This design comes from an exercise in tuning for small area, a short achievable clock period and few clock cycles on the open sky130 flow, not from production work. RTL that was checked went through simulation tests only; none was proved equivalent to the original. Some runs may be left out. An edit can pass the tests and still lose a function that they never use. The RTL of runs 2 to 12 was laid out without a check of its function.

## flow/constraint.sdc

```tcl
create_clock -name core_clock -period 8.0 [get_ports {clk_i}]
set_input_delay 1.6000 -clock core_clock [delete_from_list [all_inputs] [get_ports {clk_i}]]
set_output_delay 1.6000 -clock core_clock [all_outputs]
set_load 0.01 [all_outputs]
```

## flow/config.mk

```make
export PLATFORM = sky130hd
export DESIGN_NAME = day03p2_top
export DESIGN_NICKNAME = day03p2_top
export VERILOG_FILES = /design/flow/design.v
export SDC_FILE = /design/flow/constraint.sdc
export NUM_CORES = 4
export LEC_CHECK = 0
export CAP_MARGIN = 20
export CORE_MARGIN = 2
export CORE_UTILIZATION = 40
export SLEW_MARGIN = 20
```

## flow/design.v

```verilog
module day03p2_top ( 
    input logic clk_i,
    input logic rst_ni,
    input logic [3:0] digit_i,
    input logic eol_i,
    output logic [63:0] result_o,
    output logic ready_o
);
typedef enum logic [1:0] { 
    Start,
    Idle,
    Process,
    Sum
} state_t;
state_t state_q, state_d;
logic [63:0] joltage_q, joltage_d;
logic [3:0] digit_q, digit_d;
logic [11:0][3:0] twelve_digits_q, twelve_digits_d;
logic [3:0] index_q, index_d;
logic [63:0] power_q, power_d;
always_comb begin
    state_d = state_q;
    joltage_d = joltage_q;
    digit_d = digit_q;
    twelve_digits_d = twelve_digits_q;
    index_d = index_q;
    power_d = power_q;
    case(state_q)
        Start: begin
            state_d = Idle;
            joltage_d = 64'b0;
            digit_d = 4'b0;
            for (int i = 0; i < 12; i++) begin
                twelve_digits_d[i] = 4'b0;
            end
            index_d = 4'b0;
            power_d = 64'b0;
        end
        Idle: begin
            if (eol_i == 1'b1) begin
                state_d = Sum;
                index_d = 4'd0;
                power_d = 64'b1;
            end else if (digit_i != 4'b0) begin
                state_d = Process;
                digit_d = digit_i;
                index_d = 4'd11;
            end
        end
        Process: begin
            if (index_q == 4'b0) begin
                if(digit_q > twelve_digits_q[0]) begin
                    twelve_digits_d[0] = digit_q;
                end
                state_d = Idle;
            end else begin
                if (twelve_digits_q[index_q] < twelve_digits_q[index_q - 1]) begin
                    twelve_digits_d[index_q] = twelve_digits_q[index_q-1];
                    twelve_digits_d[index_q-1] = 0;
                end
                index_d = index_q - 4'b1;
                state_d = Process;
            end
        end
        Sum: begin
            if(index_q == 4'd12) begin
                digit_d = 4'b0;
                for (int i = 0; i < 12; i++) begin
                    twelve_digits_d[i] = 4'b0;
                end
                state_d = Idle;
            end else begin
                joltage_d = joltage_q + twelve_digits_d[index_d] * power_q;
                power_d = power_q * 64'd10;
                index_d = index_q + 4'b1;
                state_d = Sum;
            end
        end
    endcase
end
always_ff @( posedge clk_i, negedge rst_ni ) begin
    if(rst_ni == 1'b0) begin
        state_q <= Start;
        joltage_q <= 64'b0;
        digit_q <= 4'b0;
        for (int i = 0; i < 12; i++) begin
            twelve_digits_q[i] <= 4'b0;
        end
        index_q <= 4'b0;
        power_q <= 64'b0;
    end else begin
        state_q <= state_d;
        joltage_q <= joltage_d;
        digit_q <= digit_d;
        twelve_digits_q <= twelve_digits_d;
        index_q <= index_d;
        power_q <= power_d;
    end
end
assign result_o = joltage_q;
assign ready_o = (state_q == Idle);
endmodule
```

## flow/run.sh

```bash
#!/bin/bash
# synth_recipe.tcl (not shown) runs the flow's synth.tcl, then flattens the netlist and writes it again
# the make line also repeats each setting of config.mk as NAME=value (left out here)
make -C /OpenROAD-flow-scripts/flow DESIGN_CONFIG=/design/flow/config.mk WORK_HOME=/design/flow/orfs CLKGATE_MAP_FILE= SYNTH_SCRIPT=/design/flow/synth_recipe.tcl finish
```

Run 1, wires after detailed routing:
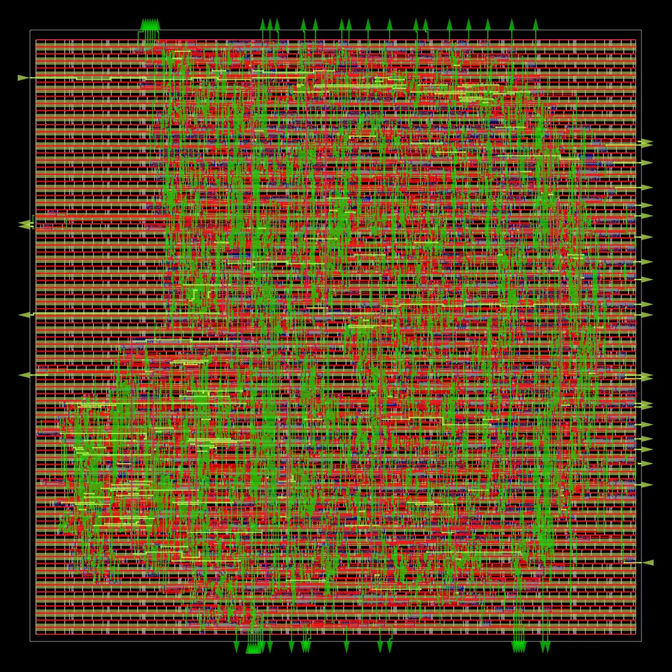
sum of met3 wire segment lengths after detailed routing: 1840 um
final routed wire length divided by cell count: 18.0 um

Run 1, routed metal per tile:
Drawn at 1.5 px/um. The die is cut into 23 by 23 equal tiles; black is low, pale yellow is high, scaled to the fullest tile. Values are wire area over tile area, all layers added.
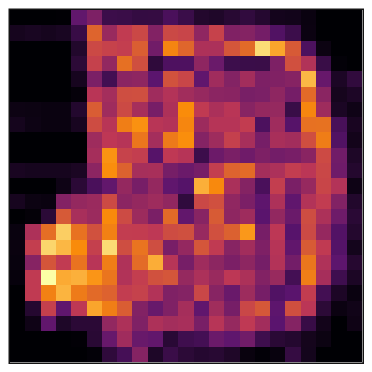
26% of the tiles are over half the peak. The emptiest ninth of the die: north-west. The fullest tile reaches 0.47. The densest ninth of the die: centre. 13% of the tiles are nearly empty. The mean over all tiles is 0.16.

==> reports/metrics.json, run 1 <==
{
  "drc": {"value": 0},
  "setup_viol_count_final": {"value": 0},
  "proportion_of_cell_area_occupied_by_multi_input_gates": {"value": 0.668},
  "worstHoldEndpoint": {"value": "power_q[63]$_DFFE_PN0P_"},
  "fin_skew": {"value": 0.0190, "unit": "ns"},
  "ys_types": {"value": 83},
  "startpoint_type": {"value": "flop"},
  "hpwlAfterDp": {"value": 42300, "unit": "um"},
  "muxShareOfSynthArea": {"value": 0.0311},
  "met2_wirelength": {"value": 26600, "unit": "um"},
  "holdWs": {"value": 0.505, "unit": "ns"},
  "layout.cell_area.non_filler": {"value": 23400, "unit": "um^2"},
  "worst_setup_path_end_kind": {"value": "flop"},
  "layout.non_clock_inverters": {"value": 190},
  "multi_input_area": {"value": 15700, "unit": "um^2"},
  "total_wire_length_after_detailed_routing": {"value": 55300, "unit": "um"},
  "max-clock-path-buffers": {"value": 2},
  "proportion_of_layout_cells_with_a_drive_suffix_above_1": {"value": 0.0513},
  "final.period_utilization": {"value": 0.893},
  "first_pass_iters": {"value": 7},
  "top_layer": {"value": "met4"},
  "grt.met3_usage": {"value": 0.0291},
  "cts_buffers": {"value": 17},
  "grt_most_used_layer": {"value": "met2"},
  "floorplan.die_area": {"value": 55200, "unit": "um^2"},
  "syn-mean-instance-area": {"value": 9.08, "unit": "um^2"},
  "cts_setup_buffers": {"value": 0},
  "synth_enable_flop_cells": {"value": 0},
  "worst_setup_path_endpoint": {"value": "joltage_q[62]$_DFFE_PN0P_"},
  "synth-adder-area-share": {"value": 0.296},
  "synth_simple_gate_area_share": {"value": 0.151},
  "vias_per_cell": {"value": 5.65},
  "synth.ff_latch_count": {"value": 186},
  "largest_registers": {"value": "joltage_q (64), power_q (64), twelve_digits_q (48)"},
  "final_hold_viol_count": {"value": 0},
  "seq_share": {"value": 0.199},
  "areaGrowthSynthToFinish": {"value": 9.82, "unit": "%"},
  "cts_hold_repair.buffers": {"value": 0},
  "gr-usage-met2": {"value": 0.342},
  "detail_route.wirelength.met1": {"value": 25700, "unit": "um"},
  "slowest_delay": {"value": 0.81, "unit": "ns"},
  "non_clock_buffer_count": {"value": 97},
  "grt_usage": {"value": 0.205},
  "synth.cells.most_frequent": {"value": "365 x sky130_fd_sc_hd__nand2_1, 211 x sky130_fd_sc_hd__ha_1, 187 x sky130_fd_sc_hd__inv_1"},
  "category_of_the_critical_setup_timing_path": {"value": "flop to flop"},
  "clk_root_buffer_cell": {"value": "sky130_fd_sc_hd__clkbuf_16"},
  "grt_max_degree": {"value": 121},
  "status": {"value": "timing/DRC/antenna clean"},
  "grt_overflow": {"value": 0},
  "reg2regPathDepth": {"value": 19},
  "n_tap_cell": {"value": 688},
  "critical_path.reg2reg.startpoint": {"value": "index_q[0]$_DFFE_PN0P_"},
  "timing.critical_path.required": {"value": 8.40, "unit": "ns"},
  "path_clk_slew": {"value": 0.09, "unit": "ns"},
  "n_fill_cell": {"value": 5053},
  "ios": {"value": 72},
  "n_clock_buffer": {"value": 17},
  "fin_cells": {"value": 3068},
  "final-max-slew-violation-count": {"value": 0},
  "leading_cell_type_in_the_layout_fill_and_taps_excluded": {"value": "sky130_fd_sc_hd__nand2_1"},
  "synth_top_family_by_area": {"value": "adder cells"},
  "yosys.area.top_type_share": {"value": 0.218},
  "grt_setup_unrepaired": {"value": "false"},
  "clk-insertion-delay-late": {"value": 0.51, "unit": "ns"},
  "worst_ep_arrival_time": {"value": 7.54, "unit": "ns"},
  "worst-path-buf-inv": {"value": 1},
  "maxcap_viol_count": {"value": 0},
  "grt_use_met1": {"value": 0.276},
  "synthMostInstantiatedCell": {"value": "sky130_fd_sc_hd__nand2_1"},
  "dpl-instance-area": {"value": 22800, "unit": "um^2"},
  "end_of_the_worst_register_to_register_path": {"value": "joltage_q[62]$_DFFE_PN0P_"},
  "hp-start": {"value": "power_q[63]$_DFFE_PN0P_"},
  "detailedPlace.worstSlack": {"value": 0.821, "unit": "ns"},
  "cts_resized": {"value": 0},
  "clock_sink_count": {"value": 186},
  "finalWorstSetupSlack": {"value": 0.859, "unit": "ns"},
  "path_cells": {"value": "buf_4 > mux4_2 > mux2i_1 > o22ai_4 > and2_1 > fa_1 > fa_1 > ha_1 > o211ai_1 > o21ai_0 > o211ai_1 > a21oi_1 > a221oi_2 > o31ai_1 > nand3_2 > a21oi_1 > o2111ai_1 > a21o_1 > a32o_1"},
  "die_h": {"value": 235, "unit": "um"},
  "mostFrequentLayoutCells": {"value": "364 x sky130_fd_sc_hd__nand2_1, 211 x sky130_fd_sc_hd__ha_1, 187 x sky130_fd_sc_hd__inv_1"},
  "yosys-top-cells-area": {"value": "sky130_fd_sc_hd__dfrtp_1 22%, sky130_fd_sc_hd__fa_1 17%, sky130_fd_sc_hd__ha_1 12%"},
  "number_of_warning_messages_in_the_yosys_log": {"value": 1},
  "h_tree_depth": {"value": 4},
  "clock_area_frac": {"value": 0.0270},
  "pin_slew_with_the_least_headroom_to_its_limit": {"value": 0.982, "unit": "ns"},
  "number_of_global_route_vias_before_repair": {"value": 17800},
  "biggestCellCategory": {"value": "multi-input combinational cells"},
  "synth_top_cell_by_area": {"value": "sky130_fd_sc_hd__dfrtp_1"},
  "route.antenna.remaining_nets": {"value": 0},
  "synth.net_count": {"value": 2752},
  "utilization": {"value": 0.445},
  "worst_hold_path_type": {"value": "flop to flop"},
  "detail_route.iter0.violations": {"value": 941}
}
Testbench counts for the RTL of run 1, summed over its fixed seeds: cycles 630,728.
Run 1, gate families picked out:
Drawn at 2 px/um.
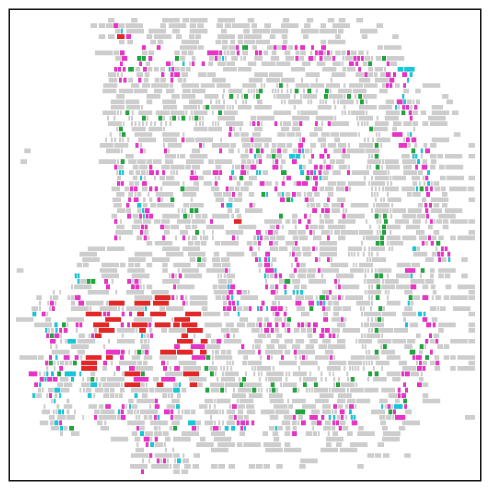
Key: red = multiplexers [cells 36, most used mux4_2]; green = AND and OR gates [cells 111, most used and2_1]; magenta = inverting AOI/OAI gates [cells 409, most used a21oi_1, where spread over the die]; cyan = NOR gates [cells 114, most used nor2_1]

==> run 2: changes to the inputs <==
==> flow/design.v (replaced) <==
module day03p2_top (
    input  logic        clk_i,
    input  logic        rst_ni,
    input  logic [3:0]  digit_i,
    input  logic        eol_i,
    output logic [63:0] result_o,
    output logic        ready_o
);
logic [11:0][3:0] s_q, s_d;
logic [63:0] total_q;
logic [39:0] acc_q, acc_d;
logic        busy_q;    
logic        flush_q;   
logic [3:0]  cnt_q;     
logic take, dig_take, eol_take, last, step, add;
logic [11:1] lt, moved;
assign take     = ~busy_q;
assign eol_take = take & eol_i;
assign dig_take = take & ~eol_i & (digit_i != 4'd0);
assign last     = (cnt_q == 4'd12);
assign step     = eol_take | (busy_q & ~last);
assign add      = busy_q & last & ~flush_q;
always_comb begin
    for (int i = 1; i < 12; i++) lt[i] = s_q[i] < s_q[i-1];
    moved[11] = lt[11];
    for (int i = 10; i >= 1; i--) moved[i] = moved[i+1] | lt[i];
    s_d = s_q;
    if (step) begin
        for (int i = 11; i >= 1; i--) s_d[i] = s_q[i-1];
        s_d[0] = 4'd0;
    end else if (dig_take) begin
        for (int i = 11; i >= 1; i--) if (moved[i]) s_d[i] = s_q[i-1];
        if (moved[1] || digit_i > s_q[0]) s_d[0] = digit_i;
    end
    if (step) acc_d = {acc_q[38:0] + {acc_q[36:0], 2'b00} + {36'd0, s_q[11][3:1]}, s_q[11][0]};
    else      acc_d = 40'd0;
end
always_ff @(posedge clk_i or negedge rst_ni) begin
    if (!rst_ni) begin
        total_q <= 64'd0;
        busy_q  <= 1'b1;
        flush_q <= 1'b1;
        cnt_q   <= 4'd0;
    end else begin
        total_q <= total_q + {24'd0, add ? acc_q : 40'd0};
        if (step) begin
            busy_q <= 1'b1;
            cnt_q  <= cnt_q + 4'd1;
        end else if (busy_q) begin
            busy_q  <= 1'b0;
            flush_q <= 1'b0;
            cnt_q   <= 4'd0;
        end
    end
end
always_ff @(posedge clk_i) begin
    s_q   <= s_d;
    acc_q <= acc_d;
end
assign result_o = total_q;
assign ready_o  = ~busy_q;
endmodule
Run 2, congestion heat map:
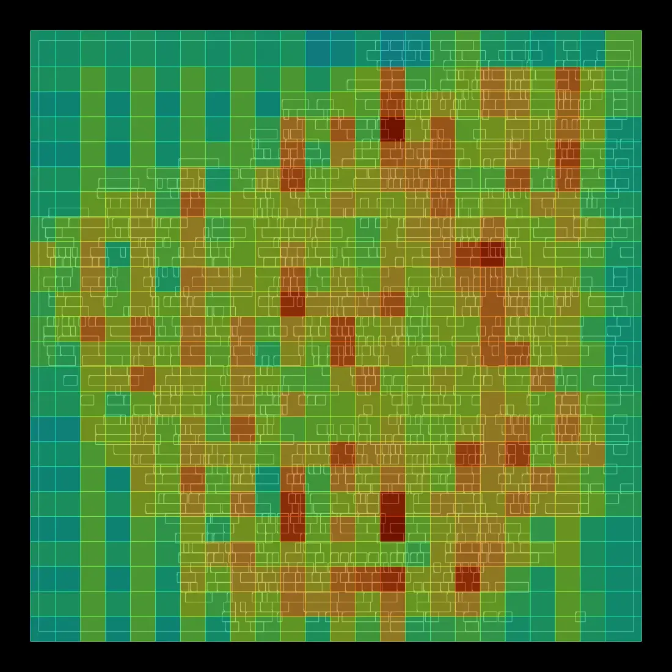
met2 track utilization from global routing: 0.278
routing usage on met3: 0.0274
final routed wire length divided by cell count: 15.1 um
met1 global-route usage: 0.242

Run 2, gate families picked out:
Drawn at 3 px/um.
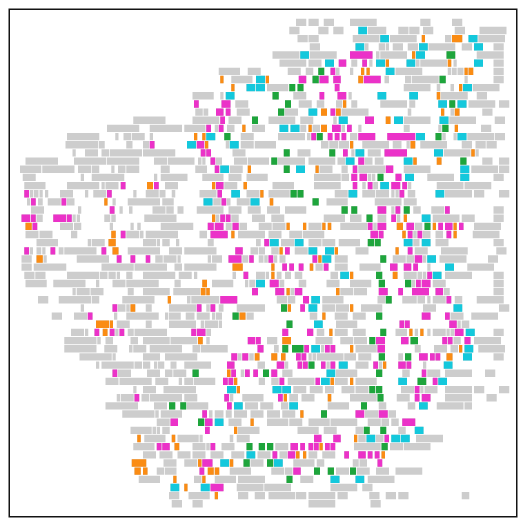
Key: cyan = XOR/XNOR gates [cells 93, most used xnor2_1]; green = AND and OR gates [cells 72, most used and2_1]; magenta = inverting AOI/OAI gates [cells 215, most used a21oi_1]; orange = NOR gates [cells 123, most used nor2_1]

==> run 2 against run 1 <==
Compared with the run above: area after synthesis decreased by 49%; clock skew down 0.0097 ns; still clean; non-clock buffer count decreased by 23; via count is 53% lower; die area shrank 48%; sequential cell count fell by 28.
==> reports/metrics.json, run 2 <==
{
  "hp-start": {"value": "s_q[2]$_SDFFE_PP0P_"},
  "yosys.area.top_type_share": {"value": 0.176},
  "clk-insertion-delay-late": {"value": 0.43, "unit": "ns"},
  "max-clock-path-buffers": {"value": 2},
  "grt_overflow": {"value": 0},
  "timing.critical_path.required": {"value": 8.36, "unit": "ns"},
  "floorplan.die_area": {"value": 28500, "unit": "um^2"},
  "seq_share": {"value": 0.317},
  "muxShareOfSynthArea": {"value": 0.000923},
  "grt_setup_unrepaired": {"value": "false"},
  "ios": {"value": 72},
  "worstHoldEndpoint": {"value": "s_q[6]$_DFFE_PP_"},
  "vias_per_cell": {"value": 5.29},
  "clock_area_frac": {"value": 0.0472},
  "worst_ep_arrival_time": {"value": 4.39, "unit": "ns"},
  "critical_path.reg2reg.startpoint": {"value": "cnt_q[0]$_DFFE_PN0P_"},
  "end_of_the_worst_register_to_register_path": {"value": "total_q[48]$_DFF_PN0_"},
  "proportion_of_cell_area_occupied_by_multi_input_gates": {"value": 0.526},
  "ys_types": {"value": 79},
  "final-max-slew-violation-count": {"value": 0},
  "syn-mean-instance-area": {"value": 9.61, "unit": "um^2"},
  "fin_skew": {"value": 0.00927, "unit": "ns"},
  "total_wire_length_after_detailed_routing": {"value": 23300, "unit": "um"},
  "path_cells": {"value": "inv_1 > ha_1 > nand4_1 > nor2_2 > buf_4 > and2_1 > ha_1 > fa_1 > a211oi_1 > o211ai_1 > o21a_1 > o2111ai_1 > nand4b_1 > a41oi_2 > o21ai_2 > nand4_1 > xnor2_1"},
  "synth.cells.most_frequent": {"value": "153 x sky130_fd_sc_hd__ha_1, 87 x sky130_fd_sc_hd__nor2_1, 84 x sky130_fd_sc_hd__a21oi_1"},
  "worst-path-buf-inv": {"value": 2},
  "status": {"value": "timing/DRC/antenna clean"},
  "cts_buffers": {"value": 17},
  "grt_usage": {"value": 0.172},
  "synth_top_cell_by_area": {"value": "sky130_fd_sc_hd__ha_1"},
  "synth_top_family_by_area": {"value": "compound AO/OA/AOI/OAI gates"},
  "grt_max_degree": {"value": 55},
  "slowest_delay": {"value": 0.43, "unit": "ns"},
  "synth-adder-area-share": {"value": 0.182},
  "finalWorstSetupSlack": {"value": 3.97, "unit": "ns"},
  "final_weighted_congestion_in_routability_driven_placement": {"value": 0.850},
  "final.period_utilization": {"value": 0.504},
  "proportion_of_layout_cells_with_a_drive_suffix_above_1": {"value": 0.0572},
  "grt_most_used_layer": {"value": "met2"},
  "non_clock_buffer_count": {"value": 74},
  "maxcap_viol_count": {"value": 0},
  "areaGrowthSynthToFinish": {"value": 15.2, "unit": "%"},
  "number_of_warning_messages_in_the_yosys_log": {"value": 1},
  "holdWs": {"value": 0.462, "unit": "ns"},
  "layout.cell_area.non_filler": {"value": 12500, "unit": "um^2"},
  "n_tap_cell": {"value": 341},
  "synth.ff_latch_count": {"value": 158},
  "detail_route.wirelength.met1": {"value": 11800, "unit": "um"},
  "path_clk_slew": {"value": 0.08, "unit": "ns"},
  "n_fill_cell": {"value": 2556},
  "final_hold_viol_count": {"value": 0},
  "worst_hold_path_type": {"value": "flop to flop"},
  "synth_simple_gate_area_share": {"value": 0.157},
  "clock_sink_count": {"value": 158},
  "biggestCellCategory": {"value": "multi-input combinational cells"},
  "top_layer": {"value": "met4"},
  "drc": {"value": 0},
  "utilization": {"value": 0.466},
  "multi_input_area": {"value": 6580, "unit": "um^2"},
  "largest_registers": {"value": "total_q (64), s_q (48), acc_q (40)"},
  "met2_wirelength": {"value": 10600, "unit": "um"},
  "mostFrequentLayoutCells": {"value": "153 x sky130_fd_sc_hd__ha_1, 86 x sky130_fd_sc_hd__nor2_1, 84 x sky130_fd_sc_hd__a21oi_1"},
  "category_of_the_critical_setup_timing_path": {"value": "flop to flop"},
  "cts_hold_repair.buffers": {"value": 0},
  "synthMostInstantiatedCell": {"value": "sky130_fd_sc_hd__ha_1"},
  "cts_resized": {"value": 0},
  "wl_met3": {"value": 632, "unit": "um"},
  "first_pass_iters": {"value": 5},
  "pin_slew_with_the_least_headroom_to_its_limit": {"value": 0.835, "unit": "ns"},
  "worst_setup_path_end_kind": {"value": "flop"},
  "startpoint_type": {"value": "flop"},
  "die_h": {"value": 169, "unit": "um"},
  "fin_cells": {"value": 1547},
  "clk_root_buffer_cell": {"value": "sky130_fd_sc_hd__clkbuf_16"},
  "setup_viol_count_final": {"value": 0},
  "h_tree_depth": {"value": 4},
  "dpl-instance-area": {"value": 11900, "unit": "um^2"},
  "number_of_global_route_vias_before_repair": {"value": 8126}
}
==> run 3: changes to the inputs <==
==> flow/design.v (replaced) <==
module bk_add #(parameter int W = 40) (
    input  logic [W-1:0] a,
    input  logic [W-1:0] b,
    input  logic         ci,
    output logic [W-1:0] y
);
    localparam int L = $clog2(W + 1);
    logic [W:0] g [0:2*L];
    logic [W:0] p [0:2*L];
    always_comb begin
        g[0] = {a & b, ci};
        p[0] = {a ^ b, 1'b0};
        for (int l = 0; l < L; l++) begin
            g[l+1] = g[l];
            p[l+1] = p[l];
            for (int i = (2 << l) - 1; i <= W; i += (2 << l)) begin
                g[l+1][i] = g[l][i] | (p[l][i] & g[l][i - (1 << l)]);
                p[l+1][i] = p[l][i] & p[l][i - (1 << l)];
            end
        end
        for (int l = L - 2; l >= 0; l--) begin
            g[2*L-1-l] = g[2*L-2-l];
            p[2*L-1-l] = p[2*L-2-l];
            for (int i = (3 << l) - 1; i <= W; i += (2 << l)) begin
                g[2*L-1-l][i] = g[2*L-2-l][i] | (p[2*L-2-l][i] & g[2*L-2-l][i - (1 << l)]);
                p[2*L-1-l][i] = p[2*L-2-l][i] & p[2*L-2-l][i - (1 << l)];
            end
        end
        for (int i = 0; i < W; i++) y[i] = p[0][i+1] ^ g[2*L-1][i];
    end
endmodule
module inc_late #(parameter int W = 24) (
    input  logic [W-1:0] a,
    input  logic         ci,
    output logic [W-1:0] y
);
    logic [W-1:0] ones;    
    always_comb begin
        ones[0] = 1'b1;
        for (int i = 1; i < W; i++) ones[i] = ones[i-1] & a[i-1];
        y = a ^ (ones & {W{ci}});
    end
endmodule
module day03p2_top (
    input  logic        clk_i,
    input  logic        rst_ni,
    input  logic [3:0]  digit_i,
    input  logic        eol_i,
    output logic [63:0] result_o,
    output logic        ready_o
);
logic [11:0][3:0] s_q, s_d;
logic [11:0]      s_en;
logic [63:0] total_q;
logic        busy_q;    
logic        flush_q;   
logic        add_q;     
logic [3:0]  cnt_q;     
logic dig_take, conv, fin;
logic [11:1] lt, moved;
logic [11:0] mb, ms;
logic [47:0] r;
logic [39:0] b, b5, sum, lo_sum;
logic [40:0] lo;
logic [23:0] hi_sum;
logic [3:0]  top;
assign dig_take = ~busy_q & ~eol_i & (digit_i != 4'd0);
assign conv     = busy_q | eol_i;
assign fin      = cnt_q[3] & cnt_q[2];    
assign r        = s_q;
always_comb begin
    for (int i = 1; i < 12; i++) lt[i] = s_q[i] < s_q[i-1];
    moved[11] = lt[11];
    for (int i = 10; i >= 1; i--) moved[i] = moved[i+1] | lt[i];
    for (int i = 0; i < 12; i++) begin
        mb[i] = (4'(i) < cnt_q) & ~fin;
        ms[i] = (4'(i) < cnt_q) | fin;
    end
    for (int i = 0; i < 10; i++) b[4*i +: 4] = mb[i] ? s_q[i] : 4'd0;
    top = fin ? 4'd0 : s_q[11];
end
bk_add #(.W(39)) u_h (.a(b[38:0]), .b({b[36:0], top[2] | top[3], top[1] | top[3]}), .ci(top[3]), .y(b5[38:0]));
assign sum = {b5[38:0], top[0]};
always_comb begin
    s_d[0] = conv ? sum[3:0] : digit_i;
    for (int i = 1; i < 12; i++)
        s_d[i] = (i < 10 ? sum[4*i +: 4] : 4'd0) | (ms[i-1] ? 4'd0 : s_q[i-1]);
    s_en[0] = conv | (dig_take & (moved[1] | (digit_i > s_q[0])));
    for (int i = 1; i < 12; i++) s_en[i] = conv | (dig_take & moved[i]);
end
bk_add #(.W(41)) u_t (.a({1'b0, total_q[39:0]}), .b({1'b0, add_q ? r[39:0] : 40'd0}), .ci(1'b0), .y(lo));
inc_late #(.W(24)) u_i (.a(total_q[63:40]), .ci(lo[40]), .y(hi_sum));
always_ff @(posedge clk_i or negedge rst_ni) begin
    if (!rst_ni) begin
        total_q <= 64'd0;
        busy_q  <= 1'b1;
        flush_q <= 1'b1;
        add_q   <= 1'b0;
        cnt_q   <= 4'd0;
    end else begin
        add_q   <= busy_q & ~flush_q & (cnt_q == 4'd11);
        total_q <= {hi_sum, lo[39:0]};
        if (conv) begin
            if (fin) begin
                busy_q  <= 1'b0;
                flush_q <= 1'b0;
                cnt_q   <= 4'd0;
            end else begin
                busy_q  <= 1'b1;
                cnt_q   <= cnt_q + 4'd1;
            end
        end
    end
end
always_ff @(posedge clk_i)
    for (int i = 0; i < 12; i++) if (s_en[i]) s_q[i] <= s_d[i];
assign result_o = total_q;
assign ready_o  = ~busy_q;
endmodule
Run 3, wires after detailed routing:
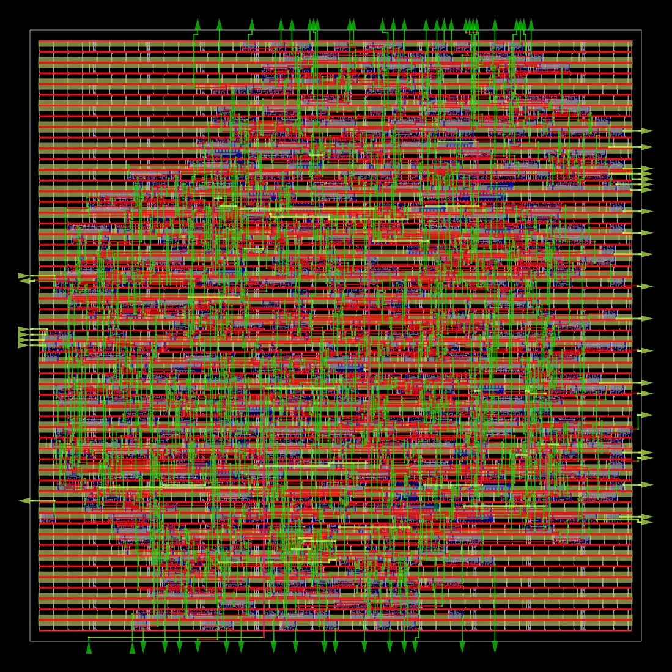
final routed wire length divided by cell count: 14.8 um
wl on met1: 9500 um
highest metal used: met4
total via count after detailed routing: 6584
met2 WL post-DR: 8720 um

Run 3, metal 3:
Drawn at 2 px/um.
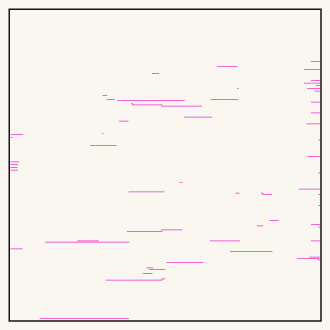
The layer holds 2.7% of the routed length. The wires run mostly horizontal. 43 nets have wire on it. The longest straight run is 44.4 um. The layer carries 515 um of wire.

==> run 3 against run 2 <==
Compared with the run above: clock skew rose by 0.0026 ns; sequential share of layout area fell by 1.7 points; first-iteration DRC count fell by 28%; critical path depth rose by 2; maximum frequency fell by 21%; register-to-register slack got worse by 1.1 ns; critical path type unchanged.
==> reports/metrics.json, run 3 <==
{
  "status": {"value": "timing/DRC/antenna clean"},
  "mostFrequentLayoutCells": {"value": "121 x sky130_fd_sc_hd__ha_1, 108 x sky130_fd_sc_hd__nand2_1, 70 x sky130_fd_sc_hd__clkdlybuf4s50_1"},
  "hp-start": {"value": "total_q[63]$_DFF_PN0_"},
  "layout.cell_area.non_filler": {"value": 10700, "unit": "um^2"},
  "h_tree_depth": {"value": 4},
  "pin_slew_with_the_least_headroom_to_its_limit": {"value": 0.959, "unit": "ns"},
  "setup_viol_count_final": {"value": 0},
  "cts_hold_repair.buffers": {"value": 0},
  "timing.critical_path.required": {"value": 8.32, "unit": "ns"},
  "critPathTopFamily": {"value": "simple AND/OR/NAND/NOR gates"},
  "leading_cell_type_in_the_layout_fill_and_taps_excluded": {"value": "sky130_fd_sc_hd__ha_1"},
  "yosys-top-cells-area": {"value": "sky130_fd_sc_hd__dfrtp_1 19%, sky130_fd_sc_hd__ha_1 17%, sky130_fd_sc_hd__edfxtp_1 16%"},
  "clk_root_buffer_cell": {"value": "sky130_fd_sc_hd__clkbuf_16"},
  "synth.ff_latch_count": {"value": 119},
  "worst_hold_path_type": {"value": "flop to flop"},
  "grt.met3_usage": {"value": 0.0287},
  "dpl-instance-area": {"value": 10200, "unit": "um^2"},
  "biggestCellCategory": {"value": "multi-input combinational cells"},
  "final.period_utilization": {"value": 0.636},
  "cts_resized": {"value": 0},
  "drc": {"value": 0},
  "utilization": {"value": 0.477},
  "seq_share": {"value": 0.300},
  "grt_max_degree": {"value": 44},
  "final-max-slew-violation-count": {"value": 0},
  "grt_setup_unrepaired": {"value": "false"},
  "synth_simple_gate_area_share": {"value": 0.179},
  "wl_met3": {"value": 514, "unit": "um"},
  "vias_per_cell": {"value": 5.16},
  "cts_setup_buffers": {"value": 0},
  "yosys.area.top_type_share": {"value": 0.189},
  "synth_top_cell_by_area": {"value": "sky130_fd_sc_hd__dfrtp_1"},
  "synth.cells.most_frequent": {"value": "121 x sky130_fd_sc_hd__ha_1, 108 x sky130_fd_sc_hd__nand2_1, 69 x sky130_fd_sc_hd__dfrtp_1"},
  "proportion_of_layout_cells_with_a_drive_suffix_above_1": {"value": 0.0554},
  "floorplan.die_area": {"value": 24100, "unit": "um^2"},
  "num_antenna_cells": {"value": 0},
  "path_cells": {"value": "and2_1 > ha_1 > nand4_1 > a21oi_1 > o31ai_1 > a31oi_1 > o21bai_1 > a21oi_1 > nor2_1 > o31ai_1 > fa_1 > and3_1 > and3_1 > and4_1 > and3_1 > and4_1 > and2_1 > nand4_1 > xnor2_1"},
  "ios": {"value": 72},
  "clk-insertion-delay-late": {"value": 0.43, "unit": "ns"},
  "largest_registers": {"value": "total_q (64), s_q (48), cnt_q (4)"},
  "synth_enable_flop_cells": {"value": 48},
  "final.setup.tns": {"value": 0, "unit": "ns"},
  "holdWs": {"value": 0.469, "unit": "ns"},
  "layout.non_clock_inverters": {"value": 65},
  "startpoint_type": {"value": "flop"},
  "detail_route.iter0.violations": {"value": 366},
  "starting_density_of_the_core": {"value": 0.406},
  "gr-usage-met2": {"value": 0.268},
  "reg2regPathDepth": {"value": 19},
  "maxcap_viol_count": {"value": 0},
  "fin_skew": {"value": 0.0119, "unit": "ns"},
  "ys_types": {"value": 59},
  "grt_most_used_layer": {"value": "met2"},
  "slowest_delay": {"value": 0.61, "unit": "ns"},
  "non_clock_buffer_count": {"value": 73},
  "proportion_of_cell_area_occupied_by_multi_input_gates": {"value": 0.522},
  "grt_usage": {"value": 0.167},
  "worst-path-buf-inv": {"value": 0},
  "synth_top_family_by_area": {"value": "adder cells"},
  "final_hold_viol_count": {"value": 0},
  "syn-mean-instance-area": {"value": 10.1, "unit": "um^2"},
  "grt_overflow": {"value": 0},
  "critical_path.reg2reg.startpoint": {"value": "add_q$_DFF_PN0_"},
  "category_of_the_critical_setup_timing_path": {"value": "flop to flop"},
  "max-clock-path-buffers": {"value": 2},
  "worst_setup_path_endpoint": {"value": "total_q[63]$_DFF_PN0_"},
  "top_reg_by_flops": {"value": "total_q"},
  "end_of_the_worst_register_to_register_path": {"value": "total_q[63]$_DFF_PN0_"},
  "synth.net_count": {"value": 1069},
  "hpwlAfterDp": {"value": 14800, "unit": "um"},
  "total_wire_length_after_detailed_routing": {"value": 18900, "unit": "um"},
  "n_tap_cell": {"value": 285},
  "number_of_warning_messages_in_the_yosys_log": {"value": 8},
  "cts_buffers": {"value": 17},
  "fin_cells": {"value": 1277},
  "final_weighted_congestion_in_routability_driven_placement": {"value": 0.816},
  "worstHoldEndpoint": {"value": "total_q[63]$_DFF_PN0_"},
  "postSynth.asyncResetShare": {"value": 0.597},
  "route.antenna.remaining_nets": {"value": 0},
  "areaGrowthSynthToFinish": {"value": 17.5, "unit": "%"},
  "min_path_cells": {"value": 1},
  "path_clk_slew": {"value": 0.06, "unit": "ns"},
  "detailedPlace.worstSlack": {"value": 2.47, "unit": "ns"},
  "number_of_global_route_vias_before_repair": {"value": 6566},
  "grt_use_met1": {"value": 0.234},
  "clock_area_frac": {"value": 0.0544},
  "crit_cells": {"value": 19},
  "worst_setup_path_end_kind": {"value": "flop"},
  "n_fill_cell": {"value": 2120},
  "synthMostInstantiatedCell": {"value": "sky130_fd_sc_hd__ha_1"},
  "grt_antenna_before_repair": {"value": 0},
  "synth-adder-area-share": {"value": 0.251},
  "clock_sink_count": {"value": 119},
  "die_h": {"value": 155, "unit": "um"},
  "reg2reg_slack": {"value": 2.91, "unit": "ns"},
  "first_pass_iters": {"value": 4},
  "finalWorstSetupSlack": {"value": 2.91, "unit": "ns"},
  "worst_ep_arrival_time": {"value": 5.40, "unit": "ns"},
  "muxShareOfSynthArea": {"value": 0.00246},
  "n_clock_buffer": {"value": 19},
  "multi_input_area": {"value": 5610, "unit": "um^2"}
}
==> run 4: changes to the inputs <==
--- a/flow/config.mk
+++ b/flow/config.mk
@@ -8,4 +8,5 @@
 export CAP_MARGIN = 20
 export CORE_MARGIN = 2
 export CORE_UTILIZATION = 40
+export SETUP_SLACK_MARGIN = 5
 export SLEW_MARGIN = 20
Run 4, wires after detailed routing:
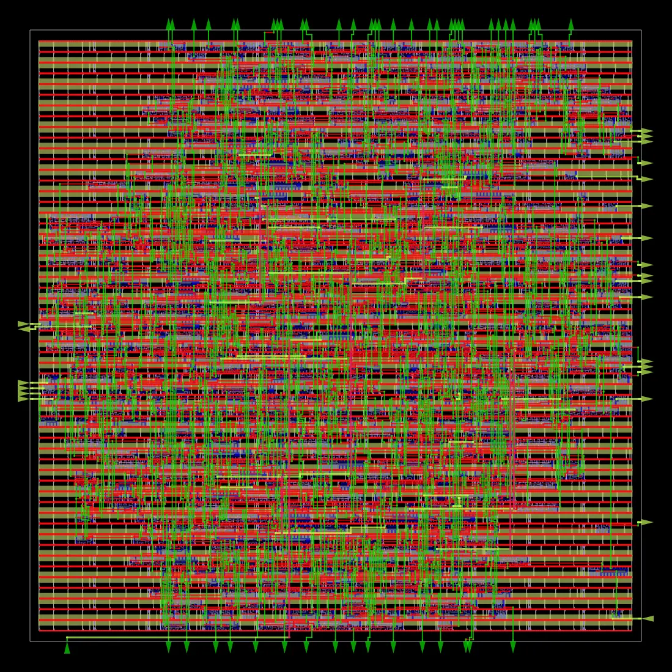
total wire length after detailed routing: 23200 um
total via count after detailed routing: 7112
sum of met3 wire segment lengths after detailed routing: 555 um
final routed wire length divided by cell count: 16.8 um
GR Util All Layers: 0.196

Run 4, routed metal per tile:
Drawn at 2 px/um. The die is cut into 31 by 31 equal tiles; black is low, pale yellow is high, scaled to the fullest tile. Values are wire area over tile area, all layers added.
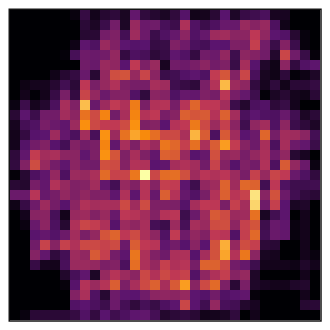
The mean over all tiles is 0.15. The emptiest ninth of the die: north-west. The fullest tile reaches 0.51. 15% of the tiles are over half the peak. 13% of the tiles are nearly empty. The densest ninth of the die: centre.

==> run 4 against run 3 <==
Compared with the run above: utilization increased by 9.2 points; hold slack worse by 0.00051 ns; maximum frequency is 13% higher; critical path type unchanged; critical endpoint unchanged; register-to-register slack improved by 0.59 ns; routed wire length increased by 22%; highest routed layer unchanged.
==> reports/metrics.json, run 4 <==
{
  "cts_resized": {"value": 134},
  "n_fill_cell": {"value": 1909},
  "final.setup.tns": {"value": 0, "unit": "ns"},
  "holdWs": {"value": 0.469, "unit": "ns"},
  "end_of_the_worst_register_to_register_path": {"value": "total_q[63]$_DFF_PN0_"},
  "worst_setup_path_startpoint": {"value": "add_q$_DFF_PN0_"},
  "number_of_global_route_vias_before_repair": {"value": 7095},
  "gr-usage-met2": {"value": 0.324},
  "seq_share": {"value": 0.252},
  "clk-insertion-delay-late": {"value": 0.42, "unit": "ns"},
  "cts_hold_repair.buffers": {"value": 0},
  "clk_root_buffer_cell": {"value": "sky130_fd_sc_hd__clkbuf_16"},
  "postSynth.asyncResetShare": {"value": 0.597},
  "biggestCellCategory": {"value": "multi-input combinational cells"},
  "route.antenna.remaining_nets": {"value": 0},
  "clock_area_frac": {"value": 0.0459},
  "synth.cells.most_frequent": {"value": "121 x sky130_fd_sc_hd__ha_1, 108 x sky130_fd_sc_hd__nand2_1, 69 x sky130_fd_sc_hd__dfrtp_1"},
  "multi_input_cells": {"value": 703},
  "non_clock_buffer_count": {"value": 174},
  "worstHoldEndpoint": {"value": "total_q[63]$_DFF_PN0_"},
  "muxShareOfSynthArea": {"value": 0.00246},
  "yosys.area.top_type_share": {"value": 0.189},
  "yosys-top-cells-area": {"value": "sky130_fd_sc_hd__dfrtp_1 19%, sky130_fd_sc_hd__ha_1 17%, sky130_fd_sc_hd__edfxtp_1 16%"},
  "layout.non_clock_inverters": {"value": 65},
  "cts_setup_buffers": {"value": 75},
  "top_layer": {"value": "met4"},
  "fin_skew": {"value": 0.00736, "unit": "ns"},
  "floorplan.die_area": {"value": 24100, "unit": "um^2"},
  "timing.critical_path.required": {"value": 8.31, "unit": "ns"},
  "startpoint_type": {"value": "flop"},
  "synth_compound_gate_area_share": {"value": 0.123},
  "synth.net_count": {"value": 1069},
  "synthMostInstantiatedCell": {"value": "sky130_fd_sc_hd__ha_1"},
  "synth_enable_flop_cells": {"value": 48},
  "slowest_delay": {"value": 0.51, "unit": "ns"},
  "detail_route.iter0.violations": {"value": 331},
  "crit_cells": {"value": 20},
  "clock_sink_count": {"value": 119},
  "largest_registers": {"value": "total_q (64), s_q (48), cnt_q (4)"},
  "n_tap_cell": {"value": 285},
  "first_pass_iters": {"value": 4},
  "timing.slew.headroom": {"value": 0.490},
  "grt_antenna_before_repair": {"value": 0},
  "grt_overflow": {"value": 0},
  "category_of_the_critical_setup_timing_path": {"value": "flop to flop"},
  "status": {"value": "timing/DRC/antenna clean"},
  "multi_input_area": {"value": 6680, "unit": "um^2"},
  "worst_hold_path_type": {"value": "flop to flop"},
  "final.period_utilization": {"value": 0.562},
  "hp-start": {"value": "total_q[63]$_DFF_PN0_"},
  "grt_most_used_layer": {"value": "met2"},
  "path_cells": {"value": "bufbuf_16 > and2_4 > ha_4 > nand4_1 > nor3_2 > o31ai_4 > a31oi_4 > o21bai_4 > a21oi_4 > nor2_4 > o31ai_4 > fa_2 > and3_4 > and3_4 > and4_4 > and3_4 > and4_4 > and2_4 > nand4_1 > xnor2_1"},
  "die_h": {"value": 155, "unit": "um"},
  "starting_density_of_the_core": {"value": 0.406},
  "ios": {"value": 72},
  "grt_use_met1": {"value": 0.267},
  "worst-path-buf-inv": {"value": 1},
  "finalWorstSetupSlack": {"value": 3.51, "unit": "ns"},
  "fin_cells": {"value": 1379},
  "cts_buffers": {"value": 17},
  "synth_simple_gate_area_share": {"value": 0.179},
  "final_weighted_congestion_in_routability_driven_placement": {"value": 0.797},
  "dpl-instance-area": {"value": 10600, "unit": "um^2"},
  "top_reg_by_flops": {"value": "total_q"},
  "h_tree_depth": {"value": 4},
  "synth.ff_latch_count": {"value": 119},
  "setup_viol_count_final": {"value": 0},
  "grt_setup_unrepaired": {"value": "true"},
  "worst_setup_path_endpoint": {"value": "total_q[63]$_DFF_PN0_"},
  "synth-adder-area-share": {"value": 0.251},
  "min_path_cells": {"value": 1},
  "maxcap_viol_count": {"value": 0},
  "mostFrequentLayoutCells": {"value": "91 x sky130_fd_sc_hd__ha_1, 90 x sky130_fd_sc_hd__nand2_1, 78 x sky130_fd_sc_hd__buf_4"},
  "final_hold_viol_count": {"value": 0},
  "proportion_of_layout_cells_with_a_drive_suffix_above_1": {"value": 0.316},
  "synth_top_cell_by_area": {"value": "sky130_fd_sc_hd__dfrtp_1"},
  "detailedPlace.worstSlack": {"value": 3.01, "unit": "ns"},
  "worst_ep_arrival_time": {"value": 4.81, "unit": "ns"},
  "num_antenna_cells": {"value": 1},
  "grt.met3_usage": {"value": 0.0323},
  "syn-mean-instance-area": {"value": 10.1, "unit": "um^2"},
  "ys_types": {"value": 59},
  "synth_top_family_by_area": {"value": "adder cells"},
  "reg2regPathDepth": {"value": 20},
  "final-max-slew-violation-count": {"value": 0},
  "drc": {"value": 0},
  "max-clock-path-buffers": {"value": 2},
  "proportion_of_cell_area_occupied_by_multi_input_gates": {"value": 0.521},
  "worst_setup_path_end_kind": {"value": "flop"},
  "path_clk_slew": {"value": 0.06, "unit": "ns"},
  "critPathTopFamily": {"value": "simple AND/OR/NAND/NOR gates"},
  "dp_cells": {"value": 1243},
  "detail_route.wirelength.met1": {"value": 11000, "unit": "um"},
  "areaGrowthSynthToFinish": {"value": 40.1, "unit": "%"},
  "leading_cell_type_in_the_layout_fill_and_taps_excluded": {"value": "sky130_fd_sc_hd__ha_1"},
  "grt_max_degree": {"value": 72},
  "utilization": {"value": 0.569},
  "n_clock_buffer": {"value": 21}
}
==> run 5: changes to the inputs <==
==> flow/design.v (replaced) <==
module bk_add #(parameter int W = 40) (
    input  logic [W-1:0] a,
    input  logic [W-1:0] b,
    input  logic         ci,
    output logic [W-1:0] y,
    output logic         co
);
    localparam int L = $clog2(W + 1);
    logic [W:0] g [0:2*L];
    logic [W:0] p [0:2*L];
    always_comb begin
        g[0] = {a & b, ci};
        p[0] = {a ^ b, 1'b0};
        for (int l = 0; l < L; l++) begin
            g[l+1] = g[l];
            p[l+1] = p[l];
            for (int i = (2 << l) - 1; i <= W; i += (2 << l)) begin
                g[l+1][i] = g[l][i] | (p[l][i] & g[l][i - (1 << l)]);
                p[l+1][i] = p[l][i] & p[l][i - (1 << l)];
            end
        end
        for (int l = L - 2; l >= 0; l--) begin
            g[2*L-1-l] = g[2*L-2-l];
            p[2*L-1-l] = p[2*L-2-l];
            for (int i = (3 << l) - 1; i <= W; i += (2 << l)) begin
                g[2*L-1-l][i] = g[2*L-2-l][i] | (p[2*L-2-l][i] & g[2*L-2-l][i - (1 << l)]);
                p[2*L-1-l][i] = p[2*L-2-l][i] & p[2*L-2-l][i - (1 << l)];
            end
        end
        for (int i = 0; i < W; i++) y[i] = p[0][i+1] ^ g[2*L-1][i];
        co = g[2*L-1][W];
    end
endmodule
module inc_late #(parameter int W = 24) (
    input  logic [W-1:0] a,
    input  logic         ci,
    output logic [W-1:0] y
);
    logic [W-1:0] ones;    
    always_comb begin
        ones[0] = 1'b1;
        for (int i = 1; i < W; i++) ones[i] = ones[i-1] & a[i-1];
        y = a ^ (ones & {W{ci}});
    end
endmodule
module day03p2_top (
    input  logic        clk_i,
    input  logic        rst_ni,
    input  logic [3:0]  digit_i,
    input  logic        eol_i,
    output logic [63:0] result_o,
    output logic        ready_o
);
logic [11:0][3:0] s_q, s_d;
logic [11:0]      s_en;
logic [39:0] lo_q;        
logic [23:0] hi_q, hi_d;  
logic        busy_q;      
logic        flush_q;     
logic        add_q;       
logic [11:0] t_q;         
logic        fin;         
logic        fin_q;       
logic        dig_take, conv;
logic [11:1] lt, moved;
logic [11:0] mb, ms, sel;
logic [47:0] r;
logic [39:0] a, b, y;
logic        co;
logic [3:0]  top;
logic [39:0] sum;
assign r        = s_q;
assign fin      = t_q[11];
assign dig_take = ~busy_q & ~eol_i & (digit_i != 4'd0);
assign conv     = busy_q | eol_i;
always_comb begin
    for (int i = 1; i < 12; i++) lt[i] = s_q[i] < s_q[i-1];
    moved[11] = lt[11];
    for (int i = 10; i >= 1; i--) moved[i] = moved[i+1] | lt[i];
    for (int i = 0; i < 12; i++) begin
        mb[i]  = t_q[i] & ~fin;
        ms[i]  = t_q[i];
        sel[i] = (i == 0) ? ~fin : (t_q[i-1] & ~fin);
    end
    top = fin ? 4'd0 : s_q[11];
    for (int j = 0; j < 40; j++) begin
        a[j] = (r[j] & mb[j/4]) | (lo_q[j] & add_q);
        if (j >= 2) b[j] = (r[j-2] & mb[(j-2)/4]) | (r[j] & add_q);
    end
    b[1] = top[2] | top[3] | (r[1] & add_q);
    b[0] = top[1] | top[3] | (r[0] & add_q);
end
bk_add #(.W(40)) u_add (.a(a), .b(b), .ci(top[3]), .y(y), .co(co));
assign sum = {y[38:0], top[0]};
inc_late #(.W(24)) u_inc (.a(hi_q), .ci(co & add_q), .y(hi_d));
always_comb begin
    s_d[0] = conv ? (sel[0] ? sum[3:0] : 4'd0) : digit_i;
    for (int i = 1; i < 12; i++)
        s_d[i] = ((i < 10 && sel[i]) ? sum[4*i +: 4] : 4'd0) | (ms[i-1] ? 4'd0 : s_q[i-1]);
    s_en[0] = conv | (dig_take & (moved[1] | (digit_i > s_q[0])));
    for (int i = 1; i < 12; i++) s_en[i] = conv | (dig_take & moved[i]);
end
always_ff @(posedge clk_i or negedge rst_ni) begin
    if (!rst_ni) begin
        hi_q    <= 24'd0;
        busy_q  <= 1'b1;
        flush_q <= 1'b1;
        add_q   <= 1'b0;
        t_q     <= 12'd0;
        fin_q   <= 1'b0;
    end else begin
        fin_q <= busy_q & t_q[10] & ~t_q[11];
        hi_q  <= hi_d;
        add_q <= busy_q & ~flush_q & t_q[10] & ~t_q[11];
        if (conv) begin
            busy_q <= ~fin;
            t_q    <= fin ? 12'd0 : {t_q[10:0], 1'b1};
            if (fin) flush_q <= 1'b0;
        end
    end
end
always_ff @(posedge clk_i) begin
    if (fin_q) lo_q <= y;
    for (int i = 0; i < 12; i++) if (s_en[i]) s_q[i] <= s_d[i];
end
assign result_o = {hi_q, lo_q};
assign ready_o  = ~busy_q;
endmodule
--- a/flow/config.mk
+++ b/flow/config.mk
@@ -8,5 +8,5 @@
 export CAP_MARGIN = 20
 export CORE_MARGIN = 2
 export CORE_UTILIZATION = 40
-export SETUP_SLACK_MARGIN = 5
+export SETUP_SLACK_MARGIN = 0
 export SLEW_MARGIN = 20
Run 5, wires after detailed routing:
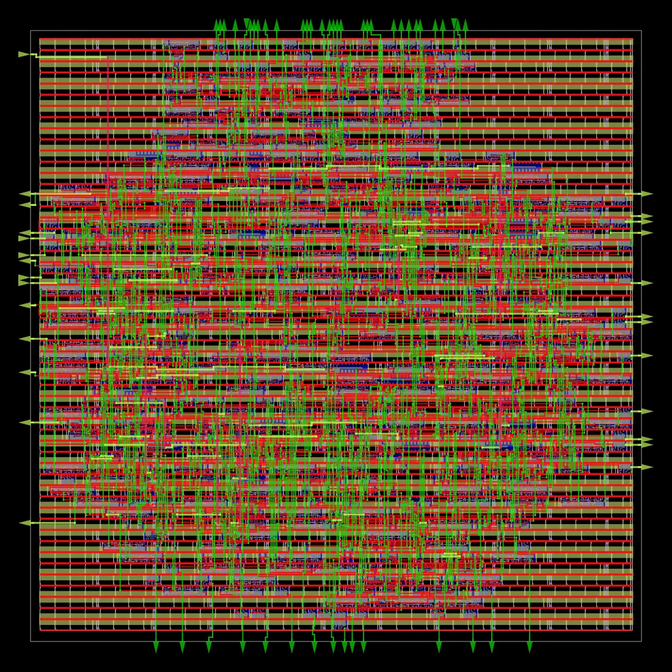
met2 WL post-DR: 9520 um
final routed wire length divided by cell count: 16.2 um
wl on met1: 9260 um
total wire length after detailed routing: 19700 um

Run 5, gate families picked out:
Drawn at 4 px/um.
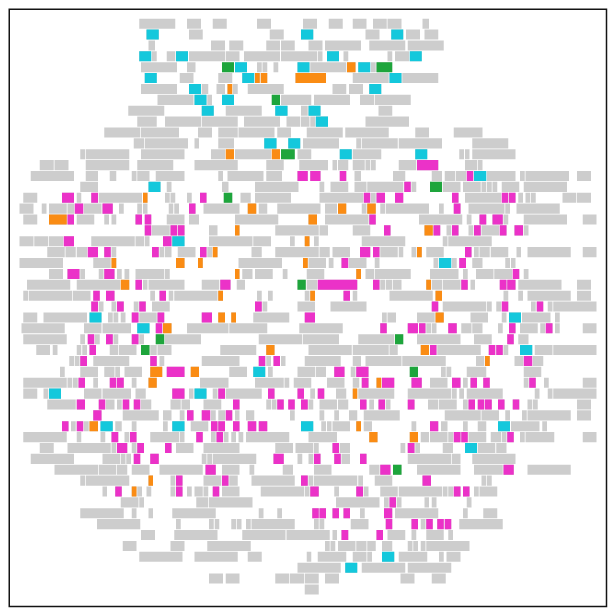
Key: green = AND and OR gates [cells 12]; cyan = XOR/XNOR gates [cells 43, most used xnor2_1]; orange = NOR gates [cells 47, most used nor2_1]; magenta = inverting AOI/OAI gates [cells 181, most used o21ai_0]

==> run 5 against run 4 <==
Compared with the run above: clock-buffer cell count is 1 higher; final cell count decreased by 12%; clock skew increased by 0.0092 ns; first-iteration DRC count increased by 11%; maximum frequency fell by 24%; via count is 12% lower; hold slack better by 0.0013 ns; area after synthesis down 8.1%; critical path type unchanged; largest cell class unchanged.
==> reports/metrics.json, run 5 <==
{
  "status": {"value": "timing/DRC/antenna clean"},
  "layout.non_clock_inverters": {"value": 116},
  "floorplan.die_area": {"value": 22200, "unit": "um^2"},
  "non_clock_buffer_count": {"value": 73},
  "n_fill_cell": {"value": 1998},
  "maxcap_viol_count": {"value": 0},
  "clk-insertion-delay-late": {"value": 0.43, "unit": "ns"},
  "grt_overflow": {"value": 0},
  "grt.met3_usage": {"value": 0.0349},
  "seq_share": {"value": 0.368},
  "reg2regPathDepth": {"value": 19},
  "grt_use_met1": {"value": 0.254},
  "mostFrequentLayoutCells": {"value": "127 x sky130_fd_sc_hd__nand2_1, 115 x sky130_fd_sc_hd__inv_1, 112 x sky130_fd_sc_hd__o21ai_0"},
  "final.period_utilization": {"value": 0.734},
  "dpl-instance-area": {"value": 9360, "unit": "um^2"},
  "grt_most_used_layer": {"value": "met2"},
  "biggestCellCategory": {"value": "multi-input combinational cells"},
  "slowest_delay": {"value": 1.04, "unit": "ns"},
  "multi_input_area": {"value": 4220, "unit": "um^2"},
  "total_via_count_after_detailed_routing": {"value": 6236},
  "crit_cells": {"value": 19},
  "number_of_global_route_vias_before_repair": {"value": 6422},
  "route.antenna.remaining_nets": {"value": 0},
  "ios": {"value": 72},
  "multi_input_cells": {"value": 591},
  "worst_setup_path_endpoint": {"value": "hi_q[23]$_DFF_PN0_"},
  "grt_antenna_before_repair": {"value": 0},
  "timing.critical_path.required": {"value": 8.32, "unit": "ns"},
  "n_clock_buffer": {"value": 22},
  "wl_met3": {"value": 680, "unit": "um"},
  "muxShareOfSynthArea": {"value": 0.00134},
  "worst-path-buf-inv": {"value": 0},
  "top_layer": {"value": "met4"},
  "synth_top_family_by_area": {"value": "compound AO/OA/AOI/OAI gates"},
  "setup_viol_count_final": {"value": 0},
  "min_path_cells": {"value": 1},
  "worstHoldEndpoint": {"value": "hi_q[23]$_DFF_PN0_"},
  "vias_per_cell": {"value": 5.13},
  "worst_ep_arrival_time": {"value": 6.19, "unit": "ns"},
  "final_weighted_congestion_in_routability_driven_placement": {"value": 0.840},
  "synth.net_count": {"value": 965},
  "yosys.area.top_type_share": {"value": 0.314},
  "startpoint_type": {"value": "flop"},
  "dominantRegCellSynth": {"value": "sky130_fd_sc_hd__edfxtp_1"},
  "starting_density_of_the_core": {"value": 0.404},
  "fin_skew": {"value": 0.0166, "unit": "ns"},
  "worst_setup_path_end_kind": {"value": "flop"},
  "grt_usage": {"value": 0.188},
  "cts_resized": {"value": 0},
  "hp-start": {"value": "hi_q[23]$_DFF_PN0_"},
  "final.setup.tns": {"value": 0, "unit": "ns"},
  "finalWorstSetupSlack": {"value": 2.13, "unit": "ns"},
  "chipWidth": {"value": 149, "unit": "um"},
  "detail_route.iter0.violations": {"value": 369},
  "first_pass_iters": {"value": 5},
  "number_of_warning_messages_in_the_yosys_log": {"value": 7},
  "final-max-slew-violation-count": {"value": 0},
  "end_of_the_worst_register_to_register_path": {"value": "hi_q[23]$_DFF_PN0_"},
  "clk_root_buffer_cell": {"value": "sky130_fd_sc_hd__clkbuf_16"},
  "final_hold_viol_count": {"value": 0},
  "detailedPlace.worstSlack": {"value": 2.09, "unit": "ns"},
  "h_tree_depth": {"value": 4},
  "proportion_of_cell_area_occupied_by_multi_input_gates": {"value": 0.425},
  "synth_top_cell_by_area": {"value": "sky130_fd_sc_hd__edfxtp_1"},
  "layout.cell_area.non_filler": {"value": 9920, "unit": "um^2"},
  "areaGrowthSynthToFinish": {"value": 18.1, "unit": "%"},
  "cts_hold_repair.buffers": {"value": 0},
  "clock_sink_count": {"value": 128},
  "top_reg_by_flops": {"value": "s_q"},
  "synth-adder-area-share": {"value": 0.162},
  "synth.cells.most_frequent": {"value": "127 x sky130_fd_sc_hd__nand2_1, 115 x sky130_fd_sc_hd__inv_1, 112 x sky130_fd_sc_hd__o21ai_0"},
  "drc": {"value": 0},
  "grt_max_degree": {"value": 64},
  "syn-mean-instance-area": {"value": 9.76, "unit": "um^2"},
  "critPathTopFamily": {"value": "simple AND/OR/NAND/NOR gates"},
  "reg2reg_slack": {"value": 2.13, "unit": "ns"},
  "hpwlAfterDp": {"value": 14400, "unit": "um"},
  "holdWs": {"value": 0.470, "unit": "ns"},
  "synth.ff_latch_count": {"value": 128},
  "synth_simple_gate_area_share": {"value": 0.129},
  "num_antenna_cells": {"value": 0},
  "ys_types": {"value": 62},
  "dp_cells": {"value": 1182},
  "proportion_of_layout_cells_with_a_drive_suffix_above_1": {"value": 0.0585},
  "leading_cell_type_in_the_layout_fill_and_taps_excluded": {"value": "sky130_fd_sc_hd__nand2_1"},
  "critical_path.reg2reg.startpoint": {"value": "t_q[11]$_DFFE_PN0N_"},
  "yosys-top-cells-area": {"value": "sky130_fd_sc_hd__edfxtp_1 31%, sky130_fd_sc_hd__ha_1 11%, sky130_fd_sc_hd__dfrtp_1 11%"},
  "fin_cells": {"value": 1215},
  "max-clock-path-buffers": {"value": 2},
  "worst_setup_path_startpoint": {"value": "t_q[11]$_DFFE_PN0N_"},
  "largest_registers": {"value": "s_q (48), lo_q (40), hi_q (24)"},
  "gr-usage-met2": {"value": 0.311}
}
==> run 6: changes to the inputs <==
--- a/flow/config.mk
+++ b/flow/config.mk
@@ -8,5 +8,5 @@
 export CAP_MARGIN = 20
 export CORE_MARGIN = 2
 export CORE_UTILIZATION = 40
-export SETUP_SLACK_MARGIN = 0
+export SETUP_SLACK_MARGIN = 5
 export SLEW_MARGIN = 20
Run 6, metal 3:
Drawn at 2 px/um.
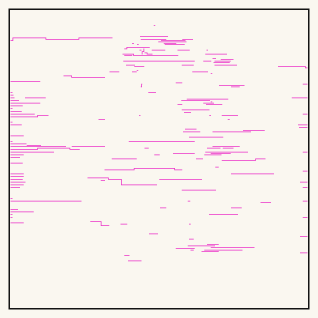
The layer holds 5.1% of the routed length. 119 nets have wire on it.

Run 6, congestion heat map:
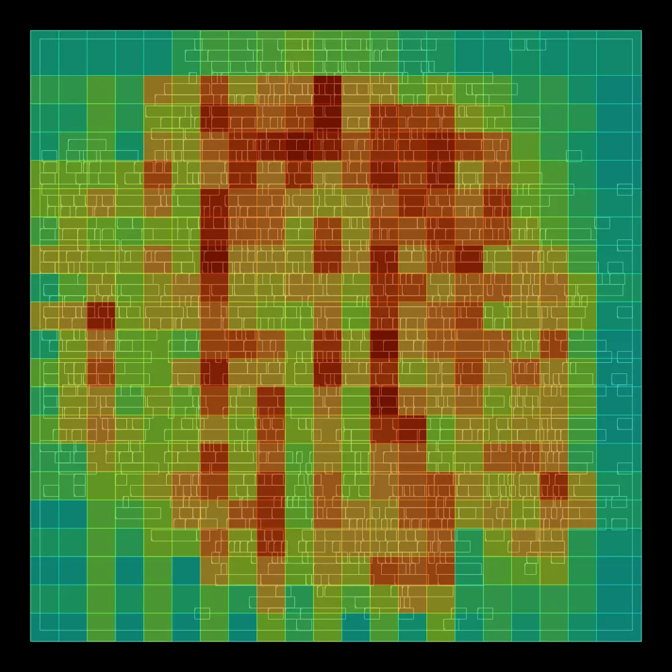
met2 track utilization from global routing: 0.337
GR Util All Layers: 0.211
busiest layer in global routing: met2
met1 global-route usage: 0.297
final routed wire length divided by cell count: 18.5 um

==> run 6 against run 5 <==
Compared with the run above: utilization rose by 12 points; area after synthesis did not move; synthesized cell count did not move; die area did not move; setup slack improved by 1.5 ns; via count rose by 18%; final cell count rose by 14%; first-iteration DRC count rose by 80%; sequential cell count did not move; critical endpoint unchanged; largest cell class unchanged.
==> reports/metrics.json, run 6 <==
{
  "reg2regPathDepth": {"value": 22},
  "cts_hold_repair.buffers": {"value": 0},
  "syn-mean-instance-area": {"value": 9.76, "unit": "um^2"},
  "route.antenna.remaining_nets": {"value": 0},
  "cts_resized": {"value": 181},
  "worst_ep_arrival_time": {"value": 4.67, "unit": "ns"},
  "holdWs": {"value": 0.465, "unit": "ns"},
  "non_clock_buffer_count": {"value": 234},
  "grt_antenna_before_repair": {"value": 0},
  "worst_setup_path_end_kind": {"value": "flop"},
  "final_hold_viol_count": {"value": 0},
  "ys_types": {"value": 62},
  "utilization": {"value": 0.602},
  "multi_input_cells": {"value": 595},
  "number_of_global_route_vias_before_repair": {"value": 6936},
  "h_tree_depth": {"value": 4},
  "startpoint_type": {"value": "flop"},
  "biggestCellCategory": {"value": "multi-input combinational cells"},
  "critical_path.reg2reg.startpoint": {"value": "add_q$_DFF_PN0_"},
  "category_of_the_critical_setup_timing_path": {"value": "flop to flop"},
  "layout.non_clock_inverters": {"value": 116},
  "hpwlAfterDp": {"value": 14300, "unit": "um"},
  "final-max-slew-violation-count": {"value": 0},
  "yosys.area.top_type_share": {"value": 0.314},
  "die_h": {"value": 149, "unit": "um"},
  "worst_hold_path_type": {"value": "flop to flop"},
  "vias_per_cell": {"value": 5.33},
  "worstHoldEndpoint": {"value": "hi_q[23]$_DFF_PN0_"},
  "layout.cell_area.non_filler": {"value": 12500, "unit": "um^2"},
  "first_pass_iters": {"value": 5},
  "number_of_warning_messages_in_the_yosys_log": {"value": 7},
  "chipWidth": {"value": 149, "unit": "um"},
  "final.period_utilization": {"value": 0.545},
  "synth.cells.most_frequent": {"value": "127 x sky130_fd_sc_hd__nand2_1, 115 x sky130_fd_sc_hd__inv_1, 112 x sky130_fd_sc_hd__o21ai_0"},
  "muxShareOfSynthArea": {"value": 0.00134},
  "total_wire_length_after_detailed_routing": {"value": 25500, "unit": "um"},
  "hp-start": {"value": "hi_q[23]$_DFF_PN0_"},
  "min_path_cells": {"value": 1},
  "detail_route.wirelength.met1": {"value": 11200, "unit": "um"},
  "clk_root_buffer_cell": {"value": "sky130_fd_sc_hd__clkbuf_16"},
  "num_antenna_cells": {"value": 0},
  "largest_registers": {"value": "s_q (48), lo_q (40), hi_q (24)"},
  "grt.met3_usage": {"value": 0.0388},
  "total_via_count_after_detailed_routing": {"value": 7357},
  "final.setup.tns": {"value": 0, "unit": "ns"},
  "synth_compound_gate_area_share": {"value": 0.164},
  "mostFrequentLayoutCells": {"value": "110 x sky130_fd_sc_hd__nand2_1, 102 x sky130_fd_sc_hd__inv_1, 96 x sky130_fd_sc_hd__buf_4"},
  "max-clock-path-buffers": {"value": 2},
  "fin_cells": {"value": 1380},
  "synth_simple_gate_area_share": {"value": 0.129},
  "fin_skew": {"value": 0.00689, "unit": "ns"},
  "starting_density_of_the_core": {"value": 0.404},
  "n_fill_cell": {"value": 1661},
  "clock_sink_count": {"value": 128},
  "path_cells": {"value": "buf_6 > clkbuf_16 > nand2_4 > o21ai_2 > ha_1 > and2_4 > nand3_4 > nor4_4 > a211oi_2 > a2bb2oi_2 > a21oi_2 > a221oi_2 > o21a_1 > fa_2 > and4b_2 > nand4_4 > nor4_4 > nand3_2 > nor2_4 > and3_4 > nand3_2 > xnor2_1"},
  "leading_cell_type_in_the_layout_fill_and_taps_excluded": {"value": "sky130_fd_sc_hd__nand2_1"},
  "finalWorstSetupSlack": {"value": 3.64, "unit": "ns"},
  "grt_max_degree": {"value": 41},
  "grt_setup_unrepaired": {"value": "true"},
  "timing.slew.headroom": {"value": 0.288},
  "synth.ff_latch_count": {"value": 128},
  "status": {"value": "timing/DRC/antenna clean"},
  "drc": {"value": 0},
  "worst-path-buf-inv": {"value": 2},
  "worst_setup_path_startpoint": {"value": "add_q$_DFF_PN0_"},
  "synth_enable_flop_cells": {"value": 88},
  "synth.net_count": {"value": 965},
  "synth_top_family_by_area": {"value": "compound AO/OA/AOI/OAI gates"},
  "multi_input_area": {"value": 5160, "unit": "um^2"},
  "path_clk_slew": {"value": 0.06, "unit": "ns"},
  "worst_setup_path_endpoint": {"value": "hi_q[23]$_DFF_PN0_"},
  "clk-insertion-delay-late": {"value": 0.43, "unit": "ns"},
  "dp_cells": {"value": 1183},
  "pin_slew_with_the_least_headroom_to_its_limit": {"value": 1.07, "unit": "ns"},
  "ios": {"value": 72},
  "n_clock_buffer": {"value": 20},
  "clock_area_frac": {"value": 0.0425},
  "dpl-instance-area": {"value": 9510, "unit": "um^2"},
  "cts_buffers": {"value": 17},
  "synthMostInstantiatedCell": {"value": "sky130_fd_sc_hd__nand2_1"},
  "proportion_of_cell_area_occupied_by_multi_input_gates": {"value": 0.412},
  "end_of_the_worst_register_to_register_path": {"value": "hi_q[23]$_DFF_PN0_"},
  "postSynth.asyncResetShare": {"value": 0.313},
  "detailedPlace.worstSlack": {"value": 2.77, "unit": "ns"},
  "dominantRegCellSynth": {"value": "sky130_fd_sc_hd__edfxtp_1"},
  "final_weighted_congestion_in_routability_driven_placement": {"value": 0.827},
  "detail_route.iter0.violations": {"value": 665},
  "top_layer": {"value": "met4"},
  "areaGrowthSynthToFinish": {"value": 49.1, "unit": "%"},
  "crit_cells": {"value": 22},
  "grt_overflow": {"value": 0},
  "synth-adder-area-share": {"value": 0.162},
  "maxcap_viol_count": {"value": 0},
  "setup_viol_count_final": {"value": 0},
  "reg2reg_slack": {"value": 3.64, "unit": "ns"},
  "n_tap_cell": {"value": 275},
  "yosys-top-cells-area": {"value": "sky130_fd_sc_hd__edfxtp_1 31%, sky130_fd_sc_hd__ha_1 11%, sky130_fd_sc_hd__dfrtp_1 11%"}
}
==> run 7: changes to the inputs <==
--- a/flow/design.v
+++ b/flow/design.v
@@ -61,7 +61,8 @@
 logic [11:0] t_q;         
 logic        fin;         
 logic        fin_q;       
-logic        dig_take, conv;
+logic [3:0]  d_q;         
+logic        dig, conv;
 logic [11:1] lt, moved;
 logic [11:0] mb, ms, sel;
 logic [47:0] r;
@@ -71,8 +72,8 @@
 logic [39:0] sum;
 assign r        = s_q;
 assign fin      = t_q[11];
-assign dig_take = ~busy_q & ~eol_i & (digit_i != 4'd0);
-assign conv     = busy_q | eol_i;
+assign dig      = d_q != 4'd0;
+assign conv     = busy_q;
 always_comb begin
     for (int i = 1; i < 12; i++) lt[i] = s_q[i] < s_q[i-1];
     moved[11] = lt[11];
@@ -94,11 +95,11 @@
 assign sum = {y[38:0], top[0]};
 inc_late #(.W(24)) u_inc (.a(hi_q), .ci(co & add_q), .y(hi_d));
 always_comb begin
-    s_d[0] = conv ? (sel[0] ? sum[3:0] : 4'd0) : digit_i;
+    s_d[0] = conv ? (sel[0] ? sum[3:0] : 4'd0) : d_q;
     for (int i = 1; i < 12; i++)
         s_d[i] = ((i < 10 && sel[i]) ? sum[4*i +: 4] : 4'd0) | (ms[i-1] ? 4'd0 : s_q[i-1]);
-    s_en[0] = conv | (dig_take & (moved[1] | (digit_i > s_q[0])));
-    for (int i = 1; i < 12; i++) s_en[i] = conv | (dig_take & moved[i]);
+    s_en[0] = conv | (dig & (moved[1] | (d_q > s_q[0])));
+    for (int i = 1; i < 12; i++) s_en[i] = conv | (dig & moved[i]);
 end
 always_ff @(posedge clk_i or negedge rst_ni) begin
     if (!rst_ni) begin
@@ -116,10 +117,13 @@
             busy_q <= ~fin;
             t_q    <= fin ? 12'd0 : {t_q[10:0], 1'b1};
             if (fin) flush_q <= 1'b0;
+        end else begin
+            busy_q <= eol_i;
         end
     end
 end
 always_ff @(posedge clk_i) begin
+    d_q <= (busy_q | eol_i) ? 4'd0 : digit_i;
     if (fin_q) lo_q <= y;
     for (int i = 0; i < 12; i++) if (s_en[i]) s_q[i] <= s_d[i];
 end
--- a/flow/config.mk
+++ b/flow/config.mk
@@ -8,5 +8,4 @@
 export CAP_MARGIN = 20
 export CORE_MARGIN = 2
 export CORE_UTILIZATION = 40
-export SETUP_SLACK_MARGIN = 5
 export SLEW_MARGIN = 20
Run 7, gate families picked out:
Drawn at 4 px/um.
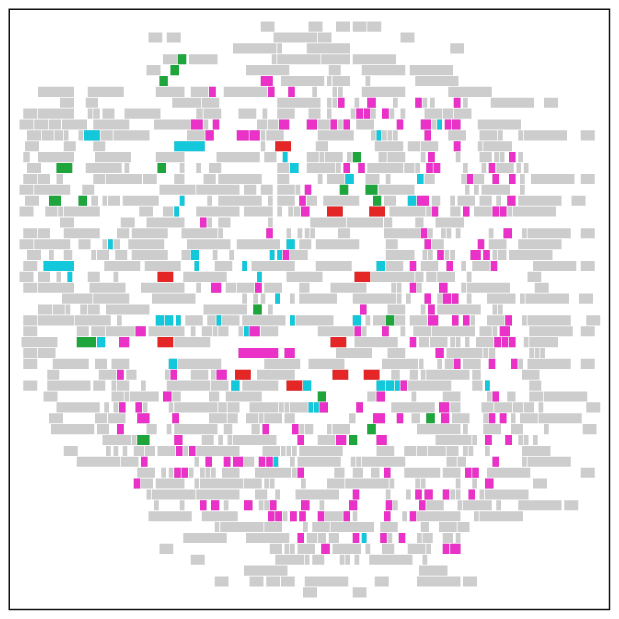
Key: cyan = NOR gates [cells 42, most used nor2_1]; red = multiplexers [cells 11, most used mux2_2, where centre]; magenta = inverting AOI/OAI gates [cells 160, most used o21ai_0]; green = AND and OR gates [cells 19, most used and2_1]

Run 7, congestion heat map:
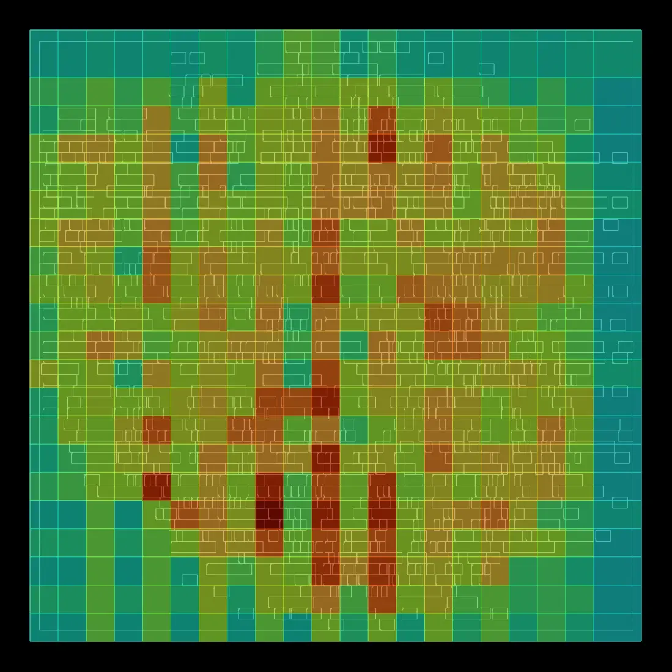
met2 track utilization from global routing: 0.268
GR Util All Layers: 0.178
post-route core utilization: 0.478
final routed wire length divided by cell count: 16.0 um

==> run 7 against run 6 <==
Compared with the run above: final area shrank 20%; via count fell by 15%; routed wire length fell by 25%; die area up 0.98%; highest routed layer unchanged.
==> reports/metrics.json, run 7 <==
{
  "number_of_global_route_vias_before_repair": {"value": 6122},
  "detailedPlace.worstSlack": {"value": 2.15, "unit": "ns"},
  "non_clock_buffer_count": {"value": 72},
  "setup_viol_count_final": {"value": 0},
  "ys_types": {"value": 55},
  "met2_wirelength": {"value": 8310, "unit": "um"},
  "slowest_delay": {"value": 0.94, "unit": "ns"},
  "leading_cell_type_in_the_layout_fill_and_taps_excluded": {"value": "sky130_fd_sc_hd__inv_1"},
  "starting_density_of_the_core": {"value": 0.405},
  "dominantRegCellSynth": {"value": "sky130_fd_sc_hd__edfxtp_1"},
  "maxcap_viol_count": {"value": 0},
  "critPathTopFamily": {"value": "simple AND/OR/NAND/NOR gates"},
  "grt_overflow": {"value": 0},
  "final-max-slew-violation-count": {"value": 0},
  "seq_share": {"value": 0.372},
  "fin_cells": {"value": 1199},
  "synth.net_count": {"value": 947},
  "crit_cells": {"value": 21},
  "dpl-instance-area": {"value": 9460, "unit": "um^2"},
  "synthMostInstantiatedCell": {"value": "sky130_fd_sc_hd__inv_1"},
  "ios": {"value": 72},
  "yosys-top-cells-area": {"value": "sky130_fd_sc_hd__edfxtp_1 31%, sky130_fd_sc_hd__ha_1 11%, sky130_fd_sc_hd__dfrtp_1 11%"},
  "multi_input_cells": {"value": 572},
  "synth_simple_gate_area_share": {"value": 0.121},
  "vias_per_cell": {"value": 5.19},
  "postSynth.asyncResetShare": {"value": 0.303},
  "cts_resized": {"value": 0},
  "pin_slew_with_the_least_headroom_to_its_limit": {"value": 1.05, "unit": "ns"},
  "top_layer": {"value": "met4"},
  "multi_input_area": {"value": 4240, "unit": "um^2"},
  "min_path_cells": {"value": 1},
  "synth_top_cell_by_area": {"value": "sky130_fd_sc_hd__edfxtp_1"},
  "final_hold_viol_count": {"value": 0},
  "hpwlAfterDp": {"value": 14000, "unit": "um"},
  "hp-start": {"value": "flush_q$_DFFE_PN1P_"},
  "reg2reg_slack": {"value": 2.18, "unit": "ns"},
  "worst_setup_path_endpoint": {"value": "hi_q[23]$_DFF_PN0_"},
  "end_of_the_worst_register_to_register_path": {"value": "hi_q[23]$_DFF_PN0_"},
  "floorplan.die_area": {"value": 22400, "unit": "um^2"},
  "status": {"value": "timing/DRC/antenna clean"},
  "h_tree_depth": {"value": 4}
}
==> run 8: changes to the inputs <==
--- a/flow/design.v
+++ b/flow/design.v
@@ -58,8 +58,12 @@
 logic        busy_q;      
 logic        flush_q;     
 logic        add_q;       
-logic [11:0] t_q;         
+logic        addb_q;      
+logic        c_q;         
+logic        tg_q;        
+logic [12:0] t_q;         
 logic        fin;         
+logic        done;        
 logic        fin_q;       
 logic [3:0]  d_q;         
 logic        dig, conv;
@@ -72,6 +76,7 @@
 logic [39:0] sum;
 assign r        = s_q;
 assign fin      = t_q[11];
+assign done     = t_q[12];
 assign dig      = d_q != 4'd0;
 assign conv     = busy_q;
 always_comb begin
@@ -83,17 +88,17 @@
         ms[i]  = t_q[i];
         sel[i] = (i == 0) ? ~fin : (t_q[i-1] & ~fin);
     end
-    top = fin ? 4'd0 : s_q[11];
+    top = tg_q ? s_q[11] : 4'd0;
     for (int j = 0; j < 40; j++) begin
         a[j] = (r[j] & mb[j/4]) | (lo_q[j] & add_q);
-        if (j >= 2) b[j] = (r[j-2] & mb[(j-2)/4]) | (r[j] & add_q);
+        if (j >= 2) b[j] = (r[j-2] & mb[(j-2)/4]) | (r[j] & addb_q);
     end
-    b[1] = top[2] | top[3] | (r[1] & add_q);
-    b[0] = top[1] | top[3] | (r[0] & add_q);
+    b[1] = top[2] | top[3] | (r[1] & addb_q);
+    b[0] = top[1] | top[3] | (r[0] & addb_q);
 end
 bk_add #(.W(40)) u_add (.a(a), .b(b), .ci(top[3]), .y(y), .co(co));
 assign sum = {y[38:0], top[0]};
-inc_late #(.W(24)) u_inc (.a(hi_q), .ci(co & add_q), .y(hi_d));
+inc_late #(.W(24)) u_inc (.a(hi_q), .ci(c_q), .y(hi_d));
 always_comb begin
     s_d[0] = conv ? (sel[0] ? sum[3:0] : 4'd0) : d_q;
     for (int i = 1; i < 12; i++)
@@ -107,16 +112,22 @@
         busy_q  <= 1'b1;
         flush_q <= 1'b1;
         add_q   <= 1'b0;
-        t_q     <= 12'd0;
+        addb_q  <= 1'b0;
+        c_q     <= 1'b0;
+        tg_q    <= 1'b1;
+        t_q     <= 13'd0;
         fin_q   <= 1'b0;
     end else begin
         fin_q <= busy_q & t_q[10] & ~t_q[11];
         hi_q  <= hi_d;
-        add_q <= busy_q & ~flush_q & t_q[10] & ~t_q[11];
+        add_q  <= busy_q & ~flush_q & t_q[10] & ~t_q[11];
+        addb_q <= busy_q & ~flush_q & t_q[10] & ~t_q[11];
+        c_q    <= add_q & co;
+        tg_q   <= ~(busy_q & t_q[10] & ~t_q[11]);
         if (conv) begin
-            busy_q <= ~fin;
-            t_q    <= fin ? 12'd0 : {t_q[10:0], 1'b1};
-            if (fin) flush_q <= 1'b0;
+            busy_q <= ~done;
+            t_q    <= done ? 13'd0 : {t_q[11:0], 1'b1};
+            if (done) flush_q <= 1'b0;
         end else begin
             busy_q <= eol_i;
         end
Run 8, cell area per tile:
Drawn at 2 px/um. The die is cut into 15 by 15 equal tiles; black is low, pale yellow is high, 0 to 100% covered.
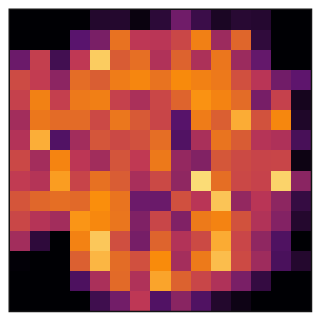
6.7% of the tiles are over 75% full. 13% of the tiles are nearly empty. The mean over all tiles is 43%. The densest ninth of the die: west. The fullest tile reaches 93%.

Run 8, wires after detailed routing:
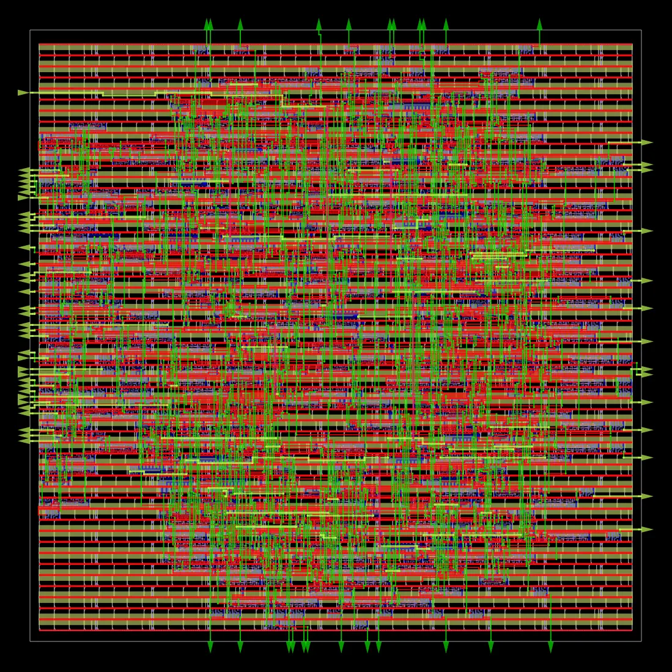
total wire length after detailed routing: 20400 um
met2 WL post-DR: 9120 um
final routed wire length divided by cell count: 17.2 um
wl on met1: 10200 um
GR Util All Layers: 0.191

==> run 8 against run 7 <==
Compared with the run above: die area rose by 0.99%; sequential share of layout area rose by 0.32 points; hold slack got worse by 0.016 ns; non-clock buffer count rose by 2; final cell count fell by 0.67%; global-route usage rose by 1.3 points; routed wire length rose by 6.9%; first-iteration DRC count rose by 24%; critical endpoint is now s_q[33]$_DFFE_PP_.
==> reports/metrics.json, run 8 <==
{
  "muxShareOfSynthArea": {"value": 0},
  "worst_ep_arrival_time": {"value": 5.11, "unit": "ns"},
  "category_of_the_critical_setup_timing_path": {"value": "flop to flop"},
  "chipWidth": {"value": 150, "unit": "um"},
  "maxcap_viol_count": {"value": 0},
  "die_h": {"value": 150, "unit": "um"},
  "yosys.area.top_type_share": {"value": 0.308},
  "gr-usage-met2": {"value": 0.291},
  "multi_input_area": {"value": 4270, "unit": "um^2"},
  "startpoint_type": {"value": "flop"},
  "layout.cell_area.non_filler": {"value": 10100, "unit": "um^2"},
  "detailedPlace.worstSlack": {"value": 3.08, "unit": "ns"},
  "number_of_global_route_vias_before_repair": {"value": 6318},
  "fin_cells": {"value": 1191},
  "wl_met3": {"value": 944, "unit": "um"},
  "proportion_of_layout_cells_with_a_drive_suffix_above_1": {"value": 0.0611},
  "finalWorstSetupSlack": {"value": 3.05, "unit": "ns"},
  "non_clock_buffer_count": {"value": 74},
  "grt_overflow": {"value": 0},
  "synth_enable_flop_cells": {"value": 88},
  "fin_skew": {"value": 0.00668, "unit": "ns"},
  "synth.ff_latch_count": {"value": 135},
  "grt_max_degree": {"value": 44},
  "worst-path-buf-inv": {"value": 1},
  "worstHoldEndpoint": {"value": "hi_q[23]$_DFF_PN0_"},
  "critPathTopFamily": {"value": "compound AO/OA/AOI/OAI gates"},
  "end_of_the_worst_register_to_register_path": {"value": "s_q[33]$_DFFE_PP_"},
  "worst_setup_path_endpoint": {"value": "s_q[33]$_DFFE_PP_"},
  "worst_setup_path_end_kind": {"value": "flop"},
  "final-max-slew-violation-count": {"value": 0},
  "n_clock_buffer": {"value": 21},
  "mostFrequentLayoutCells": {"value": "110 x sky130_fd_sc_hd__inv_1, 100 x sky130_fd_sc_hd__nand2_1, 88 x sky130_fd_sc_hd__edfxtp_1"},
  "path_cells": {"value": "clkinv_1 > nand2_1 > o21ai_0 > ha_1 > a21oi_1 > o21ai_0 > a221oi_1 > and2_4 > o21ai_2 > a31oi_2 > o31a_1 > o21bai_1 > fa_1 > xor2_1 > nand2_1 > o21ai_0"},
  "largest_registers": {"value": "s_q (48), lo_q (40), hi_q (24)"},
  "synth-adder-area-share": {"value": 0.159},
  "dp_cells": {"value": 1158},
  "route.antenna.remaining_nets": {"value": 0},
  "proportion_of_cell_area_occupied_by_multi_input_gates": {"value": 0.421},
  "first_pass_iters": {"value": 7},
  "total_via_count_after_detailed_routing": {"value": 6317},
  "final_hold_viol_count": {"value": 0},
  "clk_root_buffer_cell": {"value": "sky130_fd_sc_hd__clkbuf_16"},
  "worst_setup_path_startpoint": {"value": "t_q[11]$_DFFE_PN0P_"},
  "postSynth.asyncResetShare": {"value": 0.319},
  "clock_sink_count": {"value": 135},
  "setup_viol_count_final": {"value": 0},
  "hp-start": {"value": "hi_q[23]$_DFF_PN0_"},
  "utilization": {"value": 0.483},
  "max-clock-path-buffers": {"value": 2},
  "yosys-top-cells-area": {"value": "sky130_fd_sc_hd__edfxtp_1 31%, sky130_fd_sc_hd__dfrtp_1 12%, sky130_fd_sc_hd__ha_1 11%"},
  "reg2regPathDepth": {"value": 16},
  "synth.net_count": {"value": 934},
  "leading_cell_type_in_the_layout_fill_and_taps_excluded": {"value": "sky130_fd_sc_hd__inv_1"},
  "biggestCellCategory": {"value": "multi-input combinational cells"},
  "drc": {"value": 0},
  "floorplan.die_area": {"value": 22600, "unit": "um^2"},
  "ios": {"value": 72},
  "n_fill_cell": {"value": 1912},
  "holdWs": {"value": 0.476, "unit": "ns"},
  "timing.slew.headroom": {"value": 0.319},
  "top_reg_by_flops": {"value": "s_q"},
  "layout.non_clock_inverters": {"value": 111},
  "final_weighted_congestion_in_routability_driven_placement": {"value": 0.840},
  "floorplan.core_area": {"value": 21000, "unit": "um^2"},
  "slowest_delay": {"value": 0.71, "unit": "ns"},
  "synth_compound_gate_area_share": {"value": 0.181},
  "status": {"value": "timing/DRC/antenna clean"},
  "synth_top_family_by_area": {"value": "compound AO/OA/AOI/OAI gates"},
  "grt_antenna_before_repair": {"value": 0},
  "detail_route.iter0.violations": {"value": 482},
  "cts_setup_buffers": {"value": 0},
  "grt_most_used_layer": {"value": "met2"},
  "number_of_warning_messages_in_the_yosys_log": {"value": 7},
  "final.setup.tns": {"value": 0, "unit": "ns"},
  "h_tree_depth": {"value": 4},
  "critical_path.reg2reg.startpoint": {"value": "t_q[11]$_DFFE_PN0P_"},
  "seq_share": {"value": 0.375},
  "grt.met3_usage": {"value": 0.0467},
  "ys_types": {"value": 62},
  "n_tap_cell": {"value": 275},
  "timing.critical_path.required": {"value": 8.16, "unit": "ns"},
  "synth.cells.most_frequent": {"value": "110 x sky130_fd_sc_hd__inv_1, 100 x sky130_fd_sc_hd__nand2_1, 88 x sky130_fd_sc_hd__edfxtp_1"},
  "areaGrowthSynthToFinish": {"value": 18.3, "unit": "%"},
  "num_antenna_cells": {"value": 0},
  "syn-mean-instance-area": {"value": 10.3, "unit": "um^2"},
  "path_clk_slew": {"value": 0.06, "unit": "ns"},
  "min_path_cells": {"value": 1},
  "worst_hold_path_type": {"value": "flop to flop"},
  "crit_cells": {"value": 16},
  "cts_hold_repair.buffers": {"value": 0},
  "dpl-instance-area": {"value": 9560, "unit": "um^2"},
  "vias_per_cell": {"value": 5.30},
  "grt_use_met1": {"value": 0.276},
  "final.period_utilization": {"value": 0.619},
  "synth_top_cell_by_area": {"value": "sky130_fd_sc_hd__edfxtp_1"},
  "dominantRegCellSynth": {"value": "sky130_fd_sc_hd__edfxtp_1"},
  "clock_area_frac": {"value": 0.0564}
}
==> run 9: changes to the inputs <==
--- a/flow/config.mk
+++ b/flow/config.mk
@@ -8,4 +8,5 @@
 export CAP_MARGIN = 20
 export CORE_MARGIN = 2
 export CORE_UTILIZATION = 40
+export SETUP_SLACK_MARGIN = 4.5
 export SLEW_MARGIN = 20
Run 9, gate families picked out:
Drawn at 4 px/um.
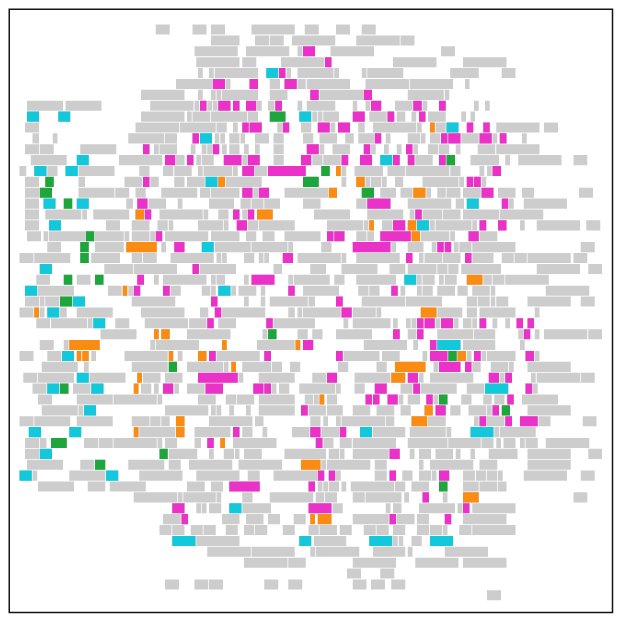
Key: magenta = inverting AOI/OAI gates [cells 153, most used o21ai_0]; cyan = XOR/XNOR gates [cells 43, most used xnor2_1, where spread over the die]; green = AND and OR gates [cells 24, most used and2_1]; orange = NOR gates [cells 42, most used nor2_1]

Run 9, metal 3:
Drawn at 2 px/um.
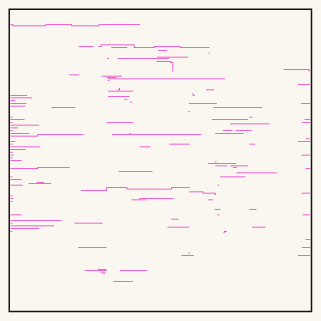
The layer holds 5.0% of the routed length. 95 nets have wire on it. The layer carries 1110 um of wire. The wires run mostly horizontal. The longest straight run is 58.4 um.

==> run 9 against run 8 <==
Compared with the run above: largest cell class unchanged; setup slack gained 1.2 ns; register-to-register slack gained 1.2 ns; die area is the same.
==> reports/metrics.json, run 9 <==
{
  "multi_input_cells": {"value": 566},
  "postSynth.asyncResetShare": {"value": 0.319},
  "final.period_utilization": {"value": 0.469},
  "reg2reg_slack": {"value": 4.25, "unit": "ns"},
  "category_of_the_critical_setup_timing_path": {"value": "flop to flop"},
  "drc": {"value": 0},
  "synth-adder-area-share": {"value": 0.159},
  "ys_types": {"value": 62},
  "number_of_warning_messages_in_the_yosys_log": {"value": 7},
  "proportion_of_cell_area_occupied_by_multi_input_gates": {"value": 0.427},
  "grt_overflow": {"value": 0},
  "grt_antenna_before_repair": {"value": 0},
  "crit_cells": {"value": 15},
  "syn-mean-instance-area": {"value": 10.3, "unit": "um^2"},
  "synth_enable_flop_cells": {"value": 88},
  "utilization": {"value": 0.539},
  "grt.met3_usage": {"value": 0.0448},
  "ios": {"value": 72},
  "worst_setup_path_endpoint": {"value": "s_q[30]$_DFFE_PP_"},
  "reg2regPathDepth": {"value": 15},
  "largest_registers": {"value": "s_q (48), lo_q (40), hi_q (24)"},
  "end_of_the_worst_register_to_register_path": {"value": "s_q[30]$_DFFE_PP_"},
  "min_path_cells": {"value": 1},
  "yosys.area.top_type_share": {"value": 0.308},
  "route.detailed.wl_per_inst": {"value": 17.9, "unit": "um"},
  "critPathTopFamily": {"value": "compound AO/OA/AOI/OAI gates"},
  "top_layer": {"value": "met4"},
  "hpwlAfterDp": {"value": 14300, "unit": "um"},
  "detail_route.iter0.violations": {"value": 450},
  "worstHoldEndpoint": {"value": "hi_q[23]$_DFF_PN0_"},
  "biggestCellCategory": {"value": "multi-input combinational cells"},
  "grt_max_degree": {"value": 44},
  "worst_hold_path_type": {"value": "flop to flop"},
  "areaGrowthSynthToFinish": {"value": 32.1, "unit": "%"},
  "post_synth_xor_xnor_area": {"value": 0.0439},
  "worst_ep_arrival_time": {"value": 3.94, "unit": "ns"},
  "gr-usage-met2": {"value": 0.314},
  "path_clk_slew": {"value": 0.07, "unit": "ns"},
  "mostFrequentLayoutCells": {"value": "105 x sky130_fd_sc_hd__inv_1, 90 x sky130_fd_sc_hd__nand2_1, 88 x sky130_fd_sc_hd__edfxtp_1"},
  "num_antenna_cells": {"value": 0},
  "detailedPlace.worstSlack": {"value": 3.23, "unit": "ns"},
  "synth.net_count": {"value": 934},
  "setup_viol_count_final": {"value": 0},
  "layout.non_clock_inverters": {"value": 112},
  "clock_area_frac": {"value": 0.0541},
  "synthMostInstantiatedCell": {"value": "sky130_fd_sc_hd__inv_1"},
  "slowest_delay": {"value": 0.56, "unit": "ns"},
  "status": {"value": "timing/DRC/antenna clean"},
  "n_fill_cell": {"value": 1791},
  "seq_share": {"value": 0.337},
  "wl_met3": {"value": 1110, "unit": "um"},
  "floorplan.die_area": {"value": 22600, "unit": "um^2"},
  "startpoint_type": {"value": "flop"},
  "grt_setup_unrepaired": {"value": "true"},
  "vias_per_cell": {"value": 5.35},
  "met2_wirelength": {"value": 10500, "unit": "um"},
  "fin_cells": {"value": 1248},
  "final_weighted_congestion_in_routability_driven_placement": {"value": 0.873},
  "dp_cells": {"value": 1159},
  "layout.cell_area.non_filler": {"value": 11300, "unit": "um^2"},
  "floorplan.core_area": {"value": 21000, "unit": "um^2"},
  "clock_sink_count": {"value": 135},
  "critical_path.reg2reg.startpoint": {"value": "add_q$_DFF_PN0_"},
  "top_reg_by_flops": {"value": "s_q"},
  "finalWorstSetupSlack": {"value": 4.25, "unit": "ns"},
  "synth.ff_latch_count": {"value": 135},
  "n_clock_buffer": {"value": 21},
  "cts_hold_repair.buffers": {"value": 0},
  "leading_cell_type_in_the_layout_fill_and_taps_excluded": {"value": "sky130_fd_sc_hd__inv_1"},
  "yosys-top-cells-area": {"value": "sky130_fd_sc_hd__edfxtp_1 31%, sky130_fd_sc_hd__dfrtp_1 12%, sky130_fd_sc_hd__ha_1 11%"},
  "max-clock-path-buffers": {"value": 2},
  "clk-insertion-delay-late": {"value": 0.43, "unit": "ns"},
  "grt_most_used_layer": {"value": "met2"},
  "synth_top_family_by_area": {"value": "compound AO/OA/AOI/OAI gates"},
  "worst_setup_path_end_kind": {"value": "flop"},
  "final_hold_viol_count": {"value": 0},
  "multi_input_area": {"value": 4830, "unit": "um^2"},
  "dominantRegCellSynth": {"value": "sky130_fd_sc_hd__edfxtp_1"},
  "total_via_count_after_detailed_routing": {"value": 6680},
  "holdWs": {"value": 0.477, "unit": "ns"},
  "cts_setup_buffers": {"value": 24},
  "synth_compound_gate_area_share": {"value": 0.181},
  "synth_top_cell_by_area": {"value": "sky130_fd_sc_hd__edfxtp_1"},
  "synth.cells.most_frequent": {"value": "110 x sky130_fd_sc_hd__inv_1, 100 x sky130_fd_sc_hd__nand2_1, 88 x sky130_fd_sc_hd__edfxtp_1"},
  "cts_resized": {"value": 46},
  "h_tree_depth": {"value": 4},
  "proportion_of_layout_cells_with_a_drive_suffix_above_1": {"value": 0.208},
  "non_clock_buffer_count": {"value": 128},
  "starting_density_of_the_core": {"value": 0.408},
  "fin_skew": {"value": 0.00856, "unit": "ns"},
  "detail_route.wirelength.met1": {"value": 10500, "unit": "um"},
  "clk_root_buffer_cell": {"value": "sky130_fd_sc_hd__clkbuf_16"},
  "pin_slew_with_the_least_headroom_to_its_limit": {"value": 1.03, "unit": "ns"},
  "die_h": {"value": 150, "unit": "um"},
  "path_cells": {"value": "clkbuf_16 > nand2_2 > o21ai_2 > ha_1 > and4_4 > nand3_2 > a211o_1 > and2_4 > o21ai_4 > a31oi_4 > o31a_1 > o21a_1 > fa_2 > inv_2 > a22o_1"},
  "n_tap_cell": {"value": 275},
  "synth_simple_gate_area_share": {"value": 0.115},
  "dpl-instance-area": {"value": 9600, "unit": "um^2"},
  "chipWidth": {"value": 150, "unit": "um"}
}
==> run 10: changes to the inputs <==
--- a/flow/config.mk
+++ b/flow/config.mk
@@ -8,5 +8,5 @@
 export CAP_MARGIN = 20
 export CORE_MARGIN = 2
 export CORE_UTILIZATION = 40
-export SETUP_SLACK_MARGIN = 4.5
+export SETUP_SLACK_MARGIN = 3.5
 export SLEW_MARGIN = 20
Run 10, cell area per tile:
Drawn at 2 px/um. The die is cut into 15 by 15 equal tiles; black is low, pale yellow is high, 0 to 100% covered.
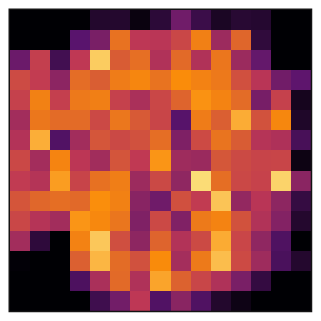
The fullest tile reaches 93%. 13% of the tiles are nearly empty. 7.1% of the tiles are over 75% full. The mean over all tiles is 44%.

Run 10, metal 3:
Drawn at 2 px/um.
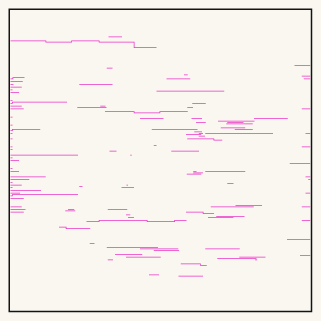
The wires run mostly horizontal. The layer carries 1100 um of wire. 94 nets have wire on it. The layer holds 5.4% of the routed length.

==> run 10 against run 9 <==
Compared with the run above: non-clock buffer count fell by 49; critical path type unchanged; highest routed layer unchanged; sequential cell count did not move; global-route usage fell by 0.75 points.
==> reports/metrics.json, run 10 <==
{
  "synth-adder-area-share": {"value": 0.159},
  "multi_input_cells": {"value": 564},
  "gr-usage-met2": {"value": 0.291},
  "max-clock-path-buffers": {"value": 2},
  "synth_enable_flop_cells": {"value": 88},
  "route.antenna.remaining_nets": {"value": 0},
  "areaGrowthSynthToFinish": {"value": 19.1, "unit": "%"},
  "multi_input_area": {"value": 4290, "unit": "um^2"},
  "utilization": {"value": 0.486},
  "status": {"value": "timing/DRC/antenna clean"},
  "num_antenna_cells": {"value": 0},
  "final.period_utilization": {"value": 0.525},
  "synth_simple_gate_area_share": {"value": 0.115},
  "mostFrequentLayoutCells": {"value": "110 x sky130_fd_sc_hd__inv_1, 98 x sky130_fd_sc_hd__nand2_1, 88 x sky130_fd_sc_hd__edfxtp_1"},
  "fin_cells": {"value": 1196},
  "vias_per_cell": {"value": 5.33},
  "synth.ff_latch_count": {"value": 135},
  "clock_sink_count": {"value": 135},
  "biggestCellCategory": {"value": "multi-input combinational cells"},
  "largest_registers": {"value": "s_q (48), lo_q (40), hi_q (24)"},
  "worstHoldEndpoint": {"value": "hi_q[23]$_DFF_PN0_"},
  "reg2regPathDepth": {"value": 16},
  "hp-start": {"value": "hi_q[23]$_DFF_PN0_"},
  "total_wire_length_after_detailed_routing": {"value": 20500, "unit": "um"},
  "post_synth_xor_xnor_area": {"value": 0.0439},
  "n_fill_cell": {"value": 1911},
  "n_clock_buffer": {"value": 21},
  "synth_top_family_by_area": {"value": "compound AO/OA/AOI/OAI gates"},
  "final_hold_viol_count": {"value": 0},
  "final_weighted_congestion_in_routability_driven_placement": {"value": 0.840},
  "non_clock_buffer_count": {"value": 79},
  "dominantRegCellSynth": {"value": "sky130_fd_sc_hd__edfxtp_1"},
  "muxShareOfSynthArea": {"value": 0},
  "proportion_of_layout_cells_with_a_drive_suffix_above_1": {"value": 0.0738},
  "crit_cells": {"value": 16},
  "worst_hold_path_type": {"value": "flop to flop"},
  "yosys.area.top_type_share": {"value": 0.308},
  "synthMostInstantiatedCell": {"value": "sky130_fd_sc_hd__inv_1"},
  "drc": {"value": 0},
  "grt_max_degree": {"value": 44},
  "grt_usage": {"value": 0.191},
  "proportion_of_cell_area_occupied_by_multi_input_gates": {"value": 0.420},
  "grt_setup_unrepaired": {"value": "false"},
  "wl_met3": {"value": 1100, "unit": "um"},
  "layout.cell_area.non_filler": {"value": 10200, "unit": "um^2"},
  "path_cells": {"value": "buf_6 > a22oi_1 > inv_1 > ha_1 > a21oi_1 > o21ai_0 > a221oi_2 > and2_4 > o21ai_2 > a31oi_2 > o31a_1 > o21bai_1 > fa_1 > xor2_1 > nand2_1 > o21ai_0"},
  "cts_resized": {"value": 4},
  "detail_route.wirelength.met1": {"value": 10000, "unit": "um"},
  "cts_setup_buffers": {"value": 0},
  "holdWs": {"value": 0.476, "unit": "ns"},
  "die_h": {"value": 150, "unit": "um"},
  "synth.net_count": {"value": 934},
  "route.detailed.wl_per_inst": {"value": 17.2, "unit": "um"},
  "maxcap_viol_count": {"value": 0},
  "detail_route.iter0.violations": {"value": 511},
  "pin_slew_with_the_least_headroom_to_its_limit": {"value": 1.02, "unit": "ns"},
  "category_of_the_critical_setup_timing_path": {"value": "flop to flop"},
  "ios": {"value": 72},
  "cts_buffers": {"value": 17},
  "final.setup.tns": {"value": 0, "unit": "ns"},
  "worst_setup_path_startpoint": {"value": "add_q$_DFF_PN0_"},
  "slowest_delay": {"value": 0.60, "unit": "ns"},
  "leading_cell_type_in_the_layout_fill_and_taps_excluded": {"value": "sky130_fd_sc_hd__inv_1"},
  "grt_antenna_before_repair": {"value": 0},
  "reg2reg_slack": {"value": 3.80, "unit": "ns"},
  "dpl-instance-area": {"value": 9560, "unit": "um^2"},
  "synth_top_cell_by_area": {"value": "sky130_fd_sc_hd__edfxtp_1"},
  "dp_cells": {"value": 1158},
  "chipWidth": {"value": 150, "unit": "um"},
  "worst-path-buf-inv": {"value": 2},
  "floorplan.die_area": {"value": 22600, "unit": "um^2"},
  "synth_compound_gate_area_share": {"value": 0.181},
  "timing.critical_path.required": {"value": 8.16, "unit": "ns"},
  "yosys-top-cells-area": {"value": "sky130_fd_sc_hd__edfxtp_1 31%, sky130_fd_sc_hd__dfrtp_1 12%, sky130_fd_sc_hd__ha_1 11%"},
  "worst_ep_arrival_time": {"value": 4.36, "unit": "ns"},
  "grt_most_used_layer": {"value": "met2"},
  "critPathTopFamily": {"value": "compound AO/OA/AOI/OAI gates"},
  "cts_hold_repair.buffers": {"value": 0},
  "starting_density_of_the_core": {"value": 0.408},
  "final-max-slew-violation-count": {"value": 0},
  "clock_area_frac": {"value": 0.0560},
  "path_clk_slew": {"value": 0.06, "unit": "ns"},
  "end_of_the_worst_register_to_register_path": {"value": "s_q[33]$_DFFE_PP_"},
  "grt_use_met1": {"value": 0.276},
  "synth.cells.most_frequent": {"value": "110 x sky130_fd_sc_hd__inv_1, 100 x sky130_fd_sc_hd__nand2_1, 88 x sky130_fd_sc_hd__edfxtp_1"},
  "startpoint_type": {"value": "flop"},
  "top_layer": {"value": "met4"},
  "setup_viol_count_final": {"value": 0},
  "clk-insertion-delay-late": {"value": 0.42, "unit": "ns"},
  "ys_types": {"value": 62},
  "top_reg_by_flops": {"value": "s_q"},
  "grt.met3_usage": {"value": 0.0467},
  "fin_skew": {"value": 0.00670, "unit": "ns"}
}
==> run 11: a larger rewrite; changed files in full <==
==> flow/design.v <==
module bk_add #(parameter int W = 40) (
    input  logic [W-1:0] a,
    input  logic [W-1:0] b,
    input  logic         ci,
    output logic [W-1:0] y,
    output logic         co
);
    localparam int L = $clog2(W + 1);
    logic [W:0] g [0:2*L];
    logic [W:0] p [0:2*L];
    always_comb begin
        g[0] = {a & b, ci};
        p[0] = {a ^ b, 1'b0};
        for (int l = 0; l < L; l++) begin
            g[l+1] = g[l];
            p[l+1] = p[l];
            for (int i = (2 << l) - 1; i <= W; i += (2 << l)) begin
                g[l+1][i] = g[l][i] | (p[l][i] & g[l][i - (1 << l)]);
                p[l+1][i] = p[l][i] & p[l][i - (1 << l)];
            end
        end
        for (int l = L - 2; l >= 0; l--) begin
            g[2*L-1-l] = g[2*L-2-l];
            p[2*L-1-l] = p[2*L-2-l];
            for (int i = (3 << l) - 1; i <= W; i += (2 << l)) begin
                g[2*L-1-l][i] = g[2*L-2-l][i] | (p[2*L-2-l][i] & g[2*L-2-l][i - (1 << l)]);
                p[2*L-1-l][i] = p[2*L-2-l][i] & p[2*L-2-l][i - (1 << l)];
            end
        end
        for (int i = 0; i < W; i++) y[i] = p[0][i+1] ^ g[2*L-1][i];
        co = g[2*L-1][W];
    end
endmodule
module inc_late #(parameter int W = 24) (
    input  logic [W-1:0] a,
    input  logic         ci,
    output logic [W-1:0] y
);
    logic [W-1:0] ones;    
    always_comb begin
        ones[0] = 1'b1;
        for (int i = 1; i < W; i++) ones[i] = ones[i-1] & a[i-1];
        y = a ^ (ones & {W{ci}});
    end
endmodule
module day03p2_top (
    input  logic        clk_i,
    input  logic        rst_ni,
    input  logic [3:0]  digit_i,
    input  logic        eol_i,
    output logic [63:0] result_o,
    output logic        ready_o
);
logic [11:0][3:0] s_q, s_d;
logic [11:0]      s_en;
logic [39:0] lo_q;        
logic [23:0] hi_q, hi_d;  
logic [3:0]  d_q;         
logic        busy_q;      
logic        flush_q;     
logic [12:0] t_q;         
logic [11:0] mb_q;        
logic        tg_q;        
logic        fin_q;       
logic        hold_q;      
logic [3:0]  add_q;       
logic        c_q;         
logic        dig, conv, nxt11;
logic [11:1] lt, moved;
logic [11:0] ma;
logic [47:0] r;
logic [39:0] a, b, y;
logic        co;
logic [3:0]  top;
logic [39:0] sum;
assign r     = s_q;
assign dig   = d_q != 4'd0;
assign conv  = busy_q;
assign nxt11 = busy_q & t_q[10] & ~t_q[11];    
always_comb begin
    for (int i = 1; i < 12; i++) lt[i] = s_q[i] < s_q[i-1];
    moved[11] = lt[11];
    for (int i = 10; i >= 1; i--) moved[i] = moved[i+1] | lt[i];
    top = tg_q ? s_q[11] : 4'd0;
    for (int i = 0; i < 12; i++) ma[i] = mb_q[i] | add_q[0];
    for (int j = 0; j < 40; j++) begin
        a[j] = r[j] & ma[j/4];
        if (j >= 2) b[j] = (r[j-2] & mb_q[(j-2)/4]) | (lo_q[j] & add_q[1 + j/14]);
    end
    b[1] = top[2] | top[3] | (lo_q[1] & add_q[1]);
    b[0] = top[1] | top[3] | (lo_q[0] & add_q[1]);
end
bk_add #(.W(40)) u_add (.a(a), .b(b), .ci(top[3]), .y(y), .co(co));
assign sum = {y[38:0], top[0]};
inc_late #(.W(24)) u_inc (.a(hi_q), .ci(c_q), .y(hi_d));
always_comb begin
    s_d[0] = conv ? sum[3:0] : d_q;
    for (int i = 1; i < 12; i++)
        s_d[i] = (i < 10 ? sum[4*i +: 4] : 4'd0) | (t_q[i-1] ? 4'd0 : s_q[i-1]);
    s_en[0] = (conv & ~hold_q) | (dig & (moved[1] | (d_q > s_q[0])));
    for (int i = 1; i < 12; i++) s_en[i] = (conv & ~hold_q) | (dig & moved[i]);
end
always_ff @(posedge clk_i or negedge rst_ni) begin
    if (!rst_ni) begin
        hi_q    <= 24'd0;
        busy_q  <= 1'b1;
        flush_q <= 1'b1;
        t_q     <= 13'd0;
        tg_q    <= 1'b1;
        fin_q   <= 1'b0;
        hold_q  <= 1'b0;
        add_q   <= 4'd0;
        c_q     <= 1'b0;
    end else begin
        hi_q   <= hi_d;
        fin_q  <= nxt11;
        hold_q <= nxt11;
        add_q  <= {4{nxt11 & ~flush_q}};
        c_q    <= add_q[0] & co;
        tg_q   <= ~(nxt11 | fin_q);
        if (conv) begin
            busy_q <= ~t_q[12];
            t_q    <= t_q[12] ? 13'd0 : {t_q[11:0], 1'b1};
            if (t_q[12]) flush_q <= 1'b0;
        end else begin
            busy_q <= eol_i;
        end
    end
end
always_ff @(posedge clk_i) begin
    d_q  <= (busy_q | eol_i) ? 4'd0 : digit_i;
    mb_q <= (conv & ~t_q[11] & ~nxt11) ? {mb_q[10:0], 1'b1} : 12'd0;
    if (fin_q) lo_q <= y;
    for (int i = 0; i < 12; i++) if (s_en[i]) s_q[i] <= s_d[i];
end
assign result_o = {hi_q, lo_q};
assign ready_o  = ~busy_q;
endmodule
==> flow/config.mk <==
export PLATFORM = sky130hd
export DESIGN_NAME = day03p2_top
export DESIGN_NICKNAME = day03p2_top
export VERILOG_FILES = /design/flow/design.v
export SDC_FILE = /design/flow/constraint.sdc
export NUM_CORES = 4
export LEC_CHECK = 0
export CAP_MARGIN = 20
export CORE_MARGIN = 2
export CORE_UTILIZATION = 40
export SETUP_SLACK_MARGIN = 5
export SLEW_MARGIN = 20
Run 11, wires after detailed routing:
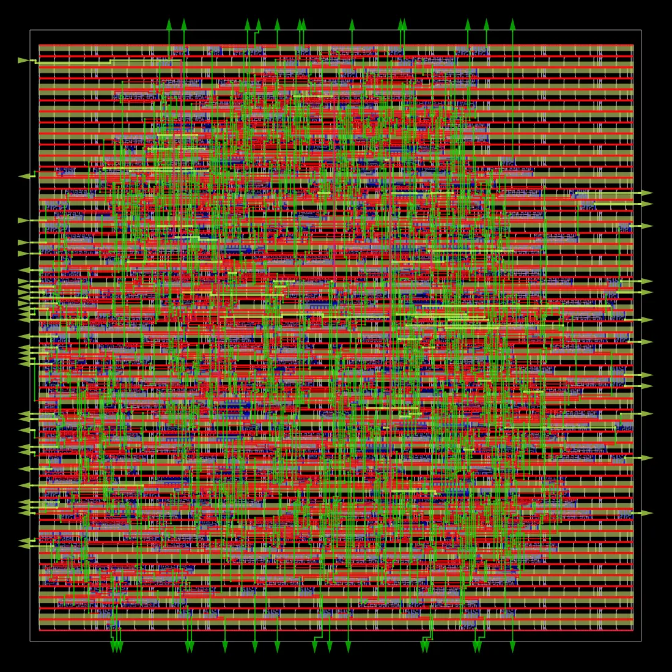
final routed wire length divided by cell count: 17.4 um
met2 WL post-DR: 9590 um
GR Util All Layers: 0.188

Run 11, metal 3:
Drawn at 2 px/um.
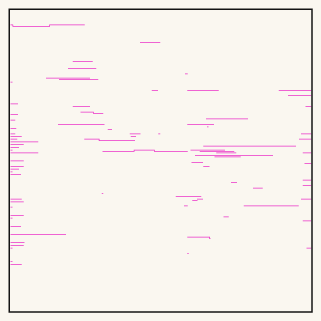
The layer holds 3.5% of the routed length. The layer carries 725 um of wire. 68 nets have wire on it. The longest straight run is 46.0 um.

==> run 11 against run 10 <==
Compared with the run above: sequential cell count increased by 10; clock skew increased by 0.0047 ns; synthesized cell count fell by 4.8%; hold slack lost 0.0019 ns; global-route usage is 0.27 points lower; setup slack improved by 0.79 ns; final cell count down 0.92%; critical path depth decreased by 3; maximum frequency is 23% higher; critical path type unchanged; largest cell class unchanged.
==> reports/metrics.json, run 11 <==
{
  "chipWidth": {"value": 151, "unit": "um"},
  "ys_types": {"value": 55},
  "detail_route.wirelength.met1": {"value": 10000, "unit": "um"},
  "leading_cell_type_in_the_layout_fill_and_taps_excluded": {"value": "sky130_fd_sc_hd__inv_1"},
  "critPathTopFamily": {"value": "compound AO/OA/AOI/OAI gates"},
  "biggestCellCategory": {"value": "multi-input combinational cells"},
  "synth-adder-area-share": {"value": 0.159},
  "drc": {"value": 0},
  "floorplan.core_area": {"value": 21100, "unit": "um^2"},
  "ios": {"value": 72},
  "reg2reg_slack": {"value": 4.58, "unit": "ns"},
  "worst-path-buf-inv": {"value": 3},
  "grt_overflow": {"value": 0},
  "pin_slew_with_the_least_headroom_to_its_limit": {"value": 0.961, "unit": "ns"},
  "areaGrowthSynthToFinish": {"value": 27.0, "unit": "%"},
  "non_clock_buffer_count": {"value": 100},
  "wl_met3": {"value": 725, "unit": "um"},
  "synth_top_cell_by_area": {"value": "sky130_fd_sc_hd__edfxtp_1"},
  "proportion_of_cell_area_occupied_by_multi_input_gates": {"value": 0.412},
  "synth_enable_flop_cells": {"value": 88},
  "mostFrequentLayoutCells": {"value": "115 x sky130_fd_sc_hd__inv_1, 88 x sky130_fd_sc_hd__edfxtp_1, 68 x sky130_fd_sc_hd__ha_1"},
  "number_of_warning_messages_in_the_yosys_log": {"value": 5},
  "detail_route.iter0.violations": {"value": 415},
  "starting_density_of_the_core": {"value": 0.408},
  "grt_max_degree": {"value": 44},
  "critical_path.reg2reg.startpoint": {"value": "add_q[0]$_DFF_PN0_"},
  "floorplan.die_area": {"value": 22700, "unit": "um^2"},
  "category_of_the_critical_setup_timing_path": {"value": "flop to flop"},
  "finalWorstSetupSlack": {"value": 4.58, "unit": "ns"},
  "total_wire_length_after_detailed_routing": {"value": 20600, "unit": "um"},
  "final-max-slew-violation-count": {"value": 0},
  "path_clk_slew": {"value": 0.07, "unit": "ns"},
  "yosys.area.top_type_share": {"value": 0.307},
  "status": {"value": "timing/DRC/antenna clean"},
  "vias_per_cell": {"value": 5.24},
  "worst_ep_arrival_time": {"value": 3.61, "unit": "ns"},
  "grt_setup_unrepaired": {"value": "true"},
  "yosys-top-cells-area": {"value": "sky130_fd_sc_hd__edfxtp_1 31%, sky130_fd_sc_hd__dfrtp_1 12%, sky130_fd_sc_hd__ha_1 11%"},
  "grt_most_used_layer": {"value": "met2"},
  "worst_setup_path_endpoint": {"value": "lo_q[39]$_DFFE_PP_"},
  "synth.cells.most_frequent": {"value": "117 x sky130_fd_sc_hd__inv_1, 88 x sky130_fd_sc_hd__edfxtp_1, 77 x sky130_fd_sc_hd__ha_1"},
  "end_of_the_worst_register_to_register_path": {"value": "lo_q[39]$_DFFE_PP_"},
  "synth_simple_gate_area_share": {"value": 0.108},
  "max-clock-path-buffers": {"value": 2},
  "hpwlAfterDp": {"value": 14400, "unit": "um"},
  "crit_cells": {"value": 13},
  "synth.ff_latch_count": {"value": 145},
  "die_h": {"value": 151, "unit": "um"},
  "n_fill_cell": {"value": 1920},
  "grt_use_met1": {"value": 0.268},
  "first_pass_iters": {"value": 5},
  "cts_setup_buffers": {"value": 21},
  "layout.non_clock_inverters": {"value": 118},
  "syn-mean-instance-area": {"value": 10.9, "unit": "um^2"},
  "synthMostInstantiatedCell": {"value": "sky130_fd_sc_hd__inv_1"},
  "holdWs": {"value": 0.474, "unit": "ns"},
  "dp_cells": {"value": 1126},
  "final_hold_viol_count": {"value": 0},
  "top_reg_by_flops": {"value": "s_q"},
  "clk_root_buffer_cell": {"value": "sky130_fd_sc_hd__clkbuf_16"},
  "min_path_cells": {"value": 1},
  "n_clock_buffer": {"value": 23}
}
==> run 12: changes to the inputs <==
--- a/flow/config.mk
+++ b/flow/config.mk
@@ -8,5 +8,5 @@
 export CAP_MARGIN = 20
 export CORE_MARGIN = 2
 export CORE_UTILIZATION = 40
-export SETUP_SLACK_MARGIN = 5
+export SETUP_SLACK_MARGIN = 4.5
 export SLEW_MARGIN = 20
Run 12, routed metal per tile:
Drawn at 2 px/um. The die is cut into 30 by 30 equal tiles; black is low, pale yellow is high, scaled to the fullest tile. Values are wire area over tile area, all layers added.
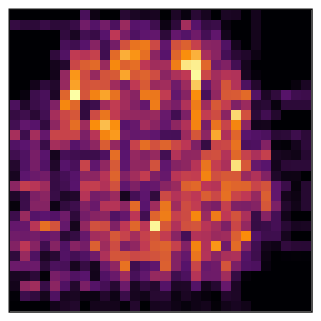
16% of the tiles are nearly empty. The fullest tile reaches 0.49. The emptiest ninth of the die: north-east. 21% of the tiles are over half the peak. The mean over all tiles is 0.14.

Run 12, gate families picked out:
Drawn at 4 px/um.
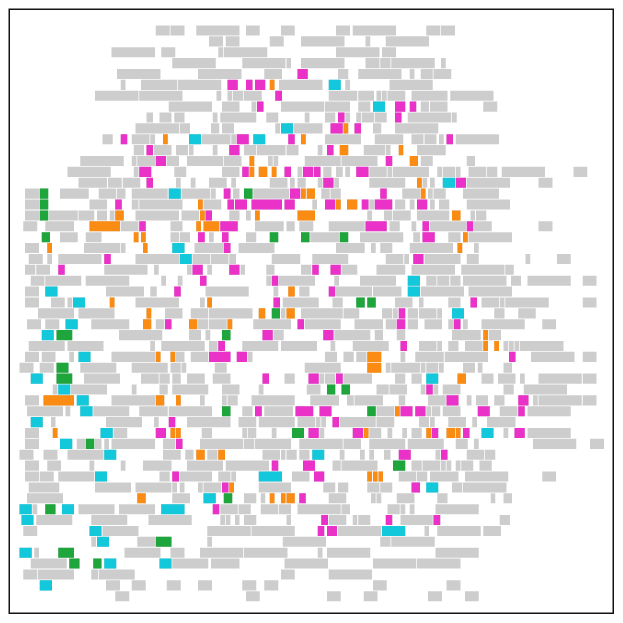
Key: cyan = XOR/XNOR gates [cells 43, most used xnor2_1, where spread over the die]; orange = NOR gates [cells 70, most used nor2_1]; green = AND and OR gates [cells 28, most used and2_1]; magenta = inverting AOI/OAI gates [cells 114, most used o21ai_0]

==> run 12 against run 11 <==
Compared with the run above: routed wire length fell by 1.0%; non-clock buffer count fell by 12; still clean; utilization fell by 1.7 points; register-to-register slack got worse by 0.05 ns; critical path depth rose by 2; final area fell by 3.3%; largest cell class unchanged.
==> reports/metrics.json, run 12 <==
{
  "worst_setup_path_endpoint": {"value": "s_q[31]$_DFFE_PP_"},
  "layout.non_clock_inverters": {"value": 118},
  "worst_setup_path_end_kind": {"value": "flop"},
  "critical_path.reg2reg.startpoint": {"value": "add_q[0]$_DFF_PN0_"},
  "drc": {"value": 0},
  "n_clock_buffer": {"value": 18},
  "synth_compound_gate_area_share": {"value": 0.164},
  "hpwlAfterDp": {"value": 14500, "unit": "um"},
  "ys_types": {"value": 55},
  "crit_cells": {"value": 15},
  "startpoint_type": {"value": "flop"},
  "biggestCellCategory": {"value": "multi-input combinational cells"},
  "gr-usage-met2": {"value": 0.303},
  "grt.met3_usage": {"value": 0.0336},
  "fin_cells": {"value": 1173},
  "wl_met3": {"value": 720, "unit": "um"},
  "end_of_the_worst_register_to_register_path": {"value": "s_q[31]$_DFFE_PP_"},
  "synthMostInstantiatedCell": {"value": "sky130_fd_sc_hd__inv_1"},
  "worst_hold_path_type": {"value": "flop to flop"},
  "clk_root_buffer_cell": {"value": "sky130_fd_sc_hd__clkbuf_16"},
  "synth_simple_gate_area_share": {"value": 0.108},
  "category_of_the_critical_setup_timing_path": {"value": "flop to flop"},
  "synth_top_family_by_area": {"value": "compound AO/OA/AOI/OAI gates"},
  "seq_share": {"value": 0.380},
  "vias_per_cell": {"value": 5.27},
  "path_cells": {"value": "buf_6 > buf_6 > a22o_1 > ha_4 > nand4_1 > o211ai_1 > a22oi_1 > nand3_2 > inv_2 > o21a_1 > o21bai_1 > a31oi_1 > fa_2 > xnor2_2 > a21o_1"},
  "dpl-instance-area": {"value": 9620, "unit": "um^2"},
  "clk-insertion-delay-late": {"value": 0.43, "unit": "ns"},
  "grt_overflow": {"value": 0},
  "detail_route.wirelength.met1": {"value": 9920, "unit": "um"},
  "max-clock-path-buffers": {"value": 2},
  "die_h": {"value": 151, "unit": "um"},
  "status": {"value": "timing/DRC/antenna clean"},
  "worstHoldEndpoint": {"value": "hi_q[23]$_DFF_PN0_"},
  "dp_cells": {"value": 1126},
  "synth_top_cell_by_area": {"value": "sky130_fd_sc_hd__edfxtp_1"},
  "cts_hold_repair.buffers": {"value": 0},
  "grt_usage": {"value": 0.190},
  "top_reg_by_flops": {"value": "s_q"},
  "final.setup.tns": {"value": 0, "unit": "ns"},
  "reg2reg_slack": {"value": 4.53, "unit": "ns"},
  "grt_most_used_layer": {"value": "met2"},
  "synth.net_count": {"value": 894},
  "cts_setup_buffers": {"value": 9}
}
==> run 13: changes to the inputs <==
--- a/flow/design.v
+++ b/flow/design.v
@@ -5,7 +5,7 @@
     output logic [W-1:0] y,
     output logic         co
 );
-    localparam int L = $clog2(W + 1);
+    localparam int L = (W < 2) ? 1 : (W < 4) ? 2 : (W < 8) ? 3 : (W < 16) ? 4 : (W < 32) ? 5 : (W < 64) ? 6 : 7;   
     logic [W:0] g [0:2*L];
     logic [W:0] p [0:2*L];
     always_comb begin
Run 13, metal 3:
Drawn at 2 px/um.
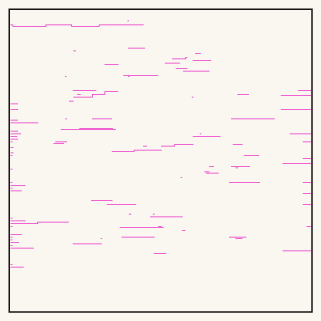
The longest straight run is 27.1 um. 77 nets have wire on it.

Run 13, cell area per tile:
Drawn at 2 px/um. The die is cut into 15 by 15 equal tiles; black is low, pale yellow is high, 0 to 100% covered.
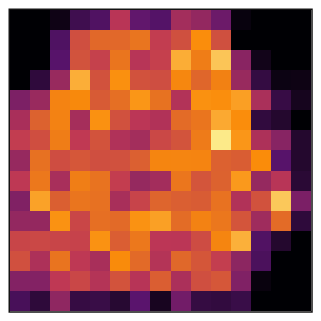
9.8% of the tiles are over 75% full. The fullest tile reaches 95%. 11% of the tiles are nearly empty. The emptiest ninth of the die: north-east. The mean over all tiles is 45%.

==> run 13 against run 12 <==
Compared with the run above: area after synthesis did not move; via count unchanged; routed wire length is the same; die area did not move; maximum frequency unchanged; register-to-register slack about the same; first-iteration DRC count did not move; global-route usage stayed put; critical path type unchanged; hold slack stayed put; critical path depth stayed put.
==> reports/metrics.json, run 13 <==
{
  "cts_buffers": {"value": 17},
  "multi_input_area": {"value": 4340, "unit": "um^2"},
  "vias_per_cell": {"value": 5.27},
  "status": {"value": "timing/DRC/antenna clean"},
  "n_tap_cell": {"value": 275},
  "ys_types": {"value": 55},
  "worst_setup_path_endpoint": {"value": "s_q[31]$_DFFE_PP_"},
  "total_wire_length_after_detailed_routing": {"value": 20400, "unit": "um"},
  "yosys-top-cells-area": {"value": "sky130_fd_sc_hd__edfxtp_1 31%, sky130_fd_sc_hd__dfrtp_1 12%, sky130_fd_sc_hd__ha_1 11%"},
  "first_pass_iters": {"value": 5},
  "fin_skew": {"value": 0.0111, "unit": "ns"},
  "slowest_delay": {"value": 0.54, "unit": "ns"},
  "worstHoldEndpoint": {"value": "hi_q[23]$_DFF_PN0_"},
  "n_clock_buffer": {"value": 18},
  "biggestCellCategory": {"value": "multi-input combinational cells"},
  "route.detailed.wl_per_inst": {"value": 17.4, "unit": "um"},
  "timing.slew.headroom": {"value": 0.277},
  "post_synth_xor_xnor_area": {"value": 0.0438},
  "final.setup.tns": {"value": 0, "unit": "ns"},
  "final.period_utilization": {"value": 0.434},
  "grt_usage": {"value": 0.190},
  "multi_input_cells": {"value": 515},
  "grt_antenna_before_repair": {"value": 0},
  "layout.non_clock_inverters": {"value": 118},
  "synth_top_family_by_area": {"value": "compound AO/OA/AOI/OAI gates"},
  "dominantRegCellSynth": {"value": "sky130_fd_sc_hd__edfxtp_1"},
  "final_hold_viol_count": {"value": 0},
  "worst_setup_path_end_kind": {"value": "flop"},
  "floorplan.core_area": {"value": 21100, "unit": "um^2"},
  "utilization": {"value": 0.501},
  "clock_sink_count": {"value": 145},
  "final-max-slew-violation-count": {"value": 0},
  "chipWidth": {"value": 151, "unit": "um"},
  "path_clk_slew": {"value": 0.07, "unit": "ns"},
  "clk_root_buffer_cell": {"value": "sky130_fd_sc_hd__clkbuf_16"},
  "fin_cells": {"value": 1173},
  "top_layer": {"value": "met4"},
  "reg2regPathDepth": {"value": 15},
  "grt_setup_unrepaired": {"value": "true"},
  "final_weighted_congestion_in_routability_driven_placement": {"value": 0.829},
  "hpwlAfterDp": {"value": 14500, "unit": "um"},
  "critPathTopFamily": {"value": "compound AO/OA/AOI/OAI gates"},
  "leading_cell_type_in_the_layout_fill_and_taps_excluded": {"value": "sky130_fd_sc_hd__inv_1"},
  "non_clock_buffer_count": {"value": 88},
  "pin_slew_with_the_least_headroom_to_its_limit": {"value": 1.08, "unit": "ns"},
  "synth_simple_gate_area_share": {"value": 0.108},
  "detail_route.iter0.violations": {"value": 408},
  "hp-start": {"value": "hi_q[23]$_DFF_PN0_"},
  "mostFrequentLayoutCells": {"value": "116 x sky130_fd_sc_hd__inv_1, 88 x sky130_fd_sc_hd__edfxtp_1, 69 x sky130_fd_sc_hd__ha_1, 69 x sky130_fd_sc_hd__clkdlybuf4s50_1, 45 x sky130_fd_sc_hd__nor2_1"},
  "critical_path.reg2reg.startpoint": {"value": "add_q[0]$_DFF_PN0_"},
  "crit_cells": {"value": 15},
  "dp_cells": {"value": 1126},
  "synth_compound_gate_area_share": {"value": 0.164},
  "setup_viol_count_final": {"value": 0},
  "synth_enable_flop_cells": {"value": 88},
  "num_antenna_cells": {"value": 0},
  "wl_met3": {"value": 720, "unit": "um"},
  "gr-usage-met2": {"value": 0.303},
  "number_of_warning_messages_in_the_yosys_log": {"value": 5},
  "synth.ff_latch_count": {"value": 145},
  "areaGrowthSynthToFinish": {"value": 22.8, "unit": "%"},
  "path_cells": {"value": "buf_6 > buf_6 > a22o_1 > ha_4 > nand4_1 > o211ai_1 > a22oi_1 > nand3_2 > inv_2 > o21a_1 > o21bai_1 > a31oi_1 > fa_2 > xnor2_2 > a21o_1"}
}
Testbench counts for the RTL of run 13, summed over its fixed seeds: cycles 55,312.

## separate check: timing with driven ports
No port has a modelled driver above. Below, the same layouts with a new extraction and two added sets of constraints. Step 1 assumes that a clkbuf_16 drives the clock port and a buf_2 every other input. Step 2, shift: input delay + t, output delay - t, t = (earliest + latest rising clock arrival at the registers) / 2. This alone moves slack from input paths to output paths. Three values: no drivers, after step 1, after step 2; two values: the first two.
run	t, ns	slack for setup (ns)	worst hold slack (ns)	latest minus earliest clock arrival (ns)
run 1	0.557	0.859 / 0.859 / 0.859	0.505 / 0.505 / 0.505	0.019 / 0.019
run 2	0.470	3.966 / 3.966 / 3.966	0.462 / 0.462 / 0.462	0.009 / 0.009
run 3	0.465	2.914 / 2.914 / 2.914	0.469 / 0.469 / 0.469	0.012 / 0.011
run 4	0.465	3.507 / 3.507 / 3.507	0.469 / 0.469 / 0.469	0.007 / 0.007
run 5	0.468	2.126 / 2.126 / 2.126	0.470 / 0.470 / 0.470	0.017 / 0.017
run 6	0.469	3.637 / 3.637 / 3.637	0.465 / 0.465 / 0.465	0.007 / 0.007
run 7	0.462	2.180 / 2.180 / 2.180	0.492 / 0.492 / 0.492	0.017 / 0.017
run 8	0.464	3.047 / 3.047 / 3.047	0.476 / 0.476 / 0.476	0.006 / 0.007
run 9	0.472	4.252 / 4.252 / 4.252	0.477 / 0.477 / 0.477	0.008 / 0.008
run 10	0.463	3.797 / 3.797 / 3.797	0.476 / 0.476 / 0.476	0.006 / 0.007
run 11	0.468	4.584 / 4.584 / 4.584	0.474 / 0.474 / 0.474	0.012 / 0.012
run 12	0.472	4.531 / 4.531 / 4.531	0.474 / 0.474 / 0.474	0.011 / 0.011
run 13	0.472	4.531 / 4.531 / 4.531	0.474 / 0.474 / 0.474	0.011 / 0.011
After both steps setup and hold are still met in every run listed.
